This is an optimization exercise on Yosys and OpenROAD, whose aim is small area, a short achievable clock period and few clock cycles per item, not a production implementation. RTL that was checked went through simulation tests only; none was proved equivalent to the original. Some runs may be left out. An edit can pass the tests and still lose a function that they never use. Function not checked in runs 2, 5, 6, 10, 11 and 14: the RTL went through the layout flow alone.

<file path="flow/run.sh">
#!/bin/bash
# synth_recipe.tcl (not shown) runs the flow's synth.tcl, then flattens the netlist and writes it again
# the make line also repeats each setting of config.mk as NAME=value (left out here)
make -C /OpenROAD-flow-scripts/flow DESIGN_CONFIG=/design/flow/config.mk WORK_HOME=/design/flow/orfs CLKGATE_MAP_FILE= SYNTH_SCRIPT=/design/flow/synth_recipe.tcl finish
</file>
<file path="flow/config.mk">
export PLATFORM = sky130hd
export DESIGN_NAME = lcm
export DESIGN_NICKNAME = lcm
export VERILOG_FILES = /design/flow/design.v
export SDC_FILE = /design/flow/constraint.sdc
export NUM_CORES = 4
export LEC_CHECK = 0
export CAP_MARGIN = 20
export CORE_MARGIN = 2
export CORE_UTILIZATION = 40
export SLEW_MARGIN = 20
</file>
<file path="flow/constraint.sdc">
create_clock -name core_clock -period 100.0 [get_ports {clk}]
set_input_delay 20.0000 -clock core_clock [delete_from_list [all_inputs] [get_ports {clk}]]
set_output_delay 20.0000 -clock core_clock [all_outputs]
set_load 0.01 [all_outputs]
</file>
<file path="flow/design.v">
`timescale 1ns/1ns
module lcm#(
parameter DATA_W = 16)
(
input [DATA_W-1:0] A,
input [DATA_W-1:0] B,
input 			vld_in,
input			rst_n,
input 			clk,
output	wire	[DATA_W*2-1:0] 	lcm_out,
output	wire 	[DATA_W-1:0]	mcd_out,
output	reg					vld_out
);
reg	[DATA_W*2-1:0]	mcd,a_buf,b_buf;
reg [DATA_W*2-1:0]	mul_buf;
reg					mcd_vld;
reg	[1:0]			cur_st;
parameter IDLE= 2'b00,S0 = 2'b01, S1 = 2'b10, S2 = 2'b11;
always @(posedge clk or negedge rst_n)
	if (!rst_n) begin
		cur_st <= IDLE;
		mcd	  <= 0;
		mcd_vld <= 0;
		a_buf <= 0;
		b_buf <= 0;
		mul_buf <= 0;
		vld_out <= 1'b0;
	end
	else begin	
		case (cur_st)
		IDLE:if(vld_in) begin	
				a_buf <= A;
				b_buf <= B;
				cur_st <= S0;
				mul_buf <= A*B;
				mcd_vld <= 0;
				vld_out <= 1'b0;
				end
				else begin
				cur_st <= IDLE;
				mcd_vld <= 0;
				vld_out <= 1'b0;
				end
		S0:if(a_buf!=b_buf)begin
				if(a_buf>b_buf)begin
					a_buf<=a_buf-b_buf;
					b_buf<=b_buf;
				end
				else begin 
					b_buf <= b_buf - a_buf;
					a_buf <= a_buf;
					vld_out <= 1'b0;
				end
				cur_st <= S0;
				end
				else begin	
					cur_st <=S1;
					vld_out <= 1'b0;
					end
		S1:begin	
			mcd <= b_buf;
			mcd_vld <= 1'b1;
			cur_st	<= IDLE;
			vld_out <= 1'b1;
			end
		default:begin	
			cur_st<=IDLE;
			vld_out <= 1'b0;
			end
		endcase
	end
assign mcd_out = mcd;
assign lcm_out = mul_buf/mcd;
endmodule
</file>
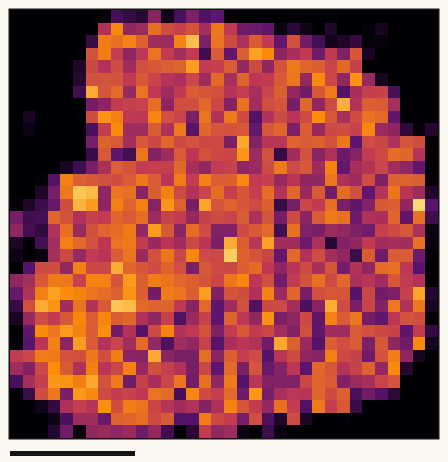
Fig. 1. Cell density map (run 1).
The bar under the picture is 100 um long. 34 x 34 tiles, from black (low) to pale yellow (high), 0 to 100% covered.
tiles over 75% full: 3.9%
fullest tile: 92%
nearly empty tiles: 17%
densest ninth of the die: middle
emptiest ninth of the die: top left

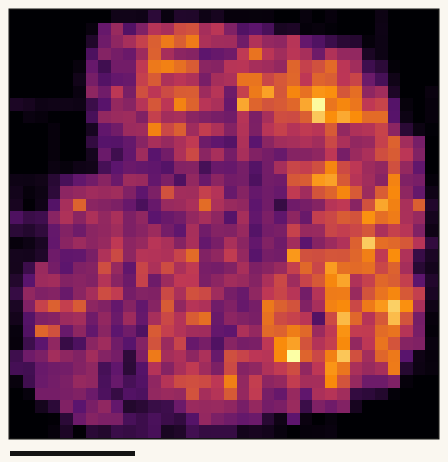
Fig. 2. Routed metal per tile (run 1).
The bar under the picture is 100 um long. 34 x 34 tiles, from black (low) to pale yellow (high), scaled to the fullest tile. Values are wire area over tile area, all layers added.
tiles over half the peak: 23%
emptiest ninth of the die: top left
mean over tiles: 0.25
fullest tile: 0.75

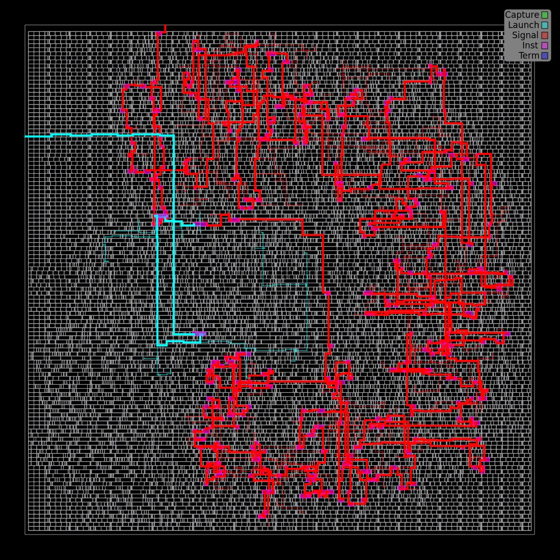
Fig. 3. Critical path on the layout (run 1).
final worst slack: 3.94 ns
Layout Cells excl Fill: 7803
crit path time final: 96.06 ns

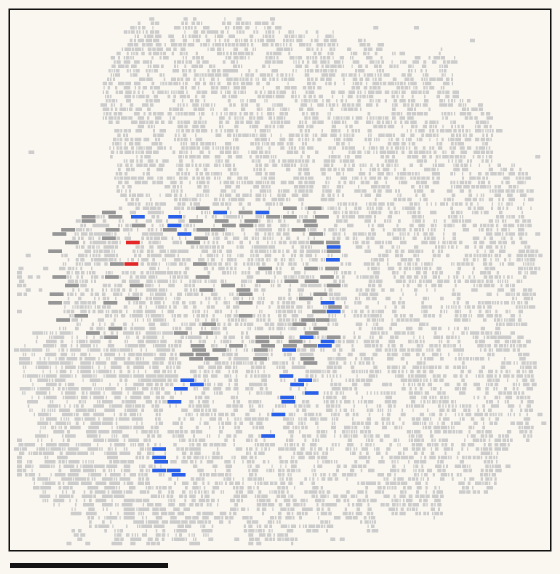
Fig. 4. Sequential cells grouped by signal name (run 1).
The bar under the picture is 100 um long. Other sequential cells in the stronger gray, the rest of the logic in the fainter gray.
[cur_st] red | placed flops: 2
[mul_buf] blue | placed flops: 32
not colored: 97

==> key figures, run 1 <==
Final layout
  – Area added between synthesis and finish: 9.13%

Clock network
  – Hold-fix buffers, CTS: 0
  – CTS tree: yes
  – Bufs on Longest Clock Path: 2

Setup path
  – CP endpoint: lcm_out[0]
  – Slowest-stage cell, CP: clkdlybuf4s50_1
  – FF-to-FF End: b_buf[3]
  – Max FO, Critical Path: 42
  – Flop-to-flop setup slack: 95.15 ns
  – Worst Setup Start Kind: flip-flop

Yosys
  – Flops & latches, synth: 131
  – Synth area leaders: ha_1 19%, fa_1 8.6%, dfrtp_1 7.2%
  – Number of synthesized flops with an enable pin: 0
  – Distinct cells, synth: 104
  – Ys Warns: 1
  – Prevailing post-synth register cell: dfrtp_1

STA
  – Max Slew Vio Count: 0
  – Relative slew slack: 28.4%
  – RSZ-0062 raised after global routing: no
  – Final Skew: 0.0116 ns

Routing
  – Routed Antenna Nets: 0
  – Drt pass-1 iters: 8
  – Total wire length: 178 mm

Worst hold path
  – Worst hold-check path type: flip-flop to flip-flop

Floorplan
  – Initial core utilization: 40.4%
  – I/O pins: 84
  – Core Region: 113000 sq um
  – Die Width: 342 um

Placement
  – Post-detail-place hpwl: 140 mm
  – Port bufs: 83

Status
  – Outcome: timing/DRC/antenna clean
Testbench counts for the RTL of run 1, summed over its fixed seeds: cycles 118,396, items 1,600.
-- run 1: kinds of logic after synthesis --
group	share of synthesized area [%]
AOI/OAI and AO/OA	26.4
xor gates and xnor gates	7.87
muxes	2.24
buffers and inverters	6.31
adders and majority gates	27.7
and+or+nand+nor	22.3
DFF	7.19
-- run 1: routing by layer --
layer / GRT usage, % / share of wire (%)
met1: 41.8 / 45
met2: 46.9 / 43
met3: 3.63 / 8.0
met4: 9.49 / 3.7
met5: 0 / 0.026
-- run 1: critical path, delay by kind of cell, from the launching register on --
family | cells | cell delay (ns)
mux | 7 | 2.44
buf+inv | 43 | 8.83
simple gates | 94 | 18.11
flops | 1 | 0.45
compound gates | 150 | 35.37
fa+ha+maj | 31 | 10.11
-- run 1: synth_stat cells (61+ instances only) --
library cell	number
a211oi_1	79
a21o_1	187
a21oi_1	500
a31oi_1	83
and2_1	146
clkbuf_1	212
dfrtp_1	131
fa_1	196
ha_1	697
inv_1	482
nand2_1	746
nand3_1	151
nor2_1	527
nor2b_1	65
nor3_1	165
o211ai_1	61
o21a_1	141
o21ai_0	327
o31ai_1	66
or3_1	65
xnor2_1	239
xor2_1	171
-- run 1: registers in the layout, indices dropped and copies added (netlist names) --
name,cells
mcd,32
b_buf,32
a_buf,32
mul_buf,32
vld_out,1
cur_st,2
-- run 1: layout make-up --
cell class	count	area [sq um]
Inverter	495	1890
Antenna cell	1	2.50
Timing Repair inverter	2	10.0
Timing Repair Buffer	249	2120
Clock inverter	12	135
Tap cell	1500	1880
Multi-Input combinational cell	5395	40000
Sequential cell	131	3280
Fill cell	11495	63000
Clock buffer	18	439
-- run 1: metrics by stage --
stage          hold slack, ns  instance area (sq um)  cells  setup TNS [ns]
2_1_floorplan           0.458                  45600   6274               0
3_3_place_gp            0.466                  48400   7737          -0.498
3_5_place_dp            0.473                  48400   7737           -1.82
4_1_cts                 0.500                  49000   7770               0
5_1_grt                 0.519                  49800   7802               0
6_report                0.496                  49800   7803               0
-- run 1: timing repair --
item / CTS / global route
pin swaps: 1 / 11
endpoints found under the setup margin: 2 / 3
setup buffers: 3 / 29
cloned: 0 / 3
gates resized for setup: 21 / 118
-- run 1: worst min-delay path by stage --
| stage | end | cells after the start | start | slack (ns) |
|---|---|---|---|---|
| finish | vld_out | 1 | vld_out | 0.50 |
| global route | vld_out | 1 | vld_out | 0.52 |
| CTS | vld_out | 1 | vld_out | 0.50 |
| detailed placement | vld_out | 1 | vld_out | 0.47 |
| global placement | vld_out | 1 | vld_out | 0.47 |
| floorplan | mul_buf[29] | 2 | mul_buf[29] | 0.46 |
==> run 2, diff against run 1 <==
==> flow/design.v (replaced) <==
`timescale 1ns/1ns
module lcm#(
parameter DATA_W = 16)
(
input [DATA_W-1:0] A,
input [DATA_W-1:0] B,
input 			vld_in,
input			rst_n,
input 			clk,
output	wire	[DATA_W*2-1:0] 	lcm_out,
output	wire 	[DATA_W-1:0]	mcd_out,
output	reg					vld_out
);
localparam W = DATA_W;
localparam P = 2*DATA_W;
reg [W-1:0] u, v;
reg [P-1:0] pu, pv;
reg         busy;
wire [W-1:0] uv = u | v;
wire [W-1:0] m = uv & (~uv + 1'b1);
wire [W-1:0] u0 = u, v0 = v;
wire [P-1:0] pu0 = pu, pv0 = pv;
wire [W-1:0] u1, v1;
wire [P-1:0] pu1, pv1;
wire eu1 = ~|(u0 & m);
wire ev1 = ~eu1 & ~|(v0 & m);
assign u1 = eu1 ? (u0 >> 1) : u0;
assign pu1 = eu1 ? (pu0 << 1) : pu0;
assign v1 = ev1 ? (v0 >> 1) : v0;
assign pv1 = ev1 ? (pv0 << 1) : pv0;
wire [W-1:0] u2, v2;
wire [P-1:0] pu2, pv2;
wire [W-1:0] d2; wire lt2;
rsub #(W) sub2 (.a(u1), .b(v1), .d(d2), .lt(lt2));
wire [W-1:0] ad2;
cneg #(W) neg2 (.x(d2), .n(lt2), .y(ad2));
assign u2 = ad2;
assign v2 = lt2 ? u1 : v1;
assign pu2 = lt2 ? pv1 : pu1;
radd #(P) add2 (.a(pu1), .b(pv1), .s(pv2));
wire [W-1:0] u3, v3;
wire [P-1:0] pu3, pv3;
wire e3 = ~|(u2 & m);
assign u3 = e3 ? (u2 >> 1) : u2;
assign pu3 = e3 ? (pu2 << 1) : pu2;
assign v3 = v2;
assign pv3 = pv2;
wire [W-1:0] u4, v4;
wire [P-1:0] pu4, pv4;
wire [W-1:0] d4; wire lt4;
rsub #(W) sub4 (.a(u3), .b(v3), .d(d4), .lt(lt4));
wire [W-1:0] ad4;
cneg #(W) neg4 (.x(d4), .n(lt4), .y(ad4));
wire z4 = ~|u3;
wire l4 = lt4 & ~z4;
assign u4 = ad4 & {W{~z4}};
assign v4 = l4 ? u3 : v3;
assign pu4 = l4 ? pv3 : pu3;
radd #(P) add4 (.a(pv3), .b(pu3 & {P{~z4}}), .s(pv4));
wire done = ~|u4;
always @(posedge clk) begin
	if (vld_in) begin
		u  <= A;
		v  <= B;
		pu <= {P{1'b0}};
		pv <= {{W{1'b0}}, A};
	end
	else begin
		u  <= u4;
		v  <= v4;
		pu <= pu4;
		pv <= pv4;
	end
end
always @(posedge clk or negedge rst_n)
	if (!rst_n) begin
		busy    <= 1'b0;
		vld_out <= 1'b0;
	end
	else begin
		busy    <= vld_in | (busy & ~done);
		vld_out <= busy & ~vld_in & done;
	end
assign mcd_out = v;
assign lcm_out = pv;
endmodule
module radd #(parameter N = 32) (input [N-1:0] a, input [N-1:0] b, output [N-1:0] s);
wire [N:0] c;
assign c[0] = 1'b0;
genvar i;
generate for (i = 0; i < N; i = i + 1) begin : g
	assign s[i] = a[i] ^ b[i] ^ c[i];
	assign c[i+1] = (a[i] & b[i]) | (c[i] & (a[i] ^ b[i]));
end endgenerate
endmodule
module rsub #(parameter N = 16) (input [N-1:0] a, input [N-1:0] b, output [N-1:0] d, output lt);
wire [N:0] c;
assign c[0] = 1'b1;
genvar i;
generate for (i = 0; i < N; i = i + 1) begin : g
	assign d[i] = a[i] ^ ~b[i] ^ c[i];
	assign c[i+1] = (a[i] & ~b[i]) | (c[i] & (a[i] ^ ~b[i]));
end endgenerate
assign lt = ~c[N];
endmodule
module cneg #(parameter N = 16) (input [N-1:0] x, input n, output [N-1:0] y);
wire [N:0] seen;
assign seen[0] = 1'b0;
genvar i;
generate for (i = 0; i < N; i = i + 1) begin : g
	assign y[i] = x[i] ^ (n & seen[i]);
	assign seen[i+1] = seen[i] | x[i];
end endgenerate
endmodule
--- a/flow/config.mk
+++ b/flow/config.mk
@@ -7,2 +7,3 @@
 export LEC_CHECK = 0
+export ABC_AREA = 1
 export CAP_MARGIN = 20
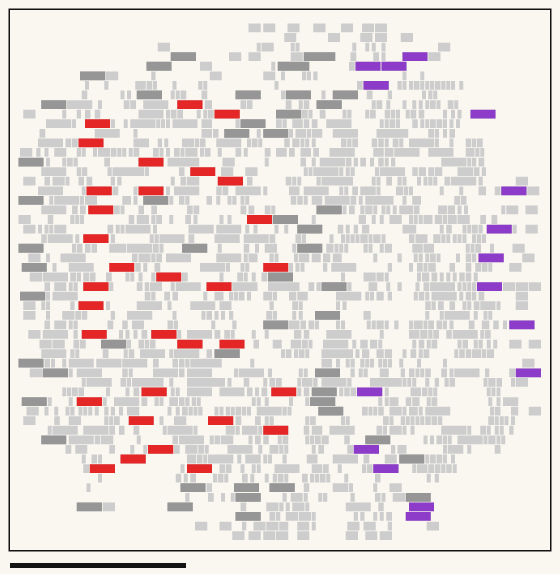
Fig. 5. Sequential cells grouped by signal name (run 2).
The bar under the picture is 50 um long. Other sequential cells in the stronger gray, the rest of the logic in the fainter gray.
Reg area: 1970 sq um
utilization after layout: 46.6%

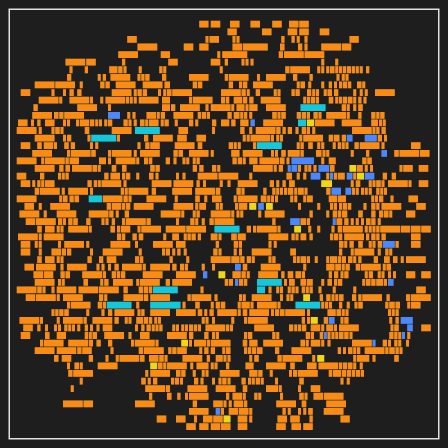
Fig. 6. Cells by drive strength (run 2).
[x3 and x4] yellow | cells: 14 | share: 1.0%
[x2] blue | cells: 30 | share: 2.2%
[x6 and larger] cyan | cells: 13 | share: 0.97%
[x1 and smaller] orange | cells: 1281 | share: 96%

==> key figures, run 2 <==
Routing
  – Routed Antenna Nets: 0
  – Total wire length: 26.4 mm
  – DRT iter0 DRCs: 517
  – Drt pass-1 iters: 6

Final layout
  – Area occupied by multi-input gates: 6070 sq um
  – Number of diodes: 0
  – Area added between synthesis and finish: 14.0%

STA
  – Final worst slack: 75.39 ns
  – RSZ-0062 raised after global routing: no
  – Setup TNS: 0 ns
  – Max Slew Vio Count: 0
  – Crit path time final: 24.61 ns
  – Relative slew slack: 34.7%

Status
  – Outcome: timing/DRC/antenna clean

Floorplan
  – Die Width: 153 um
  – Core Region: 21800 sq um
  – I/O pins: 84
  – Initial core utilization: 40.9%

Yosys
  – Ys Warns: 1
  – Flops & latches, synth: 98
  – Synth area leaders: dfxtp_1 22%, fa_1 20%, nand2_1 16%
  – Count leader, synth: nand2_1
  – Post-synth top cells: 388 x nand2_1, 177 x o21ai_0, 138 x inv_1
  – Number of synthesized flops with an enable pin: 0

Clock network
  – Post-CTS Setup Inserts: 0
  – CTS tree: yes
  – Hold-fix buffers, CTS: 0
  – Bufs on Longest Clock Path: 2
  – CTS resizes: 0

Setup path
  – Slowest-stage cell, CP: fa_1
  – Worst Setup Start Kind: flip-flop
  – Max FO, Critical Path: 50

Placement
  – Port bufs: 83
  – Post-detail-place hpwl: 19.3 mm
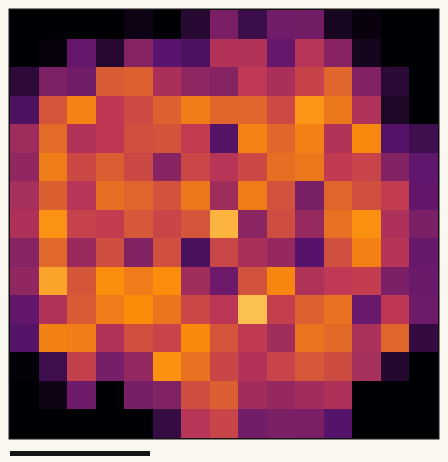
Fig. 7. Cell density map (run 2).
The bar under the picture is 50 um long. 15 x 15 tiles, from black (low) to pale yellow (high), 0 to 100% covered.
mean over tiles: 42%
nearly empty tiles: 12%
tiles over 75% full: 4.0%
fullest tile: 86%

## run 2: final timing paths
kind	startpoint	endpoint	slack (ns)	cells after the start
max in group asynchronous	rst_n	busy	80.08	1
setup / recovery	u[0]	pv[31]	75.39	91
setup reg to reg	u[0]	pv[31]	75.39	91
min in group asynchronous	rst_n	vld_out	19.80	1
hold reg to reg	busy	busy	0.48	2
hold / removal	busy	busy	0.48	2
## run 2: kinds of logic (layout without fill, tap and decap cells)
group	Yosys count	count (layout)	synth area share [%]
muxes	28	28	3.14
adders and majority gates	95	95	20.9
DFF	98	98	22.1
buffers and inverters	216	258	9.95
xor gates and xnor gates	18	18	1.77
and+or+nand+nor	574	574	26.5
AOI/OAI and AO/OA	267	267	15.6
## run 2: stage by stage
stage	hold slack (ns)	cell area, sq um	util [%]	std cells
after floorplan	0.442	8920	-	1296
after global routing	0.498	10200	46.6	1618
after global placement	0.457	9860	45.2	1602
after CTS	0.479	10200	46.6	1618
final	0.479	10200	46.6	1618
after detailed placement	0.461	9860	45.2	1602
## run 2: area by class of cell
type | count | area share (%)
multi-input cells | 982 | 59.7
flip-flops and latches | 98 | 19.4
repair buffers | 95 | 9.01
inverters | 147 | 5.44
well taps | 280 | 3.45
clock buffers | 11 | 2.39
clock inverters | 5 | 0.591
## run 2: critical path, delay by kind of cell, from the launching register on
family | cells | cell delay (ns)
simple gates | 29 | 3.80
xor+xnor | 1 | 0.21
buf+inv | 13 | 1.68
fa+ha+maj | 46 | 18.15
flops | 1 | 0.33
compound gates | 2 | 0.28
## run 2: per-layer routing
layer | wire length, um | global-route usage [%] | vias to the layer above
li1 | - | - | 4221
met1 | 11800 | 30.3 | 3965
met2 | 12900 | 39.8 | 226
met3 | 1130 | 3.15 | 44
met4 | 552 | 6.42 | 0
met5 | 0 | 0 | -
==> run 3, diff against run 2 <==
--- a/flow/design.v
+++ b/flow/design.v
@@ -20,8 +20,12 @@
 wire [W-1:0] m = uv & (~uv + 1'b1);
+wire [W-1:0] m2 = {m[W-2:0], 1'b0};
 wire [W-1:0] u0 = u, v0 = v;
 wire [P-1:0] pu0 = pu, pv0 = pv;
+wire ou0 = |(u & m), ov0 = |(v & m);    
+wire z0 = 1'b0;                          
 wire [W-1:0] u1, v1;
 wire [P-1:0] pu1, pv1;
-wire eu1 = ~|(u0 & m);
-wire ev1 = ~eu1 & ~|(v0 & m);
+wire ou1, ov1, z1;
+wire eu1 = ~ou0;
+wire ev1 = ~ov0 & ou0;
 assign u1 = eu1 ? (u0 >> 1) : u0;
@@ -30,15 +34,25 @@
 assign pv1 = ev1 ? (pv0 << 1) : pv0;
+assign ou1 = eu1 ? |(u0 & m2) : 1'b1;
+assign ov1 = ev1 ? |(v0 & m2) : ov0;
+assign z1 = z0;
 wire [W-1:0] u2, v2;
 wire [P-1:0] pu2, pv2;
-wire [W-1:0] d2; wire lt2;
-rsub #(W) sub2 (.a(u1), .b(v1), .d(d2), .lt(lt2));
+wire ou2, ov2, z2;
+wire [W-1:0] d2; wire bo2, lt2, eq2;
+rsub #(W) sub2 (.a(u1), .b(v1), .d(d2), .lt(bo2));
+fcmp #(W) cmp2 (.a(u1), .b(v1), .lt(lt2), .eq(eq2));
 wire [W-1:0] ad2;
 cneg #(W) neg2 (.x(d2), .n(lt2), .y(ad2));
+wire l2 = lt2;
 assign u2 = ad2;
-assign v2 = lt2 ? u1 : v1;
-assign pu2 = lt2 ? pv1 : pu1;
 radd #(P) add2 (.a(pu1), .b(pv1), .s(pv2));
+assign v2 = l2 ? u1 : v1;
+assign pu2 = l2 ? pv1 : pu1;
+assign ou2 = ou1 ^ ov1;
+assign ov2 = l2 ? ou1 : ov1;
+assign z2 = z1 | eq2;
 wire [W-1:0] u3, v3;
 wire [P-1:0] pu3, pv3;
-wire e3 = ~|(u2 & m);
+wire ou3, ov3, z3;
+wire e3 = ~ou2;
 assign u3 = e3 ? (u2 >> 1) : u2;
@@ -47,14 +61,22 @@
 assign pv3 = pv2;
+assign ou3 = e3 ? |(u2 & m2) : 1'b1;
+assign ov3 = ov2;
+assign z3 = z2;
 wire [W-1:0] u4, v4;
 wire [P-1:0] pu4, pv4;
-wire [W-1:0] d4; wire lt4;
-rsub #(W) sub4 (.a(u3), .b(v3), .d(d4), .lt(lt4));
+wire ou4, ov4, z4;
+wire [W-1:0] d4; wire bo4, lt4, eq4;
+rsub #(W) sub4 (.a(u3), .b(v3), .d(d4), .lt(bo4));
+assign lt4 = bo4;
+assign eq4 = ~|d4;
 wire [W-1:0] ad4;
 cneg #(W) neg4 (.x(d4), .n(lt4), .y(ad4));
-wire z4 = ~|u3;
-wire l4 = lt4 & ~z4;
-assign u4 = ad4 & {W{~z4}};
+wire l4 = lt4 & ~z3;
+assign u4 = ad4 & {W{~z3}};
+radd #(P) add4 (.a(pv3), .b(pu3 & {P{~z3}}), .s(pv4));
 assign v4 = l4 ? u3 : v3;
 assign pu4 = l4 ? pv3 : pu3;
-radd #(P) add4 (.a(pv3), .b(pu3 & {P{~z4}}), .s(pv4));
+assign ou4 = ou3 ^ ov3;
+assign ov4 = l4 ? ou3 : ov3;
+assign z4 = z3 | eq4;
 wire done = ~|u4;
@@ -114 +136,16 @@
 endmodule
+module fcmp #(parameter N = 16) (input [N-1:0] a, input [N-1:0] b, output lt, output eq);
+generate
+if (N == 1) begin : leaf
+	assign lt = ~a[0] & b[0];
+	assign eq = ~(a[0] ^ b[0]);
+end
+else begin : node
+	wire lth, eqh, ltl, eql;
+	fcmp #(N/2) hi (.a(a[N-1:N/2]), .b(b[N-1:N/2]), .lt(lth), .eq(eqh));
+	fcmp #(N/2) lo (.a(a[N/2-1:0]), .b(b[N/2-1:0]), .lt(ltl), .eq(eql));
+	assign lt = lth | (eqh & ltl);
+	assign eq = eqh & eql;
+end
+endgenerate
+endmodule
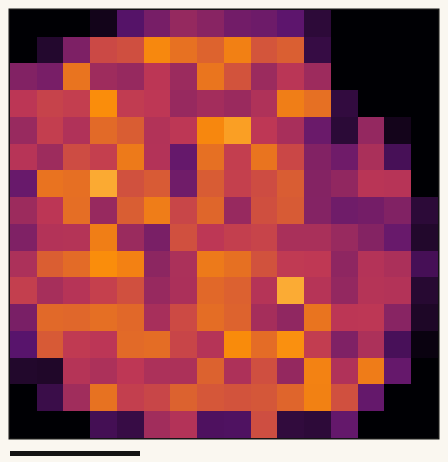
Fig. 8. Cell density map (run 3).
The bar under the picture is 50 um long. 16 x 16 tiles, from black (low) to pale yellow (high), 0 to 100% covered.
Core Region: 25200 sq um
utilization after layout: 45.8%
initial core utilization: 40.8%

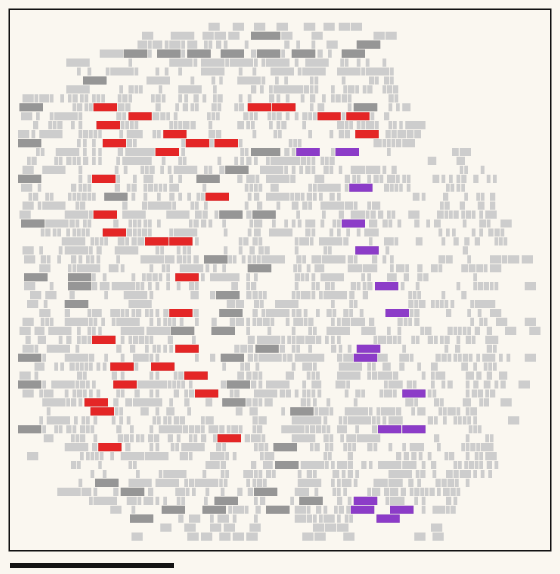
Fig. 9. Sequential cells grouped by signal name (run 3).
The bar under the picture is 50 um long. Other sequential cells in the stronger gray, the rest of the logic in the fainter gray.
[v] purple | placed flops: 16
[pu] red | placed flops: 32
not colored: 50

==> key figures, run 3 <==
Final layout
  – Number of diodes: 0
  – Largest regs: pu: 32 flops, pv: 32 flops
  – Fillers: 2625
  – Area added between synthesis and finish: 12.3%

Routing
  – Routed Antenna Nets: 0
  – Drt pass-1 iters: 5
  – DRT iter0 DRCs: 696

Clock network
  – Post-CTS Setup Inserts: 0
  – Bufs on Longest Clock Path: 2
  – Hold-fix buffers, CTS: 0

Setup path
  – FF-to-FF Start: u[0]
  – FF-to-FF End: pv[31]
  – Slowest-stage cell, CP: buf_4
  – Max FO, Critical Path: 83
  – Flop-to-flop setup slack: 82.69 ns
  – Worst Setup Start Kind: primary input
  – Worst r2r path cells: 62
  – CP Launch Point: vld_in

STA
  – Relative slew slack: 43.4%
  – RSZ-0062 raised after global routing: no
  – Max Slew Vio Count: 0
  – Setup TNS: 0 ns
  – Crit path time final: 21.85 ns

Yosys
  – Ys Warns: 1
  – Post-synth top cells: 564 x nand2_1, 227 x inv_1, 118 x nand3_1
  – Prevailing post-synth register cell: dfxtp_1
  – Flops & latches, synth: 98
  – Count leader, synth: nand2_1
  – Synth area leaders: nand2_1 21%, dfxtp_1 19%, fa_1 17%
  – Distinct cells, synth: 37

Placement
  – Post-detail-place hpwl: 22.2 mm
  – Port bufs: 83

Worst hold path
  – Worst hold-check path type: flip-flop to flip-flop
  – Hold Crit Start: busy

Status
  – Outcome: timing/DRC/antenna clean

Floorplan
  – Die Width: 164 um
Testbench counts for the RTL of run 3, summed over its fixed seeds: cycles 13,657, items 1,600.
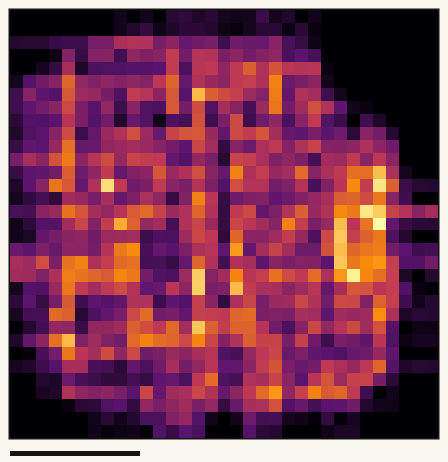
Fig. 10. Routed metal per tile (run 3).
The bar under the picture is 50 um long. 33 x 33 tiles, from black (low) to pale yellow (high), scaled to the fullest tile. Values are wire area over tile area, all layers added.
via count: 9878
total wire length: 29.4 mm
Global Route Usage Sum: 22.9%
WL per Instance: 14.9 um

run 3: metal layers:
layer  vias up  wire (um)  track usage [%]
li1       5058          -                -
met2       223      13500             37.8
met4         0        615             6.58
met5         -          0                0
met3        34       1310             2.27
met1      4563      14000             31.8
run 3: area by class of cell:
type                       instances  area share (%)
inverter                         233            7.58
sequential                        98            17.1
clock inverter                     4           0.239
timing repair buffer              97            8.07
clock buffer                      12            2.22
tap                              330            3.58
multi-input combinational       1205            61.2
run 3: how the worst min path moves through the flow:
stage / endpoint / slack [ns] / depth (start not counted)
3_3_place_gp: busy / 0.48 / 2
2_1_floorplan: busy / 0.46 / 2
3_5_place_dp: busy / 0.48 / 2
6_report: busy / 0.51 / 2
4_1_cts: busy / 0.51 / 2
5_1_grt: busy / 0.54 / 2
run 3: kinds of logic after synthesis:
kind of cell / after synthesis / synth area share [%]
buffers and inverters: 305 / 12.2
DFF: 98 / 19.2
xor gates and xnor gates: 18 / 1.54
and+or+nand+nor: 852 / 34.9
adders and majority gates: 109 / 19.8
AOI/OAI and AO/OA: 226 / 12.4
run 3: metrics by stage:
| step | setup slack (ns) | hold WS (ns) | instances | cell area [sq um] |
|---|---|---|---|---|
| final | 78.15 | 0.506 | 1979 | 11500 |
| after global routing | 77.99 | 0.536 | 1979 | 11500 |
| after CTS | 78.16 | 0.509 | 1979 | 11500 |
| after detailed placement | 77.77 | 0.483 | 1963 | 11200 |
| after global placement | 77.82 | 0.482 | 1963 | 11200 |
| after floorplan | 79.02 | 0.463 | 1608 | 10300 |
run 3: worst max-delay path, delay by kind of cell:
kind,cells,cell delay [ns]
buffers and inverters,6,1.89
AO/OA/AOI/OAI,1,0.11
AND/OR/NAND/NOR,1,0.06
==> run 4, diff against run 3 <==
--- a/flow/config.mk
+++ b/flow/config.mk
@@ -7,3 +7,2 @@
 export LEC_CHECK = 0
-export ABC_AREA = 1
 export CAP_MARGIN = 20
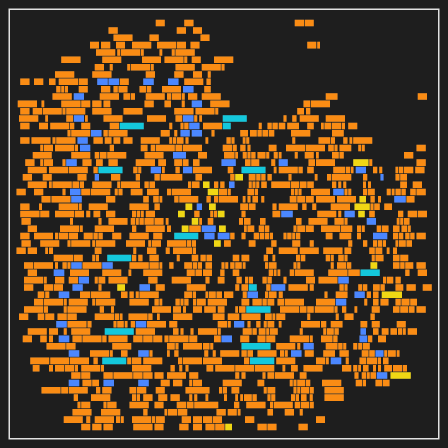
Fig. 11. Cells by drive strength (run 4).
[x1 and smaller] orange | cells: 1018 | share: 91%
[x3 and x4] yellow | cells: 20 | share: 1.8%
[x6 and larger] cyan | cells: 14 | share: 1.3%
[x2] blue | cells: 66 | share: 5.9%

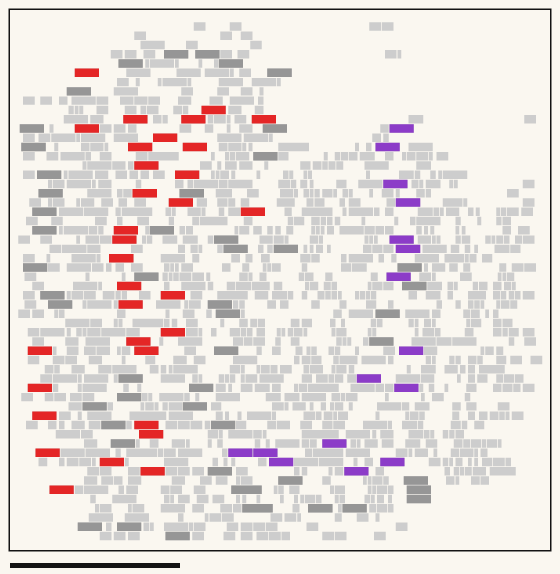
Fig. 12. Sequential cells grouped by signal name (run 4).
The bar under the picture is 50 um long. Other sequential cells in the stronger gray, the rest of the logic in the fainter gray.
[pu] red | placed flops: 32
[v] purple | placed flops: 16

==> key figures, run 4 <==
Routing
  – Routed Antenna Nets: 0

Clock network
  – Post-CTS Setup Inserts: 0
  – CTS resizes: 0
  – Hold-fix buffers, CTS: 0

Setup path
  – CP Launch Point: v[5]
  – Flop-to-flop setup slack: 81.71 ns

Placement
  – Placed instance area: 10600 sq um
  – Dpl ws: 78.19 ns

STA
  – Relative slew slack: 34.3%
  – Max Slew Vio Count: 0
  – RSZ-0062 raised after global routing: no
  – Crit path time final: 21.62 ns

Final layout
  – Fillers: 2286
  – Design area: 10900 sq um
  – Area added between synthesis and finish: 14.2%

Worst hold path
  – Hold Path Depth: 2

Yosys
  – Ys Warns: 1
  – Distinct cells, synth: 83
  – Prevailing post-synth register cell: dfxtp_1
  – Number of synthesized flops with an enable pin: 0

Status
  – Outcome: timing/DRC/antenna clean
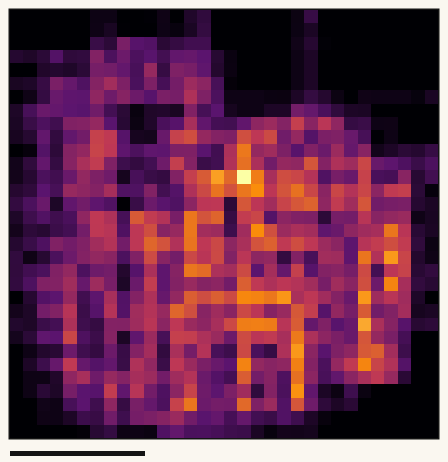
Fig. 13. Routed metal per tile (run 4).
The bar under the picture is 50 um long. 32 x 32 tiles, from black (low) to pale yellow (high), scaled to the fullest tile. Values are wire area over tile area, all layers added.
via count: 8259
total wire length: 28.7 mm
Global Route Usage Sum: 23.8%
WL per Instance: 20.0 um

run 4: cell types whose count changed after synthesis, sizes merged, moves of 14 or more:
cell / previous run / this run
nand3: 122 / 13
mux2i: 0 / 101
o21ai: 184 / 57
or2: 16 / 1
inv: 232 / 63
nor2: 112 / 84
a21oi: 25 / 83
mux2: 0 / 45
nor3: 10 / 26
o21a: 9 / 34
nand2: 568 / 96
buf: 43 / 29
run 4: final cells by class:
type                       count  area [sq um]  share of cell area, %
clock inverter                 7           100                  0.918
inverter                      63           236                   2.17
timing repair buffer          95           918                   8.42
clock buffer                   9           225                   2.06
multi-input combinational    846          7060                   64.7
tap                          319           399                   3.66
sequential                    98          1970                   18.1
run 4: worst reg2reg max path, delay by kind of cell, from the launching register on:
| kind | cells | cell delay [ns] |
|---|---|---|
| compound gates | 5 | 1.78 |
| xor+xnor | 1 | 0.37 |
| fa+ha+maj | 30 | 11.26 |
| buf+inv | 7 | 1.74 |
| flops | 1 | 0.44 |
| mux | 4 | 1.13 |
| simple gates | 6 | 1.48 |
run 4: worst min-delay path by stage:
stage,start,to,slack [ns]
2_1_floorplan,busy,busy,0.44
3_3_place_gp,busy,busy,0.45
3_5_place_dp,busy,busy,0.47
4_1_cts,busy,busy,0.48
5_1_grt,busy,busy,0.51
6_report,busy,busy,0.49
run 4: cell families after synthesis:
logic type      count (synthesis)  synth area share [%]
flops                          98                  20.6
mux                           146                  15.9
compound gates                281                  19.5
fa+ha+maj                     109                  21.3
simple gates                  290                  15.0
xor+xnor                       20                  1.98
buf+inv                       132                  5.74
run 4: routing by layer:
| layer | up-vias | wire [um] | global-route usage (%) |
|---|---|---|---|
| met1 | 4052 | 13200 | 32.5 |
| met2 | 249 | 13300 | 38.9 |
| met4 | 0 | 722 | 8.54 |
| met5 | - | 0 | 0 |
| met3 | 48 | 1450 | 3.16 |
| li1 | 3910 | - | - |
run 4: through the flow:
step	util, %	instances	hold WS [ns]
2_1_floorplan	-	1076	0.439
3_3_place_gp	45.1	1421	0.451
3_5_place_dp	45.1	1421	0.466
4_1_cts	46.5	1437	0.481
5_1_grt	46.5	1437	0.514
6_report	46.5	1437	0.492
==> run 5, diff against run 4 <==
--- a/flow/design.v
+++ b/flow/design.v
@@ -67,17 +67,39 @@
 wire ou4, ov4, z4;
-wire [W-1:0] d4; wire bo4, lt4, eq4;
-rsub #(W) sub4 (.a(u3), .b(v3), .d(d4), .lt(bo4));
-assign lt4 = bo4;
-assign eq4 = ~|d4;
-wire [W-1:0] ad4;
-cneg #(W) neg4 (.x(d4), .n(lt4), .y(ad4));
-wire l4 = lt4 & ~z3;
-assign u4 = ad4 & {W{~z3}};
-radd #(P) add4 (.a(pv3), .b(pu3 & {P{~z3}}), .s(pv4));
-assign v4 = l4 ? u3 : v3;
-assign pu4 = l4 ? pv3 : pu3;
-assign ou4 = ou3 ^ ov3;
-assign ov4 = l4 ? ou3 : ov3;
-assign z4 = z3 | eq4;
-wire done = ~|u4;
+wire e4 = ~ou3;
+assign u4 = e4 ? (u3 >> 1) : u3;
+assign pu4 = e4 ? (pu3 << 1) : pu3;
+assign v4 = v3;
+assign pv4 = pv3;
+assign ou4 = e4 ? |(u3 & m2) : 1'b1;
+assign ov4 = ov3;
+assign z4 = z3;
+wire [W-1:0] u5, v5;
+wire [P-1:0] pu5, pv5;
+wire ou5, ov5, z5;
+wire [W-1:0] d5; wire bo5, lt5, eq5;
+rsub #(W) sub5 (.a(u4), .b(v4), .d(d5), .lt(bo5));
+assign lt5 = bo5;
+assign eq5 = ~|d5;
+wire [W-1:0] ad5;
+cneg #(W) neg5 (.x(d5), .n(lt5), .y(ad5));
+wire l5 = lt5 & ~z4;
+assign u5 = ad5 & {W{~z4}};
+radd #(P) add5 (.a(pv4), .b(pu4 & {P{~z4}}), .s(pv5));
+assign v5 = l5 ? u4 : v4;
+assign pu5 = l5 ? pv4 : pu4;
+assign ou5 = ou4 ^ ov4;
+assign ov5 = l5 ? ou4 : ov4;
+assign z5 = z4 | eq5;
+wire [W-1:0] u6, v6;
+wire [P-1:0] pu6, pv6;
+wire ou6, ov6, z6;
+wire e6 = ~ou5;
+assign u6 = e6 ? (u5 >> 1) : u5;
+assign pu6 = e6 ? (pu5 << 1) : pu5;
+assign v6 = v5;
+assign pv6 = pv5;
+assign ou6 = e6 ? |(u5 & m2) : 1'b1;
+assign ov6 = ov5;
+assign z6 = z5;
+wire done = ~|u6;
 always @(posedge clk) begin
@@ -90,6 +112,6 @@
 	else begin
-		u  <= u4;
-		v  <= v4;
-		pu <= pu4;
-		pv <= pv4;
+		u  <= u6;
+		v  <= v6;
+		pu <= pu6;
+		pv <= pv6;
 	end
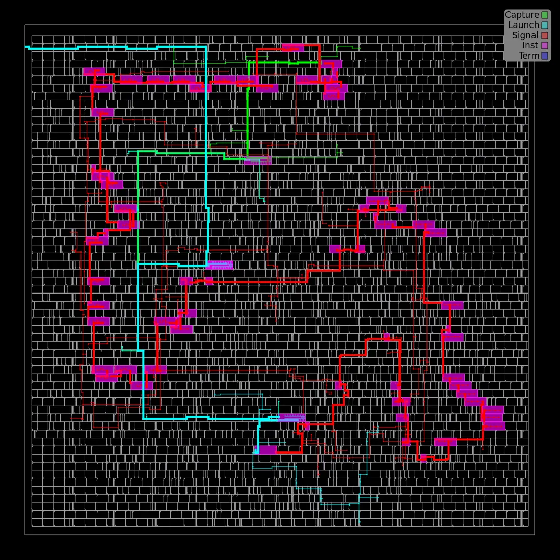
Fig. 14. Critical path on the layout (run 5).
crit path time final: 23.05 ns
utilization after layout: 45.7%
final worst slack: 76.95 ns

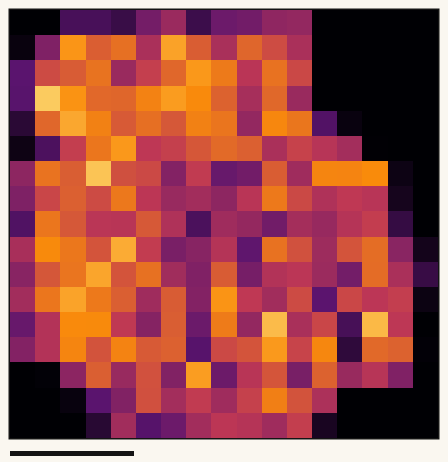
Fig. 15. Cell density map (run 5).
The bar under the picture is 50 um long. 17 x 17 tiles, from black (low) to pale yellow (high), 0 to 100% covered.
nearly empty tiles: 17%
fullest tile: 89%
tiles over 75% full: 5.9%
mean over tiles: 41%

==> key figures, run 5 <==
Status
  – Outcome: timing/DRC/antenna clean

Setup path
  – Flop-to-flop setup slack: 76.95 ns
  – FF-to-FF Start: v[4]
  – FF-to-FF End: pv[31]
  – CP Launch Point: v[4]
  – Worst Setup Start Kind: flip-flop
  – CP Class: flip-flop to flip-flop
  – Worst r2r path cells: 68
  – Cell family with most CP delay: adder cells
  – Max FO, Critical Path: 52
  – Slowest-stage cell, CP: or4b_1

Clock network
  – Bufs on Longest Clock Path: 2
  – CTS tree: yes
  – Hold-fix buffers, CTS: 0
  – Post-CTS Setup Inserts: 0
  – CTS resizes: 0

Worst hold path
  – Hold Crit Start: busy
  – Worst min-delay path endpoint: vld_out
  – Hold Path Depth: 2
  – Worst hold-check path type: flip-flop to flip-flop

Final layout
  – Design area: 12700 sq um
  – Number of diodes: 0
  – Largest regs: pu: 32 flops, pv: 32 flops

STA
  – Setup TNS: 0 ns
  – Relative slew slack: 36.9%
  – Max Slew Vio Count: 0
  – Final Skew: 0.0115 ns
  – Hold Slack: 0.509 ns

Routing
  – Routed Antenna Nets: 0
  – Via count: 10402
  – WL per Instance: 22.2 um
  – DRT iter0 DRCs: 864
  – Drt pass-1 iters: 8
  – Total wire length: 39.1 mm

Yosys
  – Distinct cells, synth: 87
  – Flops & latches, synth: 98
  – Count leader, synth: mux2i_1
  – Synth area leaders: dfxtp_1 17%, mux2i_1 17%, fa_1 16%
  – Post-synth top cells: 188 x mux2i_1, 151 x nor2_1, 119 x nand2_1
  – Prevailing post-synth register cell: dfxtp_1
  – Ys Warns: 1

Floorplan
  – Die height: 172 um
  – Initial core utilization: 40.7%
  – Die Width: 172 um

Placement
  – Port bufs: 83
  – Post-detail-place hpwl: 29.6 mm
  – Placed instance area: 12400 sq um

GRT
  – Initial antenna violation count: 0
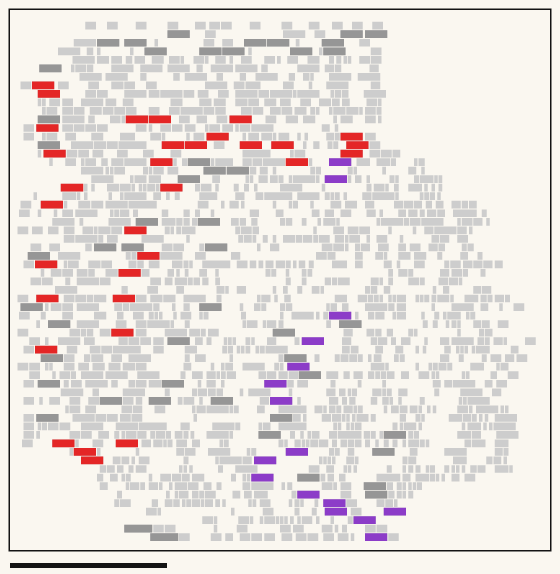
Fig. 16. Sequential cells grouped by signal name (run 5).
The bar under the picture is 50 um long. Other sequential cells in the stronger gray, the rest of the logic in the fainter gray.
[v] purple | placed flops: 16
[pu] red | placed flops: 32

-- run 5: worst min-delay path, stage by stage, from the launching register on --
cell	delay, ns
dfrtp_1	0.38
inv_1	0.05
nor4_1	0.04
-- run 5: logic make-up (layout without fill, tap and decap cells) --
family | count (synthesis) | count (layout) | synth area share, %
AOI/OAI and AO/OA | 282 | 282 | 16.3
xor gates and xnor gates | 35 | 35 | 2.71
adders and majority gates | 108 | 108 | 17.8
buffers and inverters | 150 | 183 | 5.48
DFF | 98 | 98 | 17.4
muxes | 235 | 235 | 21.3
and+or+nand+nor | 441 | 441 | 19.0
-- run 5: how the worst max path moves through the flow --
stage	endpoint	slack (ns)	cells past startpoint
2_1_floorplan	pv[31]	77.47	76
3_3_place_gp	pv[31]	77.33	68
3_5_place_dp	pv[31]	77.12	68
4_1_cts	pv[31]	77.03	68
5_1_grt	pv[31]	75.98	67
6_report	pv[31]	76.95	68
-- run 5: metal layers --
layer	track usage, %	share of wire (%)
met5	0	0
met2	42.8	45
met1	36.7	44
met4	10.2	3.6
met3	4.05	7.6
-- run 5: through the flow --
step           setup WS [ns]  cells
6_report               76.95   1760
5_1_grt                75.98   1760
4_1_cts                77.03   1760
3_5_place_dp           77.12   1744
3_3_place_gp           77.33   1744
2_1_floorplan          77.47   1349
-- run 5: area by class of cell --
cell class | instances | area, sq um
clock buffer | 11 | 253
clock inverter | 5 | 43.8
fill | 2739 | 15100
inverter | 63 | 236
multi-input combinational | 1101 | 8760
sequential | 98 | 1970
tap | 378 | 473
timing repair buffer | 104 | 986
==> run 6, diff against run 5 <==
--- a/flow/design.v
+++ b/flow/design.v
@@ -103,3 +103,14 @@
 assign z6 = z5;
-wire done = ~|u6;
+wire [W-1:0] u7, v7;
+wire [P-1:0] pu7, pv7;
+wire ou7, ov7, z7;
+wire e7 = ~ou6;
+assign u7 = e7 ? (u6 >> 1) : u6;
+assign pu7 = e7 ? (pu6 << 1) : pu6;
+assign v7 = v6;
+assign pv7 = pv6;
+assign ou7 = e7 ? |(u6 & m2) : 1'b1;
+assign ov7 = ov6;
+assign z7 = z6;
+wire done = ~|u7;
 always @(posedge clk) begin
@@ -112,6 +123,6 @@
 	else begin
-		u  <= u6;
-		v  <= v6;
-		pu <= pu6;
-		pv <= pv6;
+		u  <= u7;
+		v  <= v7;
+		pu <= pu7;
+		pv <= pv7;
 	end
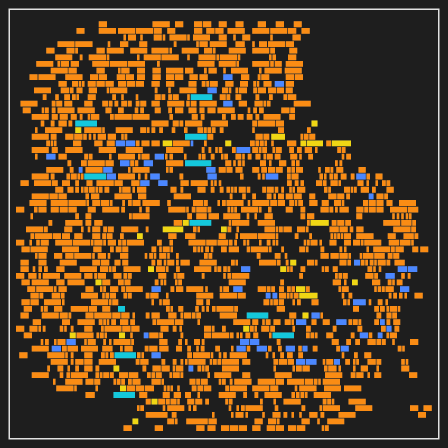
Fig. 17. Cells by drive strength (run 6).
design area: 13100 sq um
area added between synthesis and finish: 10.7%
final worst slack: 76.09 ns

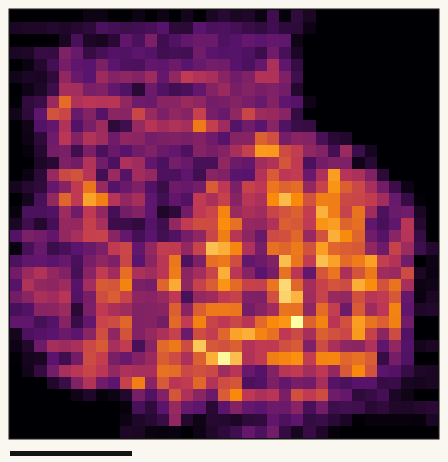
Fig. 18. Routed metal per tile (run 6).
The bar under the picture is 50 um long. 35 x 35 tiles, from black (low) to pale yellow (high), scaled to the fullest tile. Values are wire area over tile area, all layers added.
mean over tiles: 0.22
nearly empty tiles: 18%
tiles over half the peak: 22%

==> key figures, run 6 <==
Status
  – Outcome: timing/DRC/antenna clean

GRT
  – Met3 Use GR: 3.92%
  – Global-route met2 utilization: 41.6%
  – Met1 usage: 37.9%

STA
  – RSZ-0062 raised after global routing: no
  – Final Skew: 0.0106 ns

Routing
  – DRT iter0 DRCs: 1035
  – WL per Instance: 22.5 um

Yosys
  – Prevailing post-synth register cell: dfxtp_1
  – Synth area leaders: dfxtp_1 16%, mux2i_1 15%, fa_1 15%
  – Number of synthesized flops with an enable pin: 0
  – Post-synth top cells: 182 x mux2i_1, 162 x nand2_1, 137 x nor2_1
  – Ys Warns: 1
  – Count leader, synth: mux2i_1
  – Flops & latches, synth: 98

Setup path
  – CP Class: flip-flop to flip-flop
  – CP Launch Point: v[2]
  – FF-to-FF Start: v[2]

Clock network
  – CTS tree: yes
  – Hold-fix buffers, CTS: 0

Floorplan
  – Initial core utilization: 40.9%
  – Core Region: 28900 sq um
  – Die height: 176 um
  – Die Width: 176 um

Worst hold path
  – Hold Crit Start: busy

Placement
  – Dpl ws: 76.27 ns
  – Placed instance area: 12800 sq um
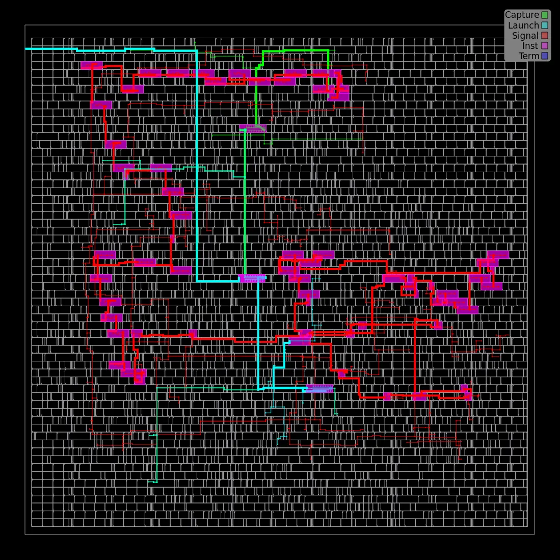
Fig. 19. Critical path on the layout (run 6).
crit path time final: 23.91 ns
utilization after layout: 45.3%
setup TNS: 0 ns
Layout Cells excl Fill: 1851

run 6: cell count changes in the layout (fill, tap and decap cells not counted), sizes merged, moves of 7 or more:
cell    previous run  this run
a21oi             95       106
nand2            120       163
nand2b            31         7
nand3             11        42
nor2             151       137
nor3b              9         2
o211ai            10        48
o21ai             62       104
or4               12         4
run 6: area by class of cell:
class | instances | area (sq um) | share of cell area, %
Sequential cell | 98 | 1970 | 15.1
Clock buffer | 9 | 225 | 1.72
Timing Repair Buffer | 99 | 948 | 7.25
Tap cell | 384 | 480 | 3.67
Clock inverter | 6 | 66.3 | 0.507
Multi-Input combinational cell | 1194 | 9150 | 70.0
Inverter | 61 | 229 | 1.75
run 6: worst paths after layout:
path,cells after the start,end
setup / recovery,67,pv[31]
hold reg to reg,1,vld_out
min in group asynchronous,1,vld_out
max in group asynchronous,1,busy
hold / removal,1,vld_out
setup reg to reg,67,pv[31]
run 6: worst max-delay path, delay by kind of cell, from the launching register on:
family | cells | cell delay, ns
buffers and inverters | 8 | 1.79
adder cells (fa/ha/maj) | 40 | 15.41
XOR/XNOR | 2 | 0.59
flip-flops | 1 | 0.41
AND/OR/NAND/NOR | 9 | 3.18
multiplexers | 3 | 0.76
AO/OA/AOI/OAI | 5 | 1.64
run 6: cells by family (layout without fill, tap and decap cells):
kind of cell | Yosys count | after routing | share of synthesized area [%]
DFF | 98 | 98 | 16.7
adders and majority gates | 108 | 108 | 17.1
and+or+nand+nor | 465 | 465 | 18.8
AOI/OAI and AO/OA | 358 | 358 | 18.9
xor gates and xnor gates | 36 | 36 | 2.67
muxes | 227 | 227 | 19.8
buffers and inverters | 166 | 175 | 6.05
run 6: layer usage:
metal,wire length (um),vias to the layer above
met4,1520,0
met5,0,-
met1,19000,5570
li1,-,5238
met2,18500,429
met3,2740,72
run 6: through the flow:
stage               cells  hold WS, ns
global route         1851        0.574
detailed placement   1836        0.524
CTS                  1851        0.540
floorplan            1458        0.502
global placement     1836        0.521
finish               1851        0.533
## Run 7: files that changed since run 6, shown whole
removed: flow/run.sh
==> flow/design.v <==
`timescale 1ns/1ns
module lcm#(
parameter DATA_W = 16)
(
input [DATA_W-1:0] A,
input [DATA_W-1:0] B,
input 			vld_in,
input			rst_n,
input 			clk,
output	wire	[DATA_W*2-1:0] 	lcm_out,
output	wire 	[DATA_W-1:0]	mcd_out,
output	reg					vld_out
);
localparam W = DATA_W;
localparam P = 2*DATA_W;
reg [W-1:0] u, v;
reg [P-1:0] pu, pv;
reg         busy;
wire [W-1:0] uv = u | v;
wire [W-1:0] m = uv & (~uv + 1'b1);
wire [W-1:0] u0 = u, v0 = v;
wire [P-1:0] pu0 = pu, pv0 = pv;
wire t1 = |(u0 & (m << 0));
wire t2 = |(u0 & (m << 1));
wire t3 = |(u0 & (m << 2));
wire t4 = |(u0 & (m << 3));
wire t5 = |(u0 & (m << 4));
wire t6 = |(v0 & (m << 0));
wire t7 = |(v0 & (m << 1));
wire t8 = |(v0 & (m << 2));
wire t9 = |(v0 & (m << 3));
wire t10 = |(v0 & (m << 4));
wire [W-1:0] u1, v1;
wire [P-1:0] pu1, pv1;
wire t11 = ~t1;
wire t12 = ~t6 & ~t11;
assign u1 = t11 ? (u0 >> 1) : u0;
assign pu1 = t11 ? (pu0 << 1) : pu0;
assign v1 = t12 ? (v0 >> 1) : v0;
assign pv1 = t12 ? (pv0 << 1) : pv0;
wire t13 = t11 ? t2 : t1;
wire t14 = t11 ? t3 : t2;
wire t15 = t11 ? t4 : t3;
wire t16 = t11 ? t5 : t4;
wire t17 = t12 ? t7 : t6;
wire t18 = t12 ? t8 : t7;
wire t19 = t12 ? t9 : t8;
wire t20 = t12 ? t10 : t9;
wire [W-1:0] u2, v2;
wire [P-1:0] pu2, pv2;
wire [W-1:0] d2; wire bo2, lt2, eq2;
rsub #(W) sub2 (.a(u1), .b(v1), .d(d2), .lt(bo2));
fcmp #(W) cmp2 (.a(u1), .b(v1), .lt(lt2), .eq(eq2));
wire [W-1:0] ad2;
cneg #(W) neg2 (.x(d2), .n(lt2), .y(ad2));
assign u2 = ad2;
radd #(P) add2 (.a(pu1), .b(pv1), .s(pv2));
assign v2 = lt2 ? u1 : v1;
assign pu2 = lt2 ? pv1 : pu1;
wire t21 = t13 ^ t17 ^ 1'b0;
wire t22 = (~t13 & t17) | (~(t13 ^ t17) & 1'b0);
wire t23 = t14 ^ t18 ^ t22;
wire t24 = (~t14 & t18) | (~(t14 ^ t18) & t22);
wire t25 = t15 ^ t19 ^ t24;
wire t26 = (~t15 & t19) | (~(t15 ^ t19) & t24);
wire t27 = t16 ^ t20 ^ t26;
wire t28 = (~t16 & t20) | (~(t16 ^ t20) & t26);
wire t29 = t21 ^ (lt2 & 1'b0);
wire t30 = 1'b0 | t21;
wire t31 = t23 ^ (lt2 & t30);
wire t32 = t30 | t23;
wire t33 = t25 ^ (lt2 & t32);
wire t34 = t32 | t25;
wire t35 = t27 ^ (lt2 & t34);
wire t36 = t34 | t27;
wire t37 = lt2 ? t13 : t17;
wire t38 = lt2 ? t14 : t18;
wire t39 = lt2 ? t15 : t19;
wire t40 = lt2 ? t16 : t20;
wire t41 = 1'b0 | eq2;
wire [W-1:0] u3, v3;
wire [P-1:0] pu3, pv3;
wire t42 = ~t29;
assign u3 = t42 ? (u2 >> 1) : u2;
assign pu3 = t42 ? (pu2 << 1) : pu2;
assign v3 = v2;
assign pv3 = pv2;
wire t43 = t42 ? t31 : t29;
wire t44 = t42 ? t33 : t31;
wire t45 = t42 ? t35 : t33;
wire [W-1:0] u4, v4;
wire [P-1:0] pu4, pv4;
wire t46 = ~t43;
assign u4 = t46 ? (u3 >> 1) : u3;
assign pu4 = t46 ? (pu3 << 1) : pu3;
assign v4 = v3;
assign pv4 = pv3;
wire t47 = t46 ? t44 : t43;
wire t48 = t46 ? t45 : t44;
wire [W-1:0] u5, v5;
wire [P-1:0] pu5, pv5;
wire [W-1:0] d5; wire bo5, lt5, eq5;
rsub #(W) sub5 (.a(u4), .b(v4), .d(d5), .lt(bo5));
assign lt5 = bo5;
assign eq5 = ~|d5;
wire [W-1:0] ad5;
cneg #(W) neg5 (.x(d5), .n(lt5), .y(ad5));
wire t49 = lt5 & ~t41;
assign u5 = ad5 & {W{~t41}};
radd #(P) add5 (.a(pv4), .b(pu4 & {P{~t41}}), .s(pv5));
assign v5 = t49 ? u4 : v4;
assign pu5 = t49 ? pv4 : pu4;
wire t50 = t47 ^ t37 ^ 1'b0;
wire t51 = (~t47 & t37) | (~(t47 ^ t37) & 1'b0);
wire t52 = t48 ^ t38 ^ t51;
wire t53 = (~t48 & t38) | (~(t48 ^ t38) & t51);
wire t54 = t41 | eq5;
wire [W-1:0] u6, v6;
wire [P-1:0] pu6, pv6;
wire t55 = |(u5 & (m << 0));
wire t56 = ~t55;
assign u6 = t56 ? (u5 >> 1) : u5;
assign pu6 = t56 ? (pu5 << 1) : pu5;
assign v6 = v5;
assign pv6 = pv5;
wire done = ~|u6;
always @(posedge clk) begin
	if (vld_in) begin
		u  <= A;
		v  <= B;
		pu <= {P{1'b0}};
		pv <= {{W{1'b0}}, A};
	end
	else begin
		u  <= u6;
		v  <= v6;
		pu <= pu6;
		pv <= pv6;
	end
end
always @(posedge clk or negedge rst_n)
	if (!rst_n) begin
		busy    <= 1'b0;
		vld_out <= 1'b0;
	end
	else begin
		busy    <= vld_in | (busy & ~done);
		vld_out <= busy & ~vld_in & done;
	end
assign mcd_out = v;
assign lcm_out = pv;
endmodule
module radd #(parameter N = 32) (input [N-1:0] a, input [N-1:0] b, output [N-1:0] s);
wire [N:0] c;
assign c[0] = 1'b0;
genvar i;
generate for (i = 0; i < N; i = i + 1) begin : g
	assign s[i] = a[i] ^ b[i] ^ c[i];
	assign c[i+1] = (a[i] & b[i]) | (c[i] & (a[i] ^ b[i]));
end endgenerate
endmodule
module rsub #(parameter N = 16) (input [N-1:0] a, input [N-1:0] b, output [N-1:0] d, output lt);
wire [N:0] c;
assign c[0] = 1'b1;
genvar i;
generate for (i = 0; i < N; i = i + 1) begin : g
	assign d[i] = a[i] ^ ~b[i] ^ c[i];
	assign c[i+1] = (a[i] & ~b[i]) | (c[i] & (a[i] ^ ~b[i]));
end endgenerate
assign lt = ~c[N];
endmodule
module cneg #(parameter N = 16) (input [N-1:0] x, input n, output [N-1:0] y);
wire [N:0] seen;
assign seen[0] = 1'b0;
genvar i;
generate for (i = 0; i < N; i = i + 1) begin : g
	assign y[i] = x[i] ^ (n & seen[i]);
	assign seen[i+1] = seen[i] | x[i];
end endgenerate
endmodule
module fcmp #(parameter N = 16) (input [N-1:0] a, input [N-1:0] b, output lt, output eq);
generate
if (N == 1) begin : leaf
	assign lt = ~a[0] & b[0];
	assign eq = ~(a[0] ^ b[0]);
end
else begin : node
	wire lth, eqh, ltl, eql;
	fcmp #(N/2) hi (.a(a[N-1:N/2]), .b(b[N-1:N/2]), .lt(lth), .eq(eqh));
	fcmp #(N/2) lo (.a(a[N/2-1:0]), .b(b[N/2-1:0]), .lt(ltl), .eq(eql));
	assign lt = lth | (eqh & ltl);
	assign eq = eqh & eql;
end
endgenerate
endmodule
==> flow/flow/run.sh <==
#!/bin/bash
# The standard layout, with plain buf_1 cells as the port buffers
# (by default buffer_ports picks clkdlybuf4s50_1, which is bigger and slower).
set -o pipefail
export BUFFER_PORTS_ARGS="-buffer_cell sky130_fd_sc_hd__buf_1"
bash standard.sh > standard.log 2>&1
==> flow/standard.sh <==
#!/bin/bash
# synth_recipe.tcl (not shown) runs the flow's synth.tcl, then flattens the netlist and writes it again
# the make line also repeats each setting of config.mk as NAME=value (left out here)
make -C /OpenROAD-flow-scripts/flow DESIGN_CONFIG=/design/flow/config.mk WORK_HOME=/design/flow/orfs CLKGATE_MAP_FILE= SYNTH_SCRIPT=/design/flow/synth_recipe.tcl "${@:-finish}"
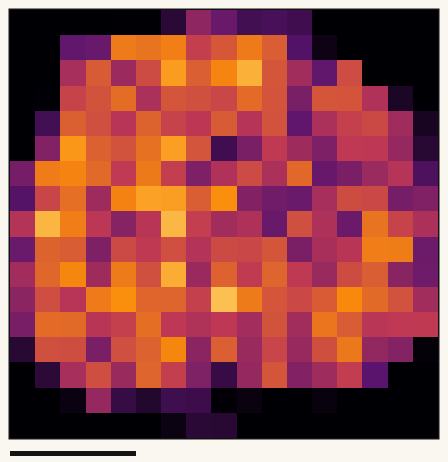
Fig. 20. Cell density map (run 7).
The bar under the picture is 50 um long. 17 x 17 tiles, from black (low) to pale yellow (high), 0 to 100% covered.
fullest tile: 86%
nearly empty tiles: 19%
mean over tiles: 39%
tiles over 75% full: 4.2%

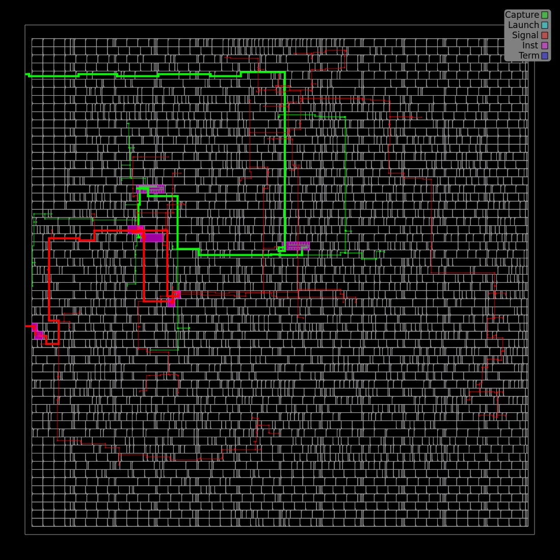
Fig. 21. Critical path on the layout (run 7).
final worst slack: 77.65 ns
Layout Cells excl Fill: 1765
utilization after layout: 44.0%

==> key figures, run 7 <==
Status
  – Outcome: timing/DRC/antenna clean

Yosys
  – Number of synthesized flops with an enable pin: 0
  – Flops & latches, synth: 98
  – Synth area leaders: dfxtp_1 17%, fa_1 16%, mux2i_1 12%
  – Ys Warns: 1

Floorplan
  – Die height: 170 um
  – I/O pins: 84
  – Die Width: 170 um

Final layout
  – Largest regs: pu: 32 flops, pv: 32 flops
  – Fillers: 2746
  – Area added between synthesis and finish: 7.55%

STA
  – Setup TNS: 0 ns
  – Hold Slack: 0.463 ns
  – Final Skew: 0.0222 ns
  – Crit path time final: 22.35 ns

GRT
  – Initial antenna violation count: 0

Setup path
  – Slowest-stage cell, CP: nand2b_1
  – Worst Setup Start Kind: primary input
  – CP Class: primary input to flip-flop

Routing
  – Via count: 10897
  – Drt pass-1 iters: 6

Placement
  – Placed instance area: 11600 sq um
  – Post-detail-place hpwl: 28.1 mm

Clock network
  – Hold-fix buffers, CTS: 0
Testbench counts for the RTL of run 7, summed over its fixed seeds: cycles 11,369, items 1,600.
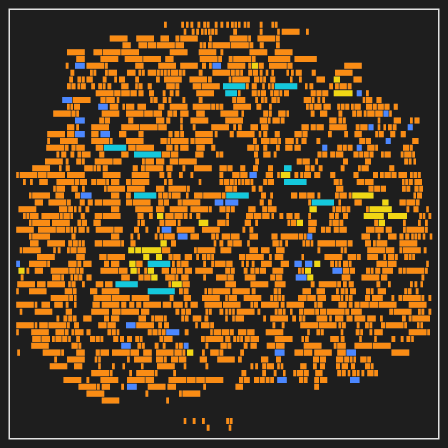
Fig. 22. Cells by drive strength (run 7).
[x6 and larger] cyan | cells: 13 | share: 0.93%
[x3 and x4] yellow | cells: 30 | share: 2.2%
[x1 and smaller] orange | cells: 1315 | share: 94%
[x2] blue | cells: 35 | share: 2.5%

[run 7: cell count changes in the layout (fill, tap and decap cells not counted), sizes merged, moves of 14 or more]
cell           delta
a21oi            -36
a31oi            +19
buf              +84
clkdlybuf4s50    -82
mux2             -28
mux2i            -50
nand2            -32
nand4            +14
o211ai           -35
o22ai            +19
[run 7: cell type report]
cell class	count	area share, %
clock inverter	5	0.714
inverter	61	1.92
clock buffer	11	2.04
sequential	98	16.5
multi-input combinational	1116	71.1
tap	372	3.90
timing repair buffer	102	3.82
[run 7: critical path, delay by kind of cell]
family,cells,cell delay [ns]
buf+inv,3,1.35
simple gates,2,0.89
compound gates,1,0.31
[run 7: through the flow]
| step | utilization, % | setup slack (ns) | cells |
|---|---|---|---|
| finish | 44.0 | 77.65 | 1765 |
| global route | 44.0 | 77.47 | 1765 |
| CTS | 44.0 | 77.69 | 1765 |
| detailed placement | 42.8 | 77.30 | 1749 |
| global placement | 42.8 | 77.33 | 1749 |
| floorplan | - | 78.80 | 1390 |
[run 7: cell families after synthesis]
| family | share of synthesized area (%) |
|---|---|
| compound gates | 22.3 |
| xor+xnor | 1.82 |
| fa+ha+maj | 18.4 |
| buf+inv | 6.32 |
| flops | 17.8 |
| mux | 13.7 |
| simple gates | 19.5 |
[run 7: path summary, 6_finish.rpt]
check | start | end | slack, ns | cells past startpoint
min in group asynchronous | rst_n | vld_out | 19.40 | 1
worst max register to register | u[6] | pv[31] | 81.57 | 54
worst min register to register | busy | vld_out | 0.46 | 1
max in group asynchronous | rst_n | busy | 80.44 | 1
worst max-delay path | vld_in | pu[16] | 77.65 | 6
worst min-delay path | busy | vld_out | 0.46 | 1
[run 7: per-layer routing]
| metal | vias up | wire [um] | track usage, % |
|---|---|---|---|
| met1 | 5229 | 16100 | 34.5 |
| met5 | - | 0 | 0 |
| li1 | 5034 | - | - |
| met3 | 85 | 2850 | 4.02 |
| met4 | 0 | 1200 | 9.29 |
| met2 | 549 | 17700 | 43.8 |
==> run 8, diff against run 7 <==
--- a/flow/config.mk
+++ b/flow/config.mk
@@ -10,2 +10,2 @@
 export CORE_UTILIZATION = 40
-export SLEW_MARGIN = 20
+export SLEW_MARGIN = 60
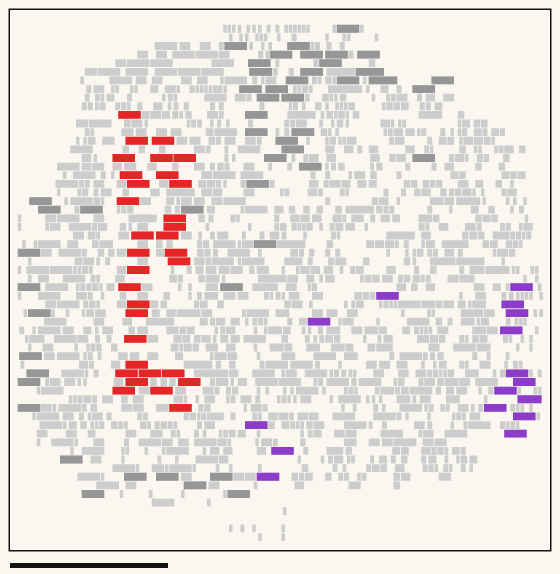
Fig. 23. Sequential cells grouped by signal name (run 8).
The bar under the picture is 50 um long. Other sequential cells in the stronger gray, the rest of the logic in the fainter gray.
[pu] red | placed flops: 32
[v] purple | placed flops: 16
not colored: 50

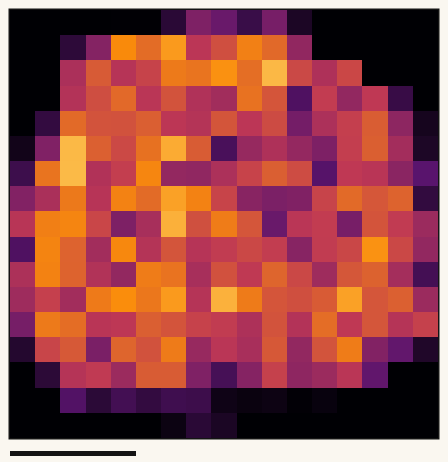
Fig. 24. Cell density map (run 8).
The bar under the picture is 50 um long. 17 x 17 tiles, from black (low) to pale yellow (high), 0 to 100% covered.
Core Region: 27100 sq um
utilization after layout: 44.4%
initial core utilization: 40.9%

==> key figures, run 8 <==
Yosys
  – Flops & latches, synth: 98
  – Count leader, synth: nor2_1
  – Ys Warns: 1
  – Post-synth top cells: 140 x nor2_1, 132 x mux2i_1, 131 x nand2_1
  – Number of synthesized flops with an enable pin: 0
  – Synth area leaders: dfxtp_1 17%, fa_1 16%, mux2i_1 12%

Floorplan
  – I/O pins: 84
  – Die height: 170 um

Routing
  – Drt pass-1 iters: 5
  – WL per Instance: 21.4 um

Final layout
  – Area added between synthesis and finish: 8.61%
  – Number of diodes: 0
  – Largest regs: pu: 32 flops, pv: 32 flops

Setup path
  – Worst r2r path cells: 56
  – Max FO, Critical Path: 71
  – FF-to-FF Start: u[5]
  – Slowest-stage cell, CP: clkinv_2
  – Worst Setup Start Kind: primary input
  – Cell family with most CP delay: buffers and inverters
  – Flop-to-flop setup slack: 82.11 ns

Status
  – Outcome: timing/DRC/antenna clean

Worst hold path
  – Hold Path Depth: 1
  – Worst hold-check path type: flip-flop to flip-flop
  – Worst min-delay path endpoint: vld_out

Clock network
  – Bufs on Longest Clock Path: 2
  – Post-CTS Setup Inserts: 0
  – Hold-fix buffers, CTS: 0

STA
  – RSZ-0062 raised after global routing: no
  – Final Skew: 0.0209 ns
  – Max Slew Vio Count: 0
  – Hold Slack: 0.494 ns
  – Setup TNS: 0 ns
  – Relative slew slack: 57.8%

GRT
  – Initial antenna violation count: 0

Placement
  – Post-detail-place hpwl: 28.3 mm
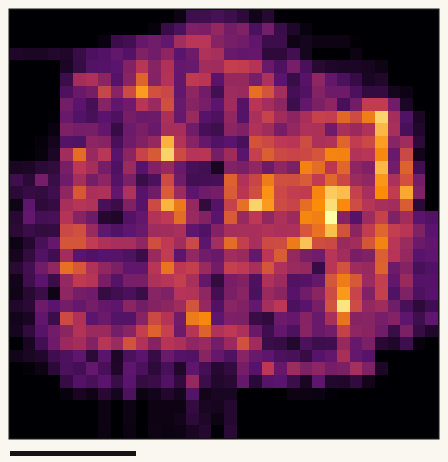
Fig. 25. Routed metal per tile (run 8).
The bar under the picture is 50 um long. 34 x 34 tiles, from black (low) to pale yellow (high), scaled to the fullest tile. Values are wire area over tile area, all layers added.
nearly empty tiles: 20%
tiles over half the peak: 14%
fullest tile: 0.79
mean over tiles: 0.21

==> run 8: how the worst max path moves through the flow <==
stage	from	to	slack, ns	cells past startpoint
final	vld_in	pu[16]	78.24	6
after global routing	vld_in	pu[16]	78.13	6
after CTS	vld_in	pu[16]	78.48	6
after detailed placement	vld_in	pu[16]	78.10	6
after global placement	vld_in	pu[16]	77.33	6
after floorplan	vld_in	pu[10]	78.80	6
==> run 8: kinds of logic after synthesis <==
family          after synthesis  synth area share, %
fa+ha+maj                   110                 18.4
compound gates              380                 22.3
flops                        98                 17.8
mux                         149                 13.7
buf+inv                     176                 6.32
xor+xnor                     23                 1.82
simple gates                454                 19.5
==> run 8: final cells by class <==
| type | instances | area [sq um] | share of cell area, % |
|---|---|---|---|
| tap | 372 | 465 | 3.87 |
| clock inverter | 6 | 90.1 | 0.748 |
| sequential | 98 | 1970 | 16.4 |
| multi-input combinational | 1116 | 8560 | 71.1 |
| timing repair buffer | 105 | 499 | 4.15 |
| inverter | 61 | 230 | 1.91 |
| clock buffer | 9 | 225 | 1.87 |
==> run 8: stage by stage <==
stage          instances  utilization [%]
3_5_place_dp        1752             43.1
6_report            1767             44.4
3_3_place_gp        1749             42.8
5_1_grt             1767             44.4
2_1_floorplan       1390                -
4_1_cts             1767             44.3
==> run 8: per-layer routing <==
metal / wire, um / global-route usage, % / share of wire [%] / up-vias
li1: - / - / - / 5048
met1: 16400 / 34.6 / 43 / 5320
met2: 17900 / 44.5 / 47 / 483
met3: 2630 / 3.88 / 6.9 / 73
met4: 1000 / 8.36 / 2.6 / 0
met5: 0 / 0 / 0 / -
==> run 9, diff against run 8 <==
--- a/flow/config.mk
+++ b/flow/config.mk
@@ -7,2 +7,3 @@
 export LEC_CHECK = 0
+export ABC_AREA = 1
 export CAP_MARGIN = 20
@@ -10,2 +11,2 @@
 export CORE_UTILIZATION = 40
-export SLEW_MARGIN = 60
+export SLEW_MARGIN = 20
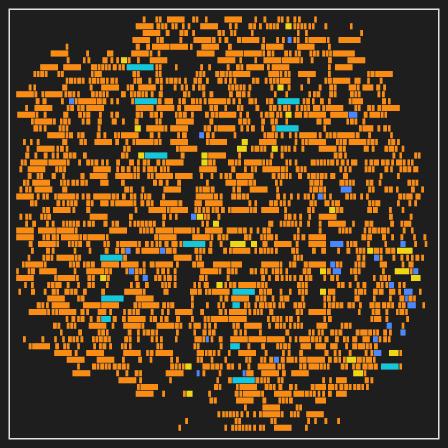
Fig. 26. Cells by drive strength (run 9).
[x1 and smaller] orange | cells: 1770 | share: 96%
[x3 and x4] yellow | cells: 29 | share: 1.6%
[x6 and larger] cyan | cells: 14 | share: 0.76%
[x2] blue | cells: 29 | share: 1.6%

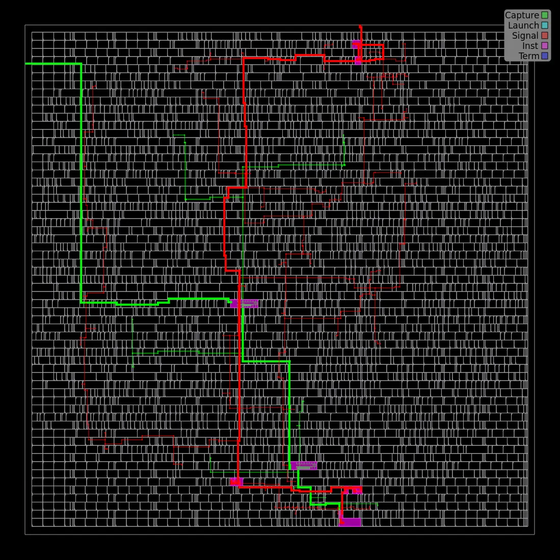
Fig. 27. Critical path on the layout (run 9).
crit path time final: 21.18 ns
utilization after layout: 43.5%

==> key figures, run 9 <==
Status
  – Outcome: timing/DRC/antenna clean

GRT
  – Pin count of the biggest net entering global routing: 73
  – Global Route Usage Sum: 27.4%
  – Initial antenna violation count: 0

STA
  – Setup TNS: 0 ns
  – RSZ-0062 raised after global routing: no
  – Final Skew: 0.0101 ns
  – Tcrit/Tclk final: 21.2%
  – Hold Slack: 0.488 ns

Yosys
  – Number of synthesized flops with an enable pin: 0
  – Post-synth top cells: 654 x nand2_1, 196 x inv_1, 191 x nand3_1
  – Distinct cells, synth: 50
  – Prevailing post-synth register cell: dfxtp_1
  – Count leader, synth: nand2_1
  – Flops & latches, synth: 98
  – Ys Warns: 1

Clock network
  – Hold-fix buffers, CTS: 0
  – CTS tree: yes
  – CTS resizes: 0
  – Bufs on Longest Clock Path: 2

Final layout
  – Reg area: 1970 sq um
  – Fillers: 3028
  – Number of diodes: 0
  – Largest regs: pu: 32 flops, pv: 32 flops
  – Area added between synthesis and finish: 7.63%
  – Layout Cells excl Fill: 2220

Routing
  – Total wire length: 39.3 mm
  – Via count: 11969

Placement
  – Post-detail-place hpwl: 29.5 mm
  – Port bufs: 83

Floorplan
  – Core Region: 27600 sq um
  – Initial core utilization: 40.4%
  – Die height: 171 um
  – I/O pins: 84
  – Die Width: 171 um

Setup path
  – Worst Setup Start Kind: primary input
  – Max FO, Critical Path: 65
  – Slowest-stage cell, CP: buf_4
  – CP Class: primary input to flip-flop

Worst hold path
  – Worst hold-check path type: flip-flop to flip-flop
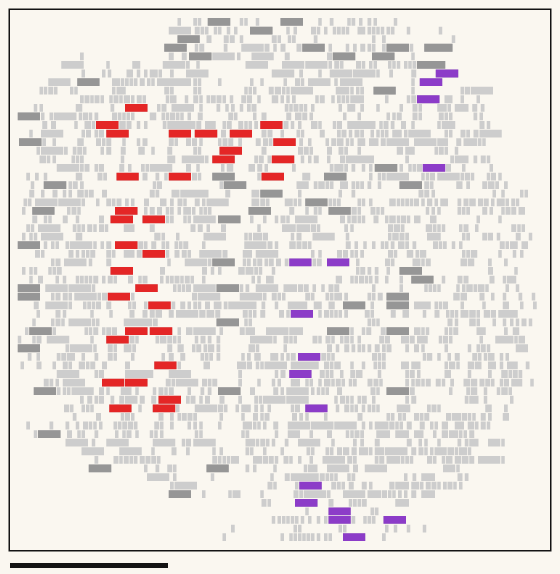
Fig. 28. Sequential cells grouped by signal name (run 9).
The bar under the picture is 50 um long. Other sequential cells in the stronger gray, the rest of the logic in the fainter gray.
[v] purple | placed flops: 16
[pu] red | placed flops: 32
not colored: 50

## run 9: changes by cell type in the layout (fill, tap and decap cells not counted), moves of 46 or more
cell,change
mux2i_1,-128
inv_1,+136
nand2_1,+524
a21oi_1,-46
nand3_1,+149
o21ai_0,+48
## run 9: routing by layer
layer	GRT usage, %	part of all wire [%]
met3	3.35	5.9
met1	36.1	44
met2	44.7	46
met4	12.8	4.3
met5	0	0
## run 9: worst max-delay path, delay by kind of cell
| family | cells | cell delay [ns] |
|---|---|---|
| simple gates | 2 | 0.10 |
| compound gates | 1 | 0.13 |
| buf+inv | 5 | 1.14 |
## run 9: final timing paths
kind	endpoint	start	slack (ns)	cells past startpoint
worst max-delay path	v[1]	vld_in	78.82	8
worst min-delay path	busy	busy	0.49	2
worst max register to register	pv[31]	v[10]	81.61	60
worst min register to register	busy	busy	0.49	2
max in group asynchronous	busy	rst_n	80.48	1
min in group asynchronous	vld_out	rst_n	19.40	1
## run 9: kinds of logic (layout without fill, tap and decap cells)
family	Yosys count	count (layout)	synth area share (%)
adders and majority gates	110	110	18.3
AOI/OAI and AO/OA	255	255	12.3
xor gates and xnor gates	17	17	1.33
DFF	98	98	17.7
muxes	4	4	0.359
and+or+nand+nor	1036	1036	39.5
buffers and inverters	293	322	10.5
## run 9: area by class of cell
| class | instances | area share (%) |
|---|---|---|
| clock buffer | 9 | 1.87 |
| clock inverter | 7 | 0.698 |
| inverter | 205 | 6.40 |
| multi-input combinational | 1422 | 67.0 |
| sequential | 98 | 16.4 |
| tap | 378 | 3.94 |
| timing repair buffer | 101 | 3.73 |
## run 9: through the flow
step	cell area (sq um)	utilization, %	setup slack [ns]
after global placement	11700	42.4	78.48
after global routing	12000	43.5	78.66
after detailed placement	11700	42.4	78.45
after CTS	12000	43.5	78.82
after floorplan	11200	-	79.05
final	12000	43.5	78.82
==> run 10, diff against run 9 <==
--- a/flow/design.v
+++ b/flow/design.v
@@ -125,3 +125,11 @@
 assign pv6 = pv5;
-wire done = ~|u6;
+wire [W-1:0] u7, v7;
+wire [P-1:0] pu7, pv7;
+wire t57 = |(u6 & (m << 0));
+wire t58 = ~t57;
+assign u7 = t58 ? (u6 >> 1) : u6;
+assign pu7 = t58 ? (pu6 << 1) : pu6;
+assign v7 = v6;
+assign pv7 = pv6;
+wire done = ~|u7;
 always @(posedge clk) begin
@@ -134,6 +142,6 @@
 	else begin
-		u  <= u6;
-		v  <= v6;
-		pu <= pu6;
-		pv <= pv6;
+		u  <= u7;
+		v  <= v7;
+		pu <= pu7;
+		pv <= pv7;
 	end
--- a/flow/config.mk
+++ b/flow/config.mk
@@ -7,3 +7,2 @@
 export LEC_CHECK = 0
-export ABC_AREA = 1
 export CAP_MARGIN = 20
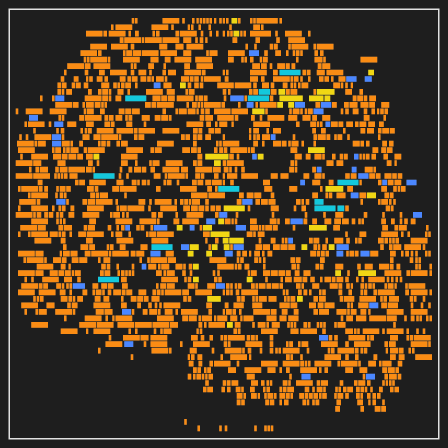
Fig. 29. Cells by drive strength (run 10).
[x6 and larger] cyan | cells: 12 | share: 0.75%
[x1 and smaller] orange | cells: 1492 | share: 93%
[x2] blue | cells: 52 | share: 3.3%
[x3 and x4] yellow | cells: 42 | share: 2.6%

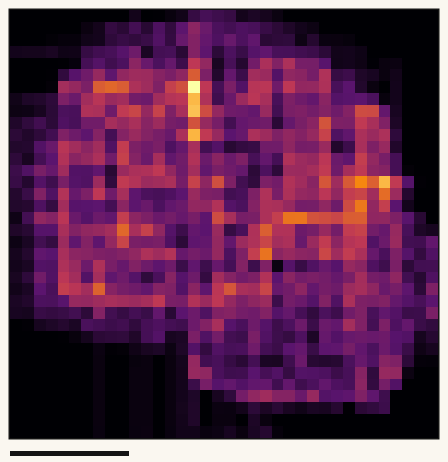
Fig. 30. Routed metal per tile (run 10).
The bar under the picture is 50 um long. 36 x 36 tiles, from black (low) to pale yellow (high), scaled to the fullest tile. Values are wire area over tile area, all layers added.
mean over tiles: 0.23
fullest tile: 1.0
tiles over half the peak: 5.5%

==> key figures, run 10 <==
Final layout
  – Design area: 13100 sq um
  – Area added between synthesis and finish: 5.92%

Floorplan
  – Initial core utilization: 40.6%
  – Core Region: 30500 sq um
  – Die Width: 180 um
  – Die height: 180 um

STA
  – Max Slew Vio Count: 0
  – Relative slew slack: 24.8%

Yosys
  – Count leader, synth: nand2_1
  – Prevailing post-synth register cell: dfxtp_1
  – Distinct cells, synth: 104
  – Ys Warns: 1

GRT
  – Pin count of the biggest net entering global routing: 65
  – Global Route Usage Sum: 28.1%

Placement
  – Placed instance area: 12800 sq um
  – Port bufs: 83

Status
  – Outcome: timing/DRC/antenna clean

Setup path
  – Max FO, Critical Path: 51
  – WP buf/inv: 1
  – Worst Setup Start Kind: primary input
  – Slowest-stage cell, CP: nor2_1

Routing
  – Via count: 12773
  – Drt pass-1 iters: 5

Clock network
  – Hold-fix buffers, CTS: 0
  – Bufs on Longest Clock Path: 2
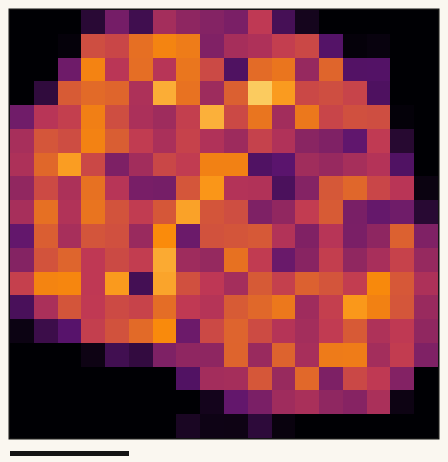
Fig. 31. Cell density map (run 10).
The bar under the picture is 50 um long. 18 x 18 tiles, from black (low) to pale yellow (high), 0 to 100% covered.
mean over tiles: 39%
fullest tile: 89%
emptiest ninth of the die: bottom left

[run 10: cell types whose count changed in the layout (fill, tap and decap cells not counted), sizes merged, moves of 35 or more]
cell	before	now
o21ai	183	122
inv	203	79
nand3	195	37
nor2	114	170
mux2i	4	96
o211ai	4	39
a21oi	23	107
nand2	660	175
[run 10: routing by layer]
layer  vias to the layer above  GRT usage (%)  wire (um)
li1                       5820              -          -
met1                      6253           37.0      19500
met2                       589           47.2      22200
met3                       111           3.61       2990
met4                         0           10.4       1640
met5                         -              0          0
[run 10: layout make-up]
class	instances	area (sq um)
inverters	77	289
clock buffers	11	243
multi-input cells	1303	9600
flip-flops and latches	98	1970
fillers	3158	17400
well taps	396	495
clock inverters	4	36.3
diodes	1	2.50
repair buffers	105	480
[run 10: path summary, 6_finish.rpt]
kind | from | depth (start not counted) | endpoint | slack, ns
worst max-delay path | vld_in | 5 | pu[21] | 78.35
worst min-delay path | busy | 1 | vld_out | 0.54
worst max register to register | u[2] | 47 | pu[21] | 81.86
worst min register to register | busy | 1 | vld_out | 0.54
max in group asynchronous | rst_n | 1 | busy | 80.48
min in group asynchronous | rst_n | 1 | vld_out | 19.40
[run 10: metrics by stage]
stage	setup WS [ns]	std cells	util, %	hold WS [ns]
final	78.35	1995	43.0	0.537
after global routing	78.26	1994	43.0	0.586
after CTS	78.40	1994	43.0	0.538
after detailed placement	78.01	1979	42.1	0.518
after global placement	78.16	1979	42.1	0.523
after floorplan	78.96	1602	-	0.502
[run 10: logic make-up after synthesis]
kind of cell | after synthesis | synth area share, %
compound gates | 502 | 27.7
xor+xnor | 22 | 1.56
fa+ha+maj | 110 | 16.5
buf+inv | 201 | 7.07
flops | 98 | 15.9
mux | 113 | 9.44
simple gates | 556 | 21.8
==> run 11, diff against run 10 <==
--- a/flow/config.mk
+++ b/flow/config.mk
@@ -7,2 +7,3 @@
 export LEC_CHECK = 0
+export ABC_AREA = 1
 export CAP_MARGIN = 20
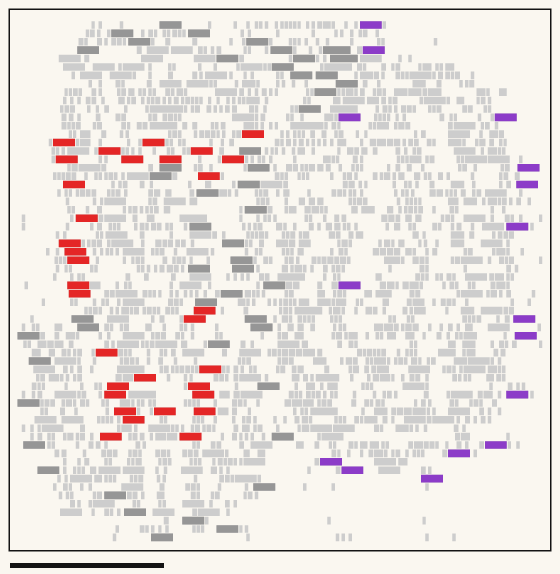
Fig. 32. Sequential cells grouped by signal name (run 11).
The bar under the picture is 50 um long. Other sequential cells in the stronger gray, the rest of the logic in the fainter gray.
[v] purple | placed flops: 16
[pu] red | placed flops: 32
not colored: 50

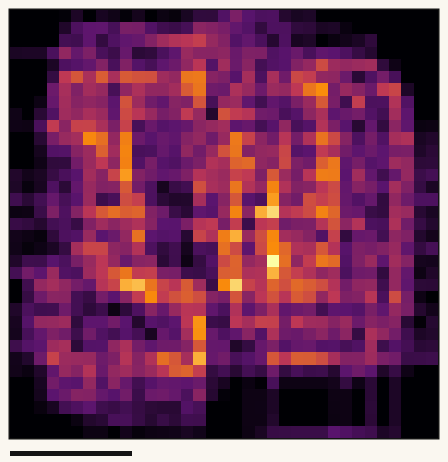
Fig. 33. Routed metal per tile (run 11).
The bar under the picture is 50 um long. 35 x 35 tiles, from black (low) to pale yellow (high), scaled to the fullest tile. Values are wire area over tile area, all layers added.
mean over tiles: 0.21
tiles over half the peak: 13%
nearly empty tiles: 12%

==> key figures, run 11 <==
STA
  – RSZ-0062 raised after global routing: no
  – Relative slew slack: 40.5%
  – Final Skew: 0.0146 ns
  – Crit path time final: 21.87 ns
  – Max Slew Vio Count: 0
  – Setup TNS: 0 ns
  – Tcrit/Tclk final: 21.9%

Routing
  – DRT iter0 DRCs: 1036
  – Via count: 12314
  – Drt pass-1 iters: 8
  – Total wire length: 38.4 mm

Floorplan
  – I/O pins: 84

Yosys
  – Number of synthesized flops with an enable pin: 0
  – Count leader, synth: nand2_1
  – Ys Warns: 1
  – Post-synth top cells: 686 x nand2_1, 202 x inv_1, 189 x o21ai_0
  – Synth area leaders: nand2_1 22%, dfxtp_1 16%, fa_1 15%

Final layout
  – Largest regs: pu: 32 flops, pv: 32 flops
  – Layout Cells excl Fill: 2292
  – Design area: 12500 sq um
  – Area added between synthesis and finish: 7.16%
  – Fillers: 3132

Clock network
  – CTS tree: yes
  – Post-CTS Setup Inserts: 0
  – CTS resizes: 0

GRT
  – Pin count of the biggest net entering global routing: 81
  – Global Route Usage Sum: 25.3%
  – Initial antenna violation count: 0

Worst hold path
  – Worst hold-check path type: flip-flop to flip-flop

Placement
  – Post-detail-place hpwl: 28.9 mm

Setup path
  – Worst Setup Start Kind: primary input
  – WP buf/inv: 4
  – CP Class: primary input to flip-flop

Status
  – Outcome: timing/DRC/antenna clean
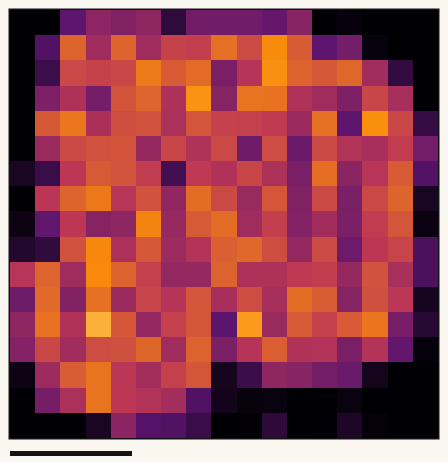
Fig. 34. Cell density map (run 11).
The bar under the picture is 50 um long. 17 x 17 tiles, from black (low) to pale yellow (high), 0 to 100% covered.
Core Region: 28700 sq um
initial core utilization: 40.7%
utilization after layout: 43.6%

==> run 11: layout make-up <==
class	count	area [sq um]	area share, %
Sequential cell	98	1970	15.8
Clock inverter	5	86.3	0.690
Multi-Input combinational cell	1484	8500	67.9
Clock buffer	11	233	1.86
Inverter	211	795	6.35
Timing Repair Buffer	99	445	3.56
Tap cell	384	480	3.84
==> run 11: kinds of logic after synthesis <==
family / Yosys count / share of synthesized area [%]
and+or+nand+nor: 1024 / 38.0
DFF: 98 / 16.9
xor gates and xnor gates: 21 / 1.58
buffers and inverters: 303 / 10.4
AOI/OAI and AO/OA: 317 / 14.6
muxes: 12 / 1.03
adders and majority gates: 110 / 17.5
==> run 11: per-stage QoR <==
step,hold slack [ns],setup WS (ns)
final,0.496,78.13
after global placement,0.457,77.80
after floorplan,0.442,79.00
after CTS,0.498,78.11
after detailed placement,0.476,77.73
after global routing,0.549,77.88
==> run 11: routing by layer <==
layer	vias up	routed length, um	global-route usage, %
li1	6091	-	-
met1	5708	17100	33.5
met2	431	17300	41.8
met3	84	2460	3.42
met4	0	1460	10.0
met5	-	0	0
==> run 11: worst register-to-register path, delay by kind of cell, from the launching register on <==
| family | cells | cell delay [ns] |
|---|---|---|
| buf+inv | 10 | 2.70 |
| xor+xnor | 2 | 0.35 |
| simple gates | 15 | 2.28 |
| flops | 1 | 0.47 |
| fa+ha+maj | 31 | 11.21 |
| compound gates | 4 | 0.86 |
==> run 11: path summary, 6_finish.rpt <==
path	from	to	slack [ns]	cells past startpoint
worst min-delay path	busy	busy	0.50	2
worst max-delay path	vld_in	pu[15]	78.13	7
worst min register to register	busy	busy	0.50	2
max in group asynchronous	rst_n	busy	80.47	1
min in group asynchronous	rst_n	vld_out	19.41	1
worst max register to register	v[5]	pv[31]	81.97	62
==> run 12, diff against run 11 <==
--- a/flow/design.v
+++ b/flow/design.v
@@ -125,11 +125,3 @@
 assign pv6 = pv5;
-wire [W-1:0] u7, v7;
-wire [P-1:0] pu7, pv7;
-wire t57 = |(u6 & (m << 0));
-wire t58 = ~t57;
-assign u7 = t58 ? (u6 >> 1) : u6;
-assign pu7 = t58 ? (pu6 << 1) : pu6;
-assign v7 = v6;
-assign pv7 = pv6;
-wire done = ~|u7;
+wire done = ~|u6;
 always @(posedge clk) begin
@@ -142,6 +134,6 @@
 	else begin
-		u  <= u7;
-		v  <= v7;
-		pu <= pu7;
-		pv <= pv7;
+		u  <= u6;
+		v  <= v6;
+		pu <= pu6;
+		pv <= pv6;
 	end
==> flow/flow/run.sh (replaced) <==
#!/bin/bash
# Own layout flow: the standard flow (standard.sh) with two changes:
#  1. synthesis maps the logic with ABC's area mapper (amap, script
#     flow/abc_area_map.script) instead of ORFS's abc_area.script; every other
#     synthesis step, the registers and their names are the standard flow's own
#     (synth_recipe.tcl is used unchanged, with the abc command wrapped);
#  2. the port buffers are plain buf_1 cells (buffer_ports would pick
#     clkdlybuf4s50_1, which is bigger and slower).
# Each tool's output goes to a log in this folder (and ORFS's own logs under
# orfs/logs).
set -euo pipefail
here=$(pwd)
scr="$here/flow/abc_area_map.script"
{
  cat <<EOT
proc abc {args} {
  set i [lsearch -exact \$args -script]
  if {\$i >= 0} { lset args [expr {\$i + 1}] {$scr} }
  yosys abc {*}\$args
}
EOT
  cat synth_recipe.tcl
} > my_synth.tcl
sed "s#SYNTH_SCRIPT=[^ ]*#SYNTH_SCRIPT=$here/my_synth.tcl#" standard.sh > my_standard.sh
grep -q "SYNTH_SCRIPT=$here/my_synth.tcl" my_standard.sh
export BUFFER_PORTS_ARGS="-buffer_cell sky130_fd_sc_hd__buf_1"
bash my_standard.sh > flow.log 2>&1
==> flow/flow/abc_area_map.script (new file) <==
strash
dch
amap
topo
stime -c
buffer -c
upsize -c
dnsize -c
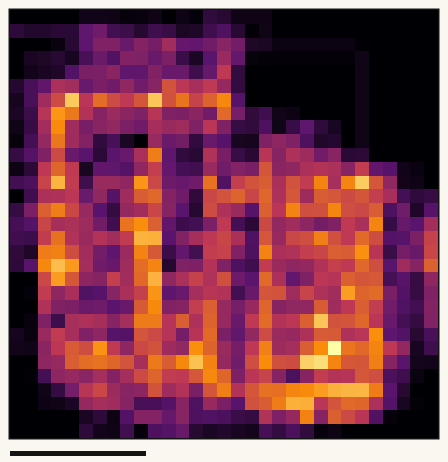
Fig. 35. Routed metal per tile (run 12).
The bar under the picture is 50 um long. 31 x 31 tiles, from black (low) to pale yellow (high), scaled to the fullest tile. Values are wire area over tile area, all layers added.
tiles over half the peak: 25%
densest ninth of the die: bottom middle
nearly empty tiles: 18%

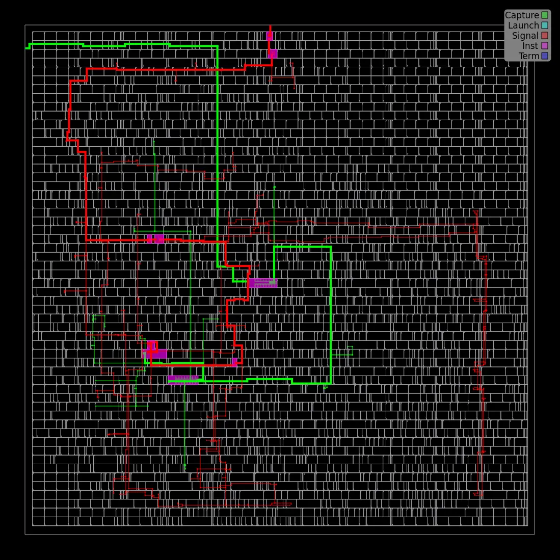
Fig. 36. Critical path on the layout (run 12).
final worst slack: 78.08 ns
crit path time final: 21.92 ns
utilization after layout: 43.8%

==> key figures, run 12 <==
Status
  – Outcome: timing/DRC/antenna clean

GRT
  – Initial antenna violation count: 0
  – Global Route Usage Sum: 24.7%

Setup path
  – Worst Setup Start Kind: primary input
  – CP Class: primary input to flip-flop
  – Max FO, Critical Path: 62

Routing
  – Via count: 9319
  – WL per Instance: 19.8 um
  – Routed Antenna Nets: 0
  – Drt pass-1 iters: 5
  – Total wire length: 30.3 mm

Yosys
  – Count leader, synth: o22ai_1
  – Flops & latches, synth: 98
  – Post-synth top cells: 207 x o22ai_1, 128 x nor2_1, 117 x inv_1
  – Syn avg cell area: 7.92 sq um
  – Distinct cells, synth: 53
  – Biggest area consumer among synthesized cells: dfxtp_1
  – Post-synthesis cell area: 9380 sq um
  – Prevailing post-synth register cell: dfxtp_1
  – Fraction of the yosys area taken by sequential cells: 21.0%
  – Synth area leaders: dfxtp_1 20%, fa_1 19%, o22ai_1 14%
  – Ys Warns: 1
  – Number of synthesized flops with an enable pin: 0

Floorplan
  – Die Width: 157 um
  – Die height: 157 um
  – Site Rows: 56
  – Initial core utilization: 40.3%
  – I/O pins: 84
  – Core Region: 23300 sq um

Clock network
  – Bufs on Longest Clock Path: 2
  – CTS resizes: 0
  – CTS tree: yes
  – Post-CTS Setup Inserts: 0
  – Hold-fix buffers, CTS: 0

STA
  – Relative slew slack: 30.2%
  – Hold Slack: 0.518 ns
  – Max Slew Vio Count: 0
  – Final Skew: 0.0169 ns
  – Setup TNS: 0 ns
  – Tcrit/Tclk final: 21.9%
  – RSZ-0062 raised after global routing: no

Placement
  – Placed instance area: 9890 sq um
  – Post-detail-place hpwl: 21.8 mm
  – Placer Congestion: 0.897
  – Placed insts: 1515
  – Port bufs: 83

Final layout
  – Design area: 10200 sq um
  – Post-layout nets: 1352
  – Number of diodes: 0
  – Fillers: 2447
  – Largest regs: pu: 32 flops, pv: 32 flops
  – Area added between synthesis and finish: 8.72%
  – Layout Cells excl Fill: 1531

Worst hold path
  – Worst hold-check path type: flip-flop to flip-flop
Testbench counts for the RTL of run 12, summed over its fixed seeds: cycles 11,369, items 1,600.
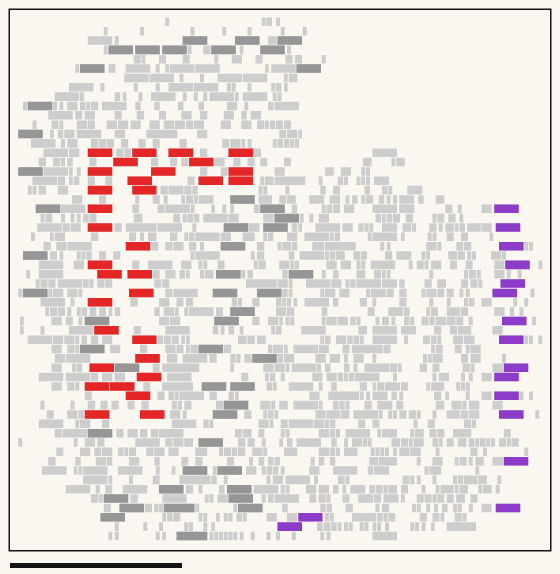
Fig. 37. Sequential cells grouped by signal name (run 12).
The bar under the picture is 50 um long. Other sequential cells in the stronger gray, the rest of the logic in the fainter gray.
[v] purple | placed flops: 16
[pu] red | placed flops: 32
not colored: 50

## run 12: per-layer routing
layer | global-route usage [%] | share of wire, % | wire length, um
met2 | 41.2 | 48 | 14400
met4 | 8.31 | 2.1 | 641
met1 | 33.3 | 43 | 13200
met5 | 0 | 0 | 0
met3 | 2.97 | 6.9 | 2080
## run 12: worst paths after layout
check | from | to | slack, ns | cells after the start
max | vld_in | pu[6] | 78.08 | 6
min | busy | vld_out | 0.52 | 1
max reg2reg | v[0] | vld_out | 79.12 | 81
min reg2reg | busy | vld_out | 0.52 | 1
max in group asynchronous | rst_n | vld_out | 80.48 | 1
min in group asynchronous | rst_n | busy | 19.40 | 1
## run 12: cells by family (layout without fill, tap and decap cells)
logic type	after synthesis	in the layout	share of synthesized area, %
adder cells (fa/ha/maj)	110	110	21.8
AND/OR/NAND/NOR	272	272	12.9
AO/OA/AOI/OAI	496	496	35.7
flip-flops	98	98	21.0
buffers and inverters	208	236	8.63
## run 12: per-stage QoR
step	setup WS, ns	util (%)
CTS	77.91	43.8
finish	78.08	43.8
floorplan	79.02	-
detailed placement	77.54	42.5
global route	77.62	43.8
global placement	77.55	42.5
## run 12: layout make-up
type / instances / area [sq um] / area share (%)
clock buffers: 9 / 225 / 2.21
repair buffers: 98 / 425 / 4.17
flip-flops and latches: 98 / 1970 / 19.3
well taps: 319 / 399 / 3.91
clock inverters: 7 / 82.6 / 0.810
inverters: 122 / 460 / 4.52
multi-input cells: 878 / 6630 / 65.0
## run 12: worst max-delay path: stages
cell	delay, ns
clkbuf_2	0.08
buf_4	0.30
inv_2	0.10
buf_4	0.51
nand2_1	0.80
o22ai_1	0.33
==> run 13, diff against run 12 <==
--- a/flow/flow/run.sh
+++ b/flow/flow/run.sh
@@ -7,3 +7,6 @@
 #  2. the port buffers are plain buf_1 cells (buffer_ports would pick
-#     clkdlybuf4s50_1, which is bigger and slower).
+#     clkdlybuf4s50_1, which is bigger and slower);
+#  3. before the resizer's repair_design (ORFS's PRE_RESIZE_TCL hook) a
+#     fanout limit is set (flow/fanout.tcl), so high-fanout nets get buffer
+#     trees.
 # Each tool's output goes to a log in this folder (and ORFS's own logs under
@@ -25,2 +28,3 @@
 grep -q "SYNTH_SCRIPT=$here/my_synth.tcl" my_standard.sh
+export PRE_RESIZE_TCL="$here/flow/fanout.tcl"
 export BUFFER_PORTS_ARGS="-buffer_cell sky130_fd_sc_hd__buf_1"
==> flow/flow/fanout.tcl (new file) <==
# Limit fanout while the resizer buffers nets, so that high-fanout nets
# (the load select from vld_in in particular) get a buffer tree.
set_max_fanout 12 [current_design]
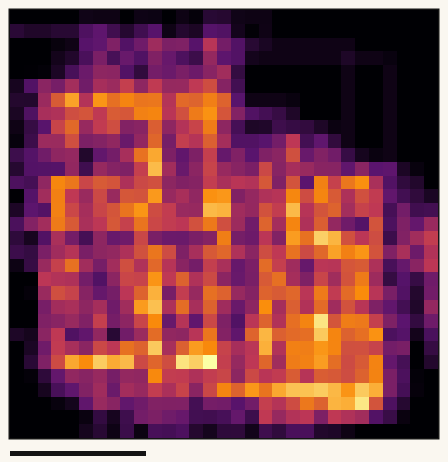
Fig. 38. Routed metal per tile (run 13).
The bar under the picture is 50 um long. 31 x 31 tiles, from black (low) to pale yellow (high), scaled to the fullest tile. Values are wire area over tile area, all layers added.
Global Route Usage Sum: 27.7%
via count: 9776
total wire length: 33.8 mm

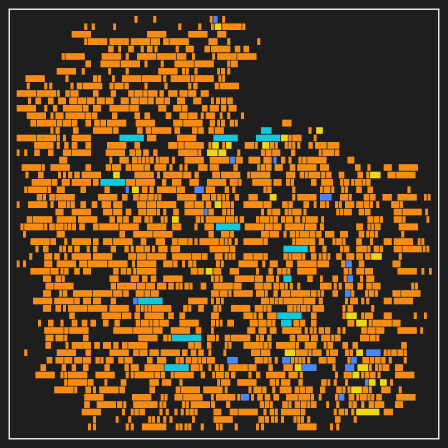
Fig. 39. Cells by drive strength (run 13).
[x6 and larger] cyan | cells: 13 | share: 1.0%
[x1 and smaller] orange | cells: 1236 | share: 95%
[x3 and x4] yellow | cells: 27 | share: 2.1%
[x2] blue | cells: 20 | share: 1.5%

==> key figures, run 13 <==
STA
  – Final worst slack: 73.88 ns
  – RSZ-0062 raised after global routing: no
  – Final Skew: 0.00902 ns
  – Tcrit/Tclk final: 26.1%
  – Relative slew slack: 49.5%

Final layout
  – Number of diodes: 0
  – Area occupied by multi-input gates: 6630 sq um

Yosys
  – Post-synthesis cell area: 9380 sq um
  – Post-synthesis mux area share: 0%
  – Main combinational cell family by area after synthesis: compound AO/OA/AOI/OAI gates
  – Post-Synth XOR/XNOR Area: 0%
  – Post-synth top cells: 207 x o22ai_1, 128 x nor2_1, 117 x inv_1
  – Post-Synth Adder-Cell Area: 21.8%
  – Synth area leaders: dfxtp_1 20%, fa_1 19%, o22ai_1 14%
  – Prevailing post-synth register cell: dfxtp_1
  – Count leader, synth: o22ai_1
  – Flops & latches, synth: 98
  – Simple-gate share of the synthesized area: 12.9%

Clock network
  – CTS tree: yes
  – Post-CTS Setup Inserts: 0
  – Bufs on Longest Clock Path: 2

Floorplan
  – Die Width: 157 um
  – Core Region: 23300 sq um

Setup path
  – FF-to-FF End: pu[3]
  – FF-to-FF Start: v[0]

Placement
  – Placed insts: 1599
  – Port bufs: 83
  – Dpl ws: 74.12 ns
  – Placer Congestion: 0.897

Status
  – Outcome: timing/DRC/antenna clean

Worst hold path
  – Worst min-delay path endpoint: vld_out
  – Hold Crit Start: busy

Routing
  – DRT iter0 DRCs: 789
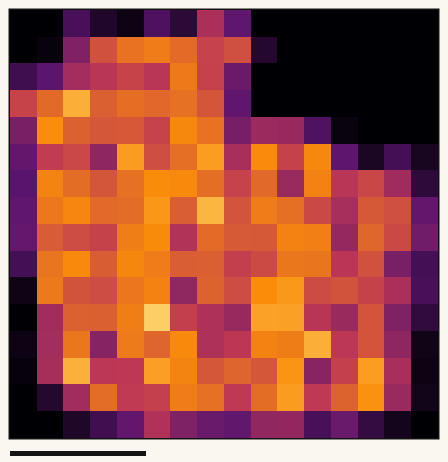
Fig. 40. Cell density map (run 13).
The bar under the picture is 50 um long. 16 x 16 tiles, from black (low) to pale yellow (high), 0 to 100% covered.
densest ninth of the die: middle
tiles over 75% full: 7.0%
emptiest ninth of the die: top right
fullest tile: 90%
nearly empty tiles: 15%
mean over tiles: 43%

run 13: area by class of cell:
cell class,instances,area share (%)
sequential,98,17.9
timing repair buffer,182,11.5
tap,319,3.62
inverter,122,4.17
clock buffer,9,2.04
multi-input combinational,878,60.1
clock inverter,7,0.748
run 13: stage by stage:
stage	instance area [sq um]	util, %	hold WS (ns)
final	11000	47.4	0.520
after global routing	11000	47.4	0.541
after CTS	11000	47.4	0.524
after detailed placement	10700	46.1	0.507
after global placement	9890	42.5	0.489
after floorplan	9380	-	0.477
run 13: worst max-delay path: cells and delay by family (launching register included):
| family | cells | cell delay, ns |
|---|---|---|
| buffers and inverters | 30 | 9.46 |
| adder cells (fa/ha/maj) | 17 | 7.30 |
| AND/OR/NAND/NOR | 19 | 4.78 |
| AO/OA/AOI/OAI | 23 | 3.96 |
| flip-flops | 1 | 0.41 |
run 13: cells by family after synthesis:
logic type               after synthesis
AO/OA/AOI/OAI                        496
AND/OR/NAND/NOR                      272
buffers and inverters                208
adder cells (fa/ha/maj)              110
flip-flops                            98
run 13: worst max path at each step:
stage	end	cells after the start	slack [ns]	start
after CTS	pu[18]	89	74.09	v[0]
after global routing	pu[2]	89	72.38	v[0]
after detailed placement	pu[25]	89	74.12	v[0]
final	pu[3]	89	73.88	v[0]
after global placement	pu[31]	6	77.55	vld_in
after floorplan	pu[16]	5	79.02	vld_in
run 13: per-layer routing:
metal	vias to the layer above	GRT usage (%)	share of wire, %
li1	4594	-	-
met1	4695	36.6	41
met2	432	46.2	47
met3	55	4.71	8.7
met4	0	9.31	2.9
met5	-	0	0
==> run 14, diff against run 13 <==
--- a/flow/design.v
+++ b/flow/design.v
@@ -19,3 +19,5 @@
 wire [W-1:0] uv = u | v;
-wire [W-1:0] m = uv & (~uv + 1'b1);
+wire [W-1:0] below;    
+pfor #(W) pf (.x({uv[W-2:0], 1'b0}), .y(below));
+wire [W-1:0] m = uv & ~below;
 wire [W-1:0] u0 = u, v0 = v;
@@ -125,3 +127,3 @@
 assign pv6 = pv5;
-wire done = ~|u6;
+wire done = t54;    
 always @(posedge clk) begin
@@ -180,2 +182,15 @@
 endmodule
+module pfor #(parameter N = 16) (input [N-1:0] x, output [N-1:0] y);
+generate
+if (N == 1) begin : leaf
+	assign y = x;
+end
+else begin : node
+	wire [N/2-1:0] yl, yh;
+	pfor #(N/2) lo (.x(x[N/2-1:0]), .y(yl));
+	pfor #(N/2) hi (.x(x[N-1:N/2]), .y(yh));
+	assign y = {yh | {(N/2){yl[N/2-1]}}, yl};
+end
+endgenerate
+endmodule
 module fcmp #(parameter N = 16) (input [N-1:0] a, input [N-1:0] b, output lt, output eq);
--- a/flow/flow/run.sh
+++ b/flow/flow/run.sh
@@ -7,6 +7,3 @@
 #  2. the port buffers are plain buf_1 cells (buffer_ports would pick
-#     clkdlybuf4s50_1, which is bigger and slower);
-#  3. before the resizer's repair_design (ORFS's PRE_RESIZE_TCL hook) a
-#     fanout limit is set (flow/fanout.tcl), so high-fanout nets get buffer
-#     trees.
+#     clkdlybuf4s50_1, which is bigger and slower).
 # Each tool's output goes to a log in this folder (and ORFS's own logs under
@@ -28,3 +25,2 @@
 grep -q "SYNTH_SCRIPT=$here/my_synth.tcl" my_standard.sh
-export PRE_RESIZE_TCL="$here/flow/fanout.tcl"
 export BUFFER_PORTS_ARGS="-buffer_cell sky130_fd_sc_hd__buf_1"
removed: flow/flow/fanout.tcl
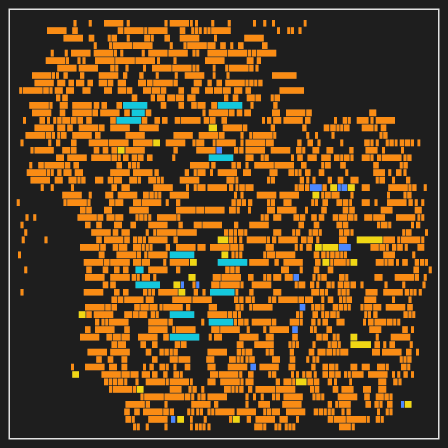
Fig. 41. Cells by drive strength (run 14).
[x3 and x4] yellow | cells: 26 | share: 2.2%
[x6 and larger] cyan | cells: 13 | share: 1.1%
[x1 and smaller] orange | cells: 1149 | share: 96%
[x2] blue | cells: 13 | share: 1.1%

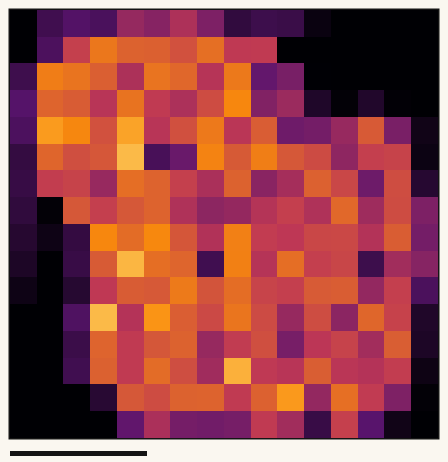
Fig. 42. Cell density map (run 14).
The bar under the picture is 50 um long. 16 x 16 tiles, from black (low) to pale yellow (high), 0 to 100% covered.
mean over tiles: 40%
tiles over 75% full: 3.1%
nearly empty tiles: 15%

==> key figures, run 14 <==
STA
  – RSZ-0062 raised after global routing: no
  – Max Slew Vio Count: 0
  – Setup TNS: 0 ns
  – Tcrit/Tclk final: 21.8%
  – Hold Slack: 0.532 ns
  – Final Skew: 0.0124 ns
  – Relative slew slack: 38.2%

Clock network
  – Post-CTS Setup Inserts: 0
  – CTS tree: yes
  – CTS resizes: 0
  – Hold-fix buffers, CTS: 0
  – Bufs on Longest Clock Path: 2

Yosys
  – Post-synth top cells: 194 x o22ai_1, 119 x nor2_1, 106 x nand2_1
  – Post-synthesis cell area: 9210 sq um
  – Count leader, synth: o22ai_1
  – Fraction of the yosys area taken by sequential cells: 21.4%
  – Ys Warns: 1
  – Prevailing post-synth register cell: dfxtp_1
  – Synth area leaders: dfxtp_1 21%, fa_1 19%, o22ai_1 13%
  – Syn avg cell area: 7.88 sq um
  – Number of synthesized flops with an enable pin: 0
  – Distinct cells, synth: 46

GRT
  – Pin count of the biggest net entering global routing: 66
  – Global Route Usage Sum: 24.9%
  – Initial antenna violation count: 0

Floorplan
  – Die height: 156 um
  – Core Region: 22600 sq um
  – Site Rows: 55
  – Initial core utilization: 40.7%
  – I/O pins: 84

Placement
  – Post-detail-place hpwl: 22.1 mm
  – Port bufs: 83
  – Placed insts: 1470

Setup path
  – Max FO, Critical Path: 65
  – Worst r2r path cells: 62
  – Crit path arrival time: 21.97 ns
  – Worst Setup Start Kind: primary input
  – CP required: 100.18 ns
  – CP Class: primary input to flip-flop

Routing
  – Via count: 9283
  – Routed Antenna Nets: 0
  – Wire length on met3: 1.97 mm
  – WL per Instance: 20.0 um
  – DRT iter0 DRCs: 746
  – Highest metal layer with signal wires: met4
  – Drt pass-1 iters: 6
  – Total wire length: 29.7 mm
  – Met2 Routed Length: 13.1 mm

Worst hold path
  – Worst hold-check path type: flip-flop to flip-flop
  – Hold Path Depth: 1

Final layout
  – Fillers: 2290
  – Area added between synthesis and finish: 9.04%
  – Post-layout nets: 1341
  – Layout Cells excl Fill: 1486
  – Number of diodes: 0

Status
  – Outcome: timing/DRC/antenna clean
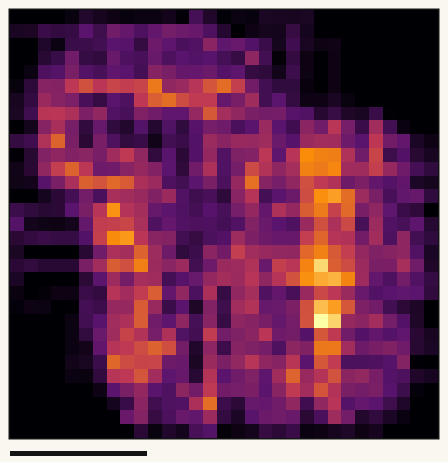
Fig. 43. Routed metal per tile (run 14).
The bar under the picture is 50 um long. 31 x 31 tiles, from black (low) to pale yellow (high), scaled to the fullest tile. Values are wire area over tile area, all layers added.
tiles over half the peak: 11%
mean over tiles: 0.20
nearly empty tiles: 16%

run 14: worst paths after layout:
kind | from | endpoint | slack, ns
setup / recovery | vld_in | u[13] | 78.21
max in group asynchronous | rst_n | vld_out | 80.43
setup reg to reg | u[0] | pv[31] | 81.22
min in group asynchronous | rst_n | busy | 19.44
hold / removal | busy | vld_out | 0.53
hold reg to reg | busy | vld_out | 0.53
run 14: per-stage QoR:
stage                     instance area, sq um  utilization [%]  worst slack, ns
after floorplan                           9210                -            78.78
after global placement                    9720             42.9            77.89
after detailed placement                  9720             42.9            77.86
after CTS                                10000             44.4            78.22
after global routing                     10000             44.4            77.96
final                                    10000             44.4            78.21
run 14: cells by family after synthesis:
group / after synthesis / share of synthesized area (%)
DFF: 98 / 21.4
AOI/OAI and AO/OA: 481 / 34.6
and+or+nand+nor: 290 / 13.7
xor gates and xnor gates: 1 / 0.0951
adders and majority gates: 110 / 22.2
buffers and inverters: 189 / 8.04
run 14: worst max-delay path, cell delays in order:
cell	delay [ns]
clkbuf_2	0.07
buf_4	0.52
inv_1	0.08
buf_4	0.23
nand2_1	0.42
buf_4	0.43
o221ai_1	0.16
run 14: routing by layer:
metal / global-route usage [%] / vias up
met2: 38.6 / 397
met1: 36.3 / 4472
li1: - / 4365
met4: 8.26 / 0
met3: 2.42 / 49
met5: 0 / -
run 14: area by class of cell:
class | count | area [sq um] | area share (%)
Multi-Input combinational cell | 882 | 6550 | 65.2
Sequential cell | 98 | 1970 | 19.6
Timing Repair Buffer | 102 | 455 | 4.53
Inverter | 103 | 387 | 3.85
Tap cell | 285 | 357 | 3.55
Clock buffer | 11 | 243 | 2.42
Clock inverter | 5 | 85.1 | 0.847
==> run 15, diff against run 14 <==
--- a/flow/design.v
+++ b/flow/design.v
@@ -52,7 +52,5 @@
 wire [P-1:0] pu2, pv2;
-wire [W-1:0] d2; wire bo2, lt2, eq2;
-rsub #(W) sub2 (.a(u1), .b(v1), .d(d2), .lt(bo2));
+wire [W-1:0] d2, ad2; wire bo2, lt2, eq2;
 fcmp #(W) cmp2 (.a(u1), .b(v1), .lt(lt2), .eq(eq2));
-wire [W-1:0] ad2;
-cneg #(W) neg2 (.x(d2), .n(lt2), .y(ad2));
+rsub #(W) sub2 (.a(lt2 ? v1 : u1), .b(lt2 ? u1 : v1), .d(ad2), .lt(bo2));
 assign u2 = ad2;
@@ -103,3 +101,3 @@
 wire [P-1:0] pu5, pv5;
-wire [W-1:0] d5; wire bo5, lt5, eq5;
+wire [W-1:0] d5, ad5; wire bo5, lt5, eq5;
 rsub #(W) sub5 (.a(u4), .b(v4), .d(d5), .lt(bo5));
@@ -107,3 +105,2 @@
 assign eq5 = ~|d5;
-wire [W-1:0] ad5;
 cneg #(W) neg5 (.x(d5), .n(lt5), .y(ad5));
@@ -129,3 +126,3 @@
 always @(posedge clk) begin
-	if (vld_in) begin
+	if (!busy) begin
 		u  <= A;
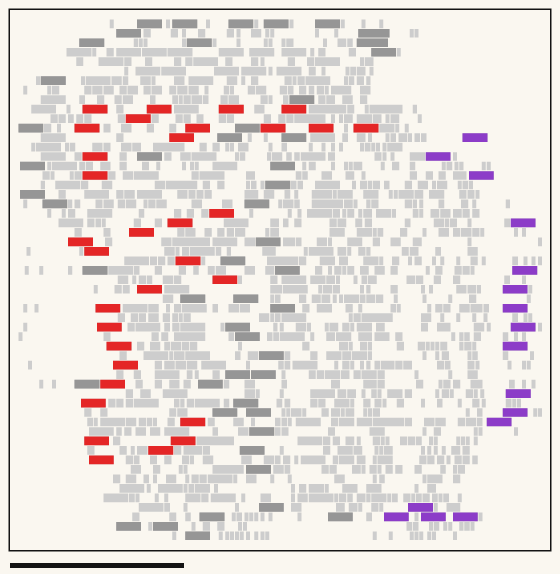
Fig. 44. Sequential cells grouped by signal name (run 15).
The bar under the picture is 50 um long. Other sequential cells in the stronger gray, the rest of the logic in the fainter gray.
[pu] red | placed flops: 32
[v] purple | placed flops: 16
not colored: 50

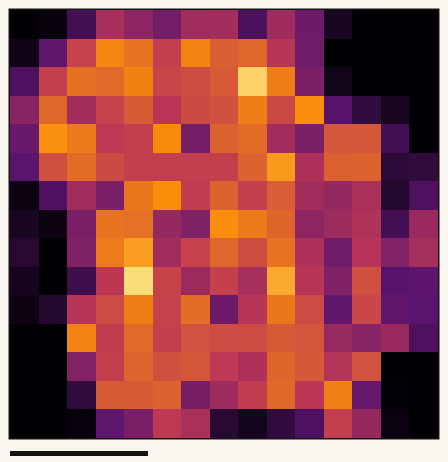
Fig. 45. Cell density map (run 15).
The bar under the picture is 50 um long. 15 x 15 tiles, from black (low) to pale yellow (high), 0 to 100% covered.
initial core utilization: 40.5%
Core Region: 22500 sq um
utilization after layout: 44.2%

==> key figures, run 15 <==
Final layout
  – Area added between synthesis and finish: 9.19%
  – Number of diodes: 0
  – Largest regs: pu: 32 flops, pv: 32 flops
  – Post-layout nets: 1318
  – Fillers: 2280

Worst hold path
  – Worst hold-check path type: flip-flop to flip-flop

Routing
  – DRT iter0 DRCs: 855
  – Total wire length: 29.9 mm
  – WL per Instance: 20.4 um

Setup path
  – Crit path arrival time: 0.97 ns
  – WP buf/inv: 1
  – Cell-by-cell trace of the critical path: buf_1
  – Cell family with most CP delay: flip-flops
  – CP required: 80.00 ns
  – CP Class: flip-flop to output pin
  – Delay of the slowest critical-path stage: 0.42 ns
  – Worst Setup Start Kind: flip-flop
  – Max FO, Critical Path: 3

Clock network
  – Post-CTS Setup Inserts: 0
  – Bufs on Longest Clock Path: 2
  – CTS resizes: 0

Placement
  – Post-detail-place hpwl: 21.2 mm
  – Port bufs: 83

Floorplan
  – I/O pins: 84
  – Die height: 155 um
  – Die Width: 155 um
  – Site Rows: 55

Yosys
  – Post-Synth Adder-Cell Area: 21.2%
  – Main combinational cell family by area after synthesis: compound AO/OA/AOI/OAI gates
  – Distinct cells, synth: 59
  – Post-synth top cells: 206 x o22ai_1, 110 x nor2_1, 100 x inv_1
  – Post-synthesis compound-gate area fraction: 34.2%
  – Ys Warns: 1
  – Post-synthesis cell area: 9110 sq um
  – Number of synthesized flops with an enable pin: 0
  – Post-synthesis mux area share: 0%
  – Fraction of the yosys area taken by sequential cells: 21.6%
  – Flops & latches, synth: 98
  – Post-Synth XOR/XNOR Area: 0%
  – Biggest area consumer among synthesized cells: dfxtp_1
  – Syn avg cell area: 7.94 sq um
  – Simple-gate share of the synthesized area: 14.8%

STA
  – RSZ-0062 raised after global routing: no
  – Final Skew: 0.0111 ns
  – Max Slew Vio Count: 0
  – Setup TNS: 0 ns
  – Tcrit/Tclk final: 21.0%

Status
  – Outcome: timing/DRC/antenna clean

GRT
  – Pin count of the biggest net entering global routing: 71
Testbench counts for the RTL of run 15, summed over its fixed seeds: cycles 11,369, items 1,600.
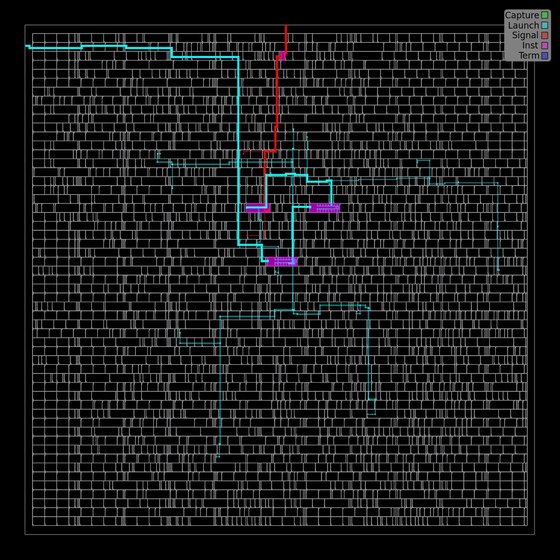
Fig. 46. Critical path on the layout (run 15).
crit path time final: 20.97 ns
final worst slack: 79.03 ns

[run 15: changes by cell type after synthesis, moves of 10 or more]
| cell | previous run | this run |
|---|---|---|
| nand2_1 | 106 | 79 |
| a22oi_1 | 2 | 15 |
| a21oi_1 | 60 | 26 |
| fa_1 | 89 | 75 |
| o22a_1 | 90 | 34 |
| o21bai_1 | 0 | 13 |
| ha_1 | 21 | 34 |
| nand2b_1 | 0 | 24 |
| a22o_1 | 16 | 26 |
| o22ai_1 | 194 | 206 |
[run 15: final timing paths]
kind | from | end | slack, ns | cells after the start
min in group asynchronous | rst_n | busy | 19.40 | 1
min | busy | pv[15] | 0.64 | 2
max | pv[13] | lcm_out[13] | 79.03 | 1
max reg2reg | u[0] | pv[31] | 80.73 | 61
min reg2reg | busy | pv[15] | 0.64 | 2
max in group asynchronous | rst_n | busy | 80.47 | 1
[run 15: layout make-up]
class	instances	area [sq um]	share of cell area (%)
tap	285	357	3.58
clock inverter	7	130	1.31
sequential	98	1970	19.8
multi-input combinational	859	6430	64.6
timing repair buffer	100	439	4.42
clock buffer	9	225	2.26
inverter	106	398	4.00
[run 15: kinds of logic after synthesis]
group,after synthesis
compound gates,462
fa+ha+maj,109
buf+inv,190
flops,98
simple gates,288
[run 15: stage by stage]
| step | hold WS [ns] | std cells |
|---|---|---|
| after global placement | 0.620 | 1448 |
| after detailed placement | 0.613 | 1448 |
| after floorplan | 0.514 | 1147 |
| after global routing | 0.700 | 1464 |
| final | 0.643 | 1464 |
| after CTS | 0.643 | 1464 |
[run 15: layer usage]
metal | up-vias | GRT usage (%) | wire length, um
li1 | 4307 | - | -
met1 | 4435 | 36.1 | 14000
met2 | 330 | 40.5 | 13500
met3 | 45 | 2.98 | 1750
met4 | 0 | 7.58 | 611
met5 | - | 0 | 0

-- what the ideal ports hide --
The results above use ideal ports. As a check the final layouts listed here were re-extracted and re-timed, cells and wires unchanged. Step 1 assumes that a clkbuf_16 drives the clock port and a buf_2 every other input. Step 2 adds t to the input delays and takes it off the output delays; t is the mean of the earliest and latest rising clock arrival at the registers after step 1. Input paths then give back, and output paths get back, about the clock's delay inside the block. Slacks: ideal ports / drivers / drivers and shift; pairs: ideal ports / drivers.
run | t (ns) | slack for setup (ns) | clock arrival spread, ns
run 1 | 0.510 | 3.943 / 3.878 / 4.388 | 0.017 / 0.017
run 2 | 0.400 | 75.393 / 75.393 / 75.393 | 0.010 / 0.010
run 3 | 0.396 | 78.152 / 78.175 / 77.780 | 0.009 / 0.009
run 4 | 0.408 | 78.381 / 78.335 / 78.141 | 0.011 / 0.010
run 5 | 0.402 | 76.951 / 76.951 / 76.951 | 0.012 / 0.012
run 6 | 0.411 | 76.091 / 76.091 / 76.091 | 0.011 / 0.011
run 7 | 0.412 | 77.651 / 77.680 / 77.268 | 0.022 / 0.022
run 8 | 0.411 | 78.243 / 78.271 / 77.860 | 0.020 / 0.021
run 9 | 0.414 | 78.819 / 78.838 / 78.424 | 0.010 / 0.010
run 10 | 0.427 | 78.346 / 78.377 / 77.950 | 0.020 / 0.020
run 11 | 0.411 | 78.132 / 78.159 / 77.748 | 0.015 / 0.015
run 12 | 0.413 | 78.078 / 78.102 / 77.689 | 0.017 / 0.017
run 13 | 0.410 | 73.883 / 73.883 / 73.883 | 0.009 / 0.010
run 14 | 0.387 | 78.206 / 78.230 / 77.843 | 0.012 / 0.012
run 15 | 0.408 | 79.032 / 78.986 / 79.395 | 0.011 / 0.011
After both steps setup and hold are still met in every run listed. For run 10, which loses most, drivers alone change the setup slack by +0.031 ns; drivers and shift together by -0.396 ns.
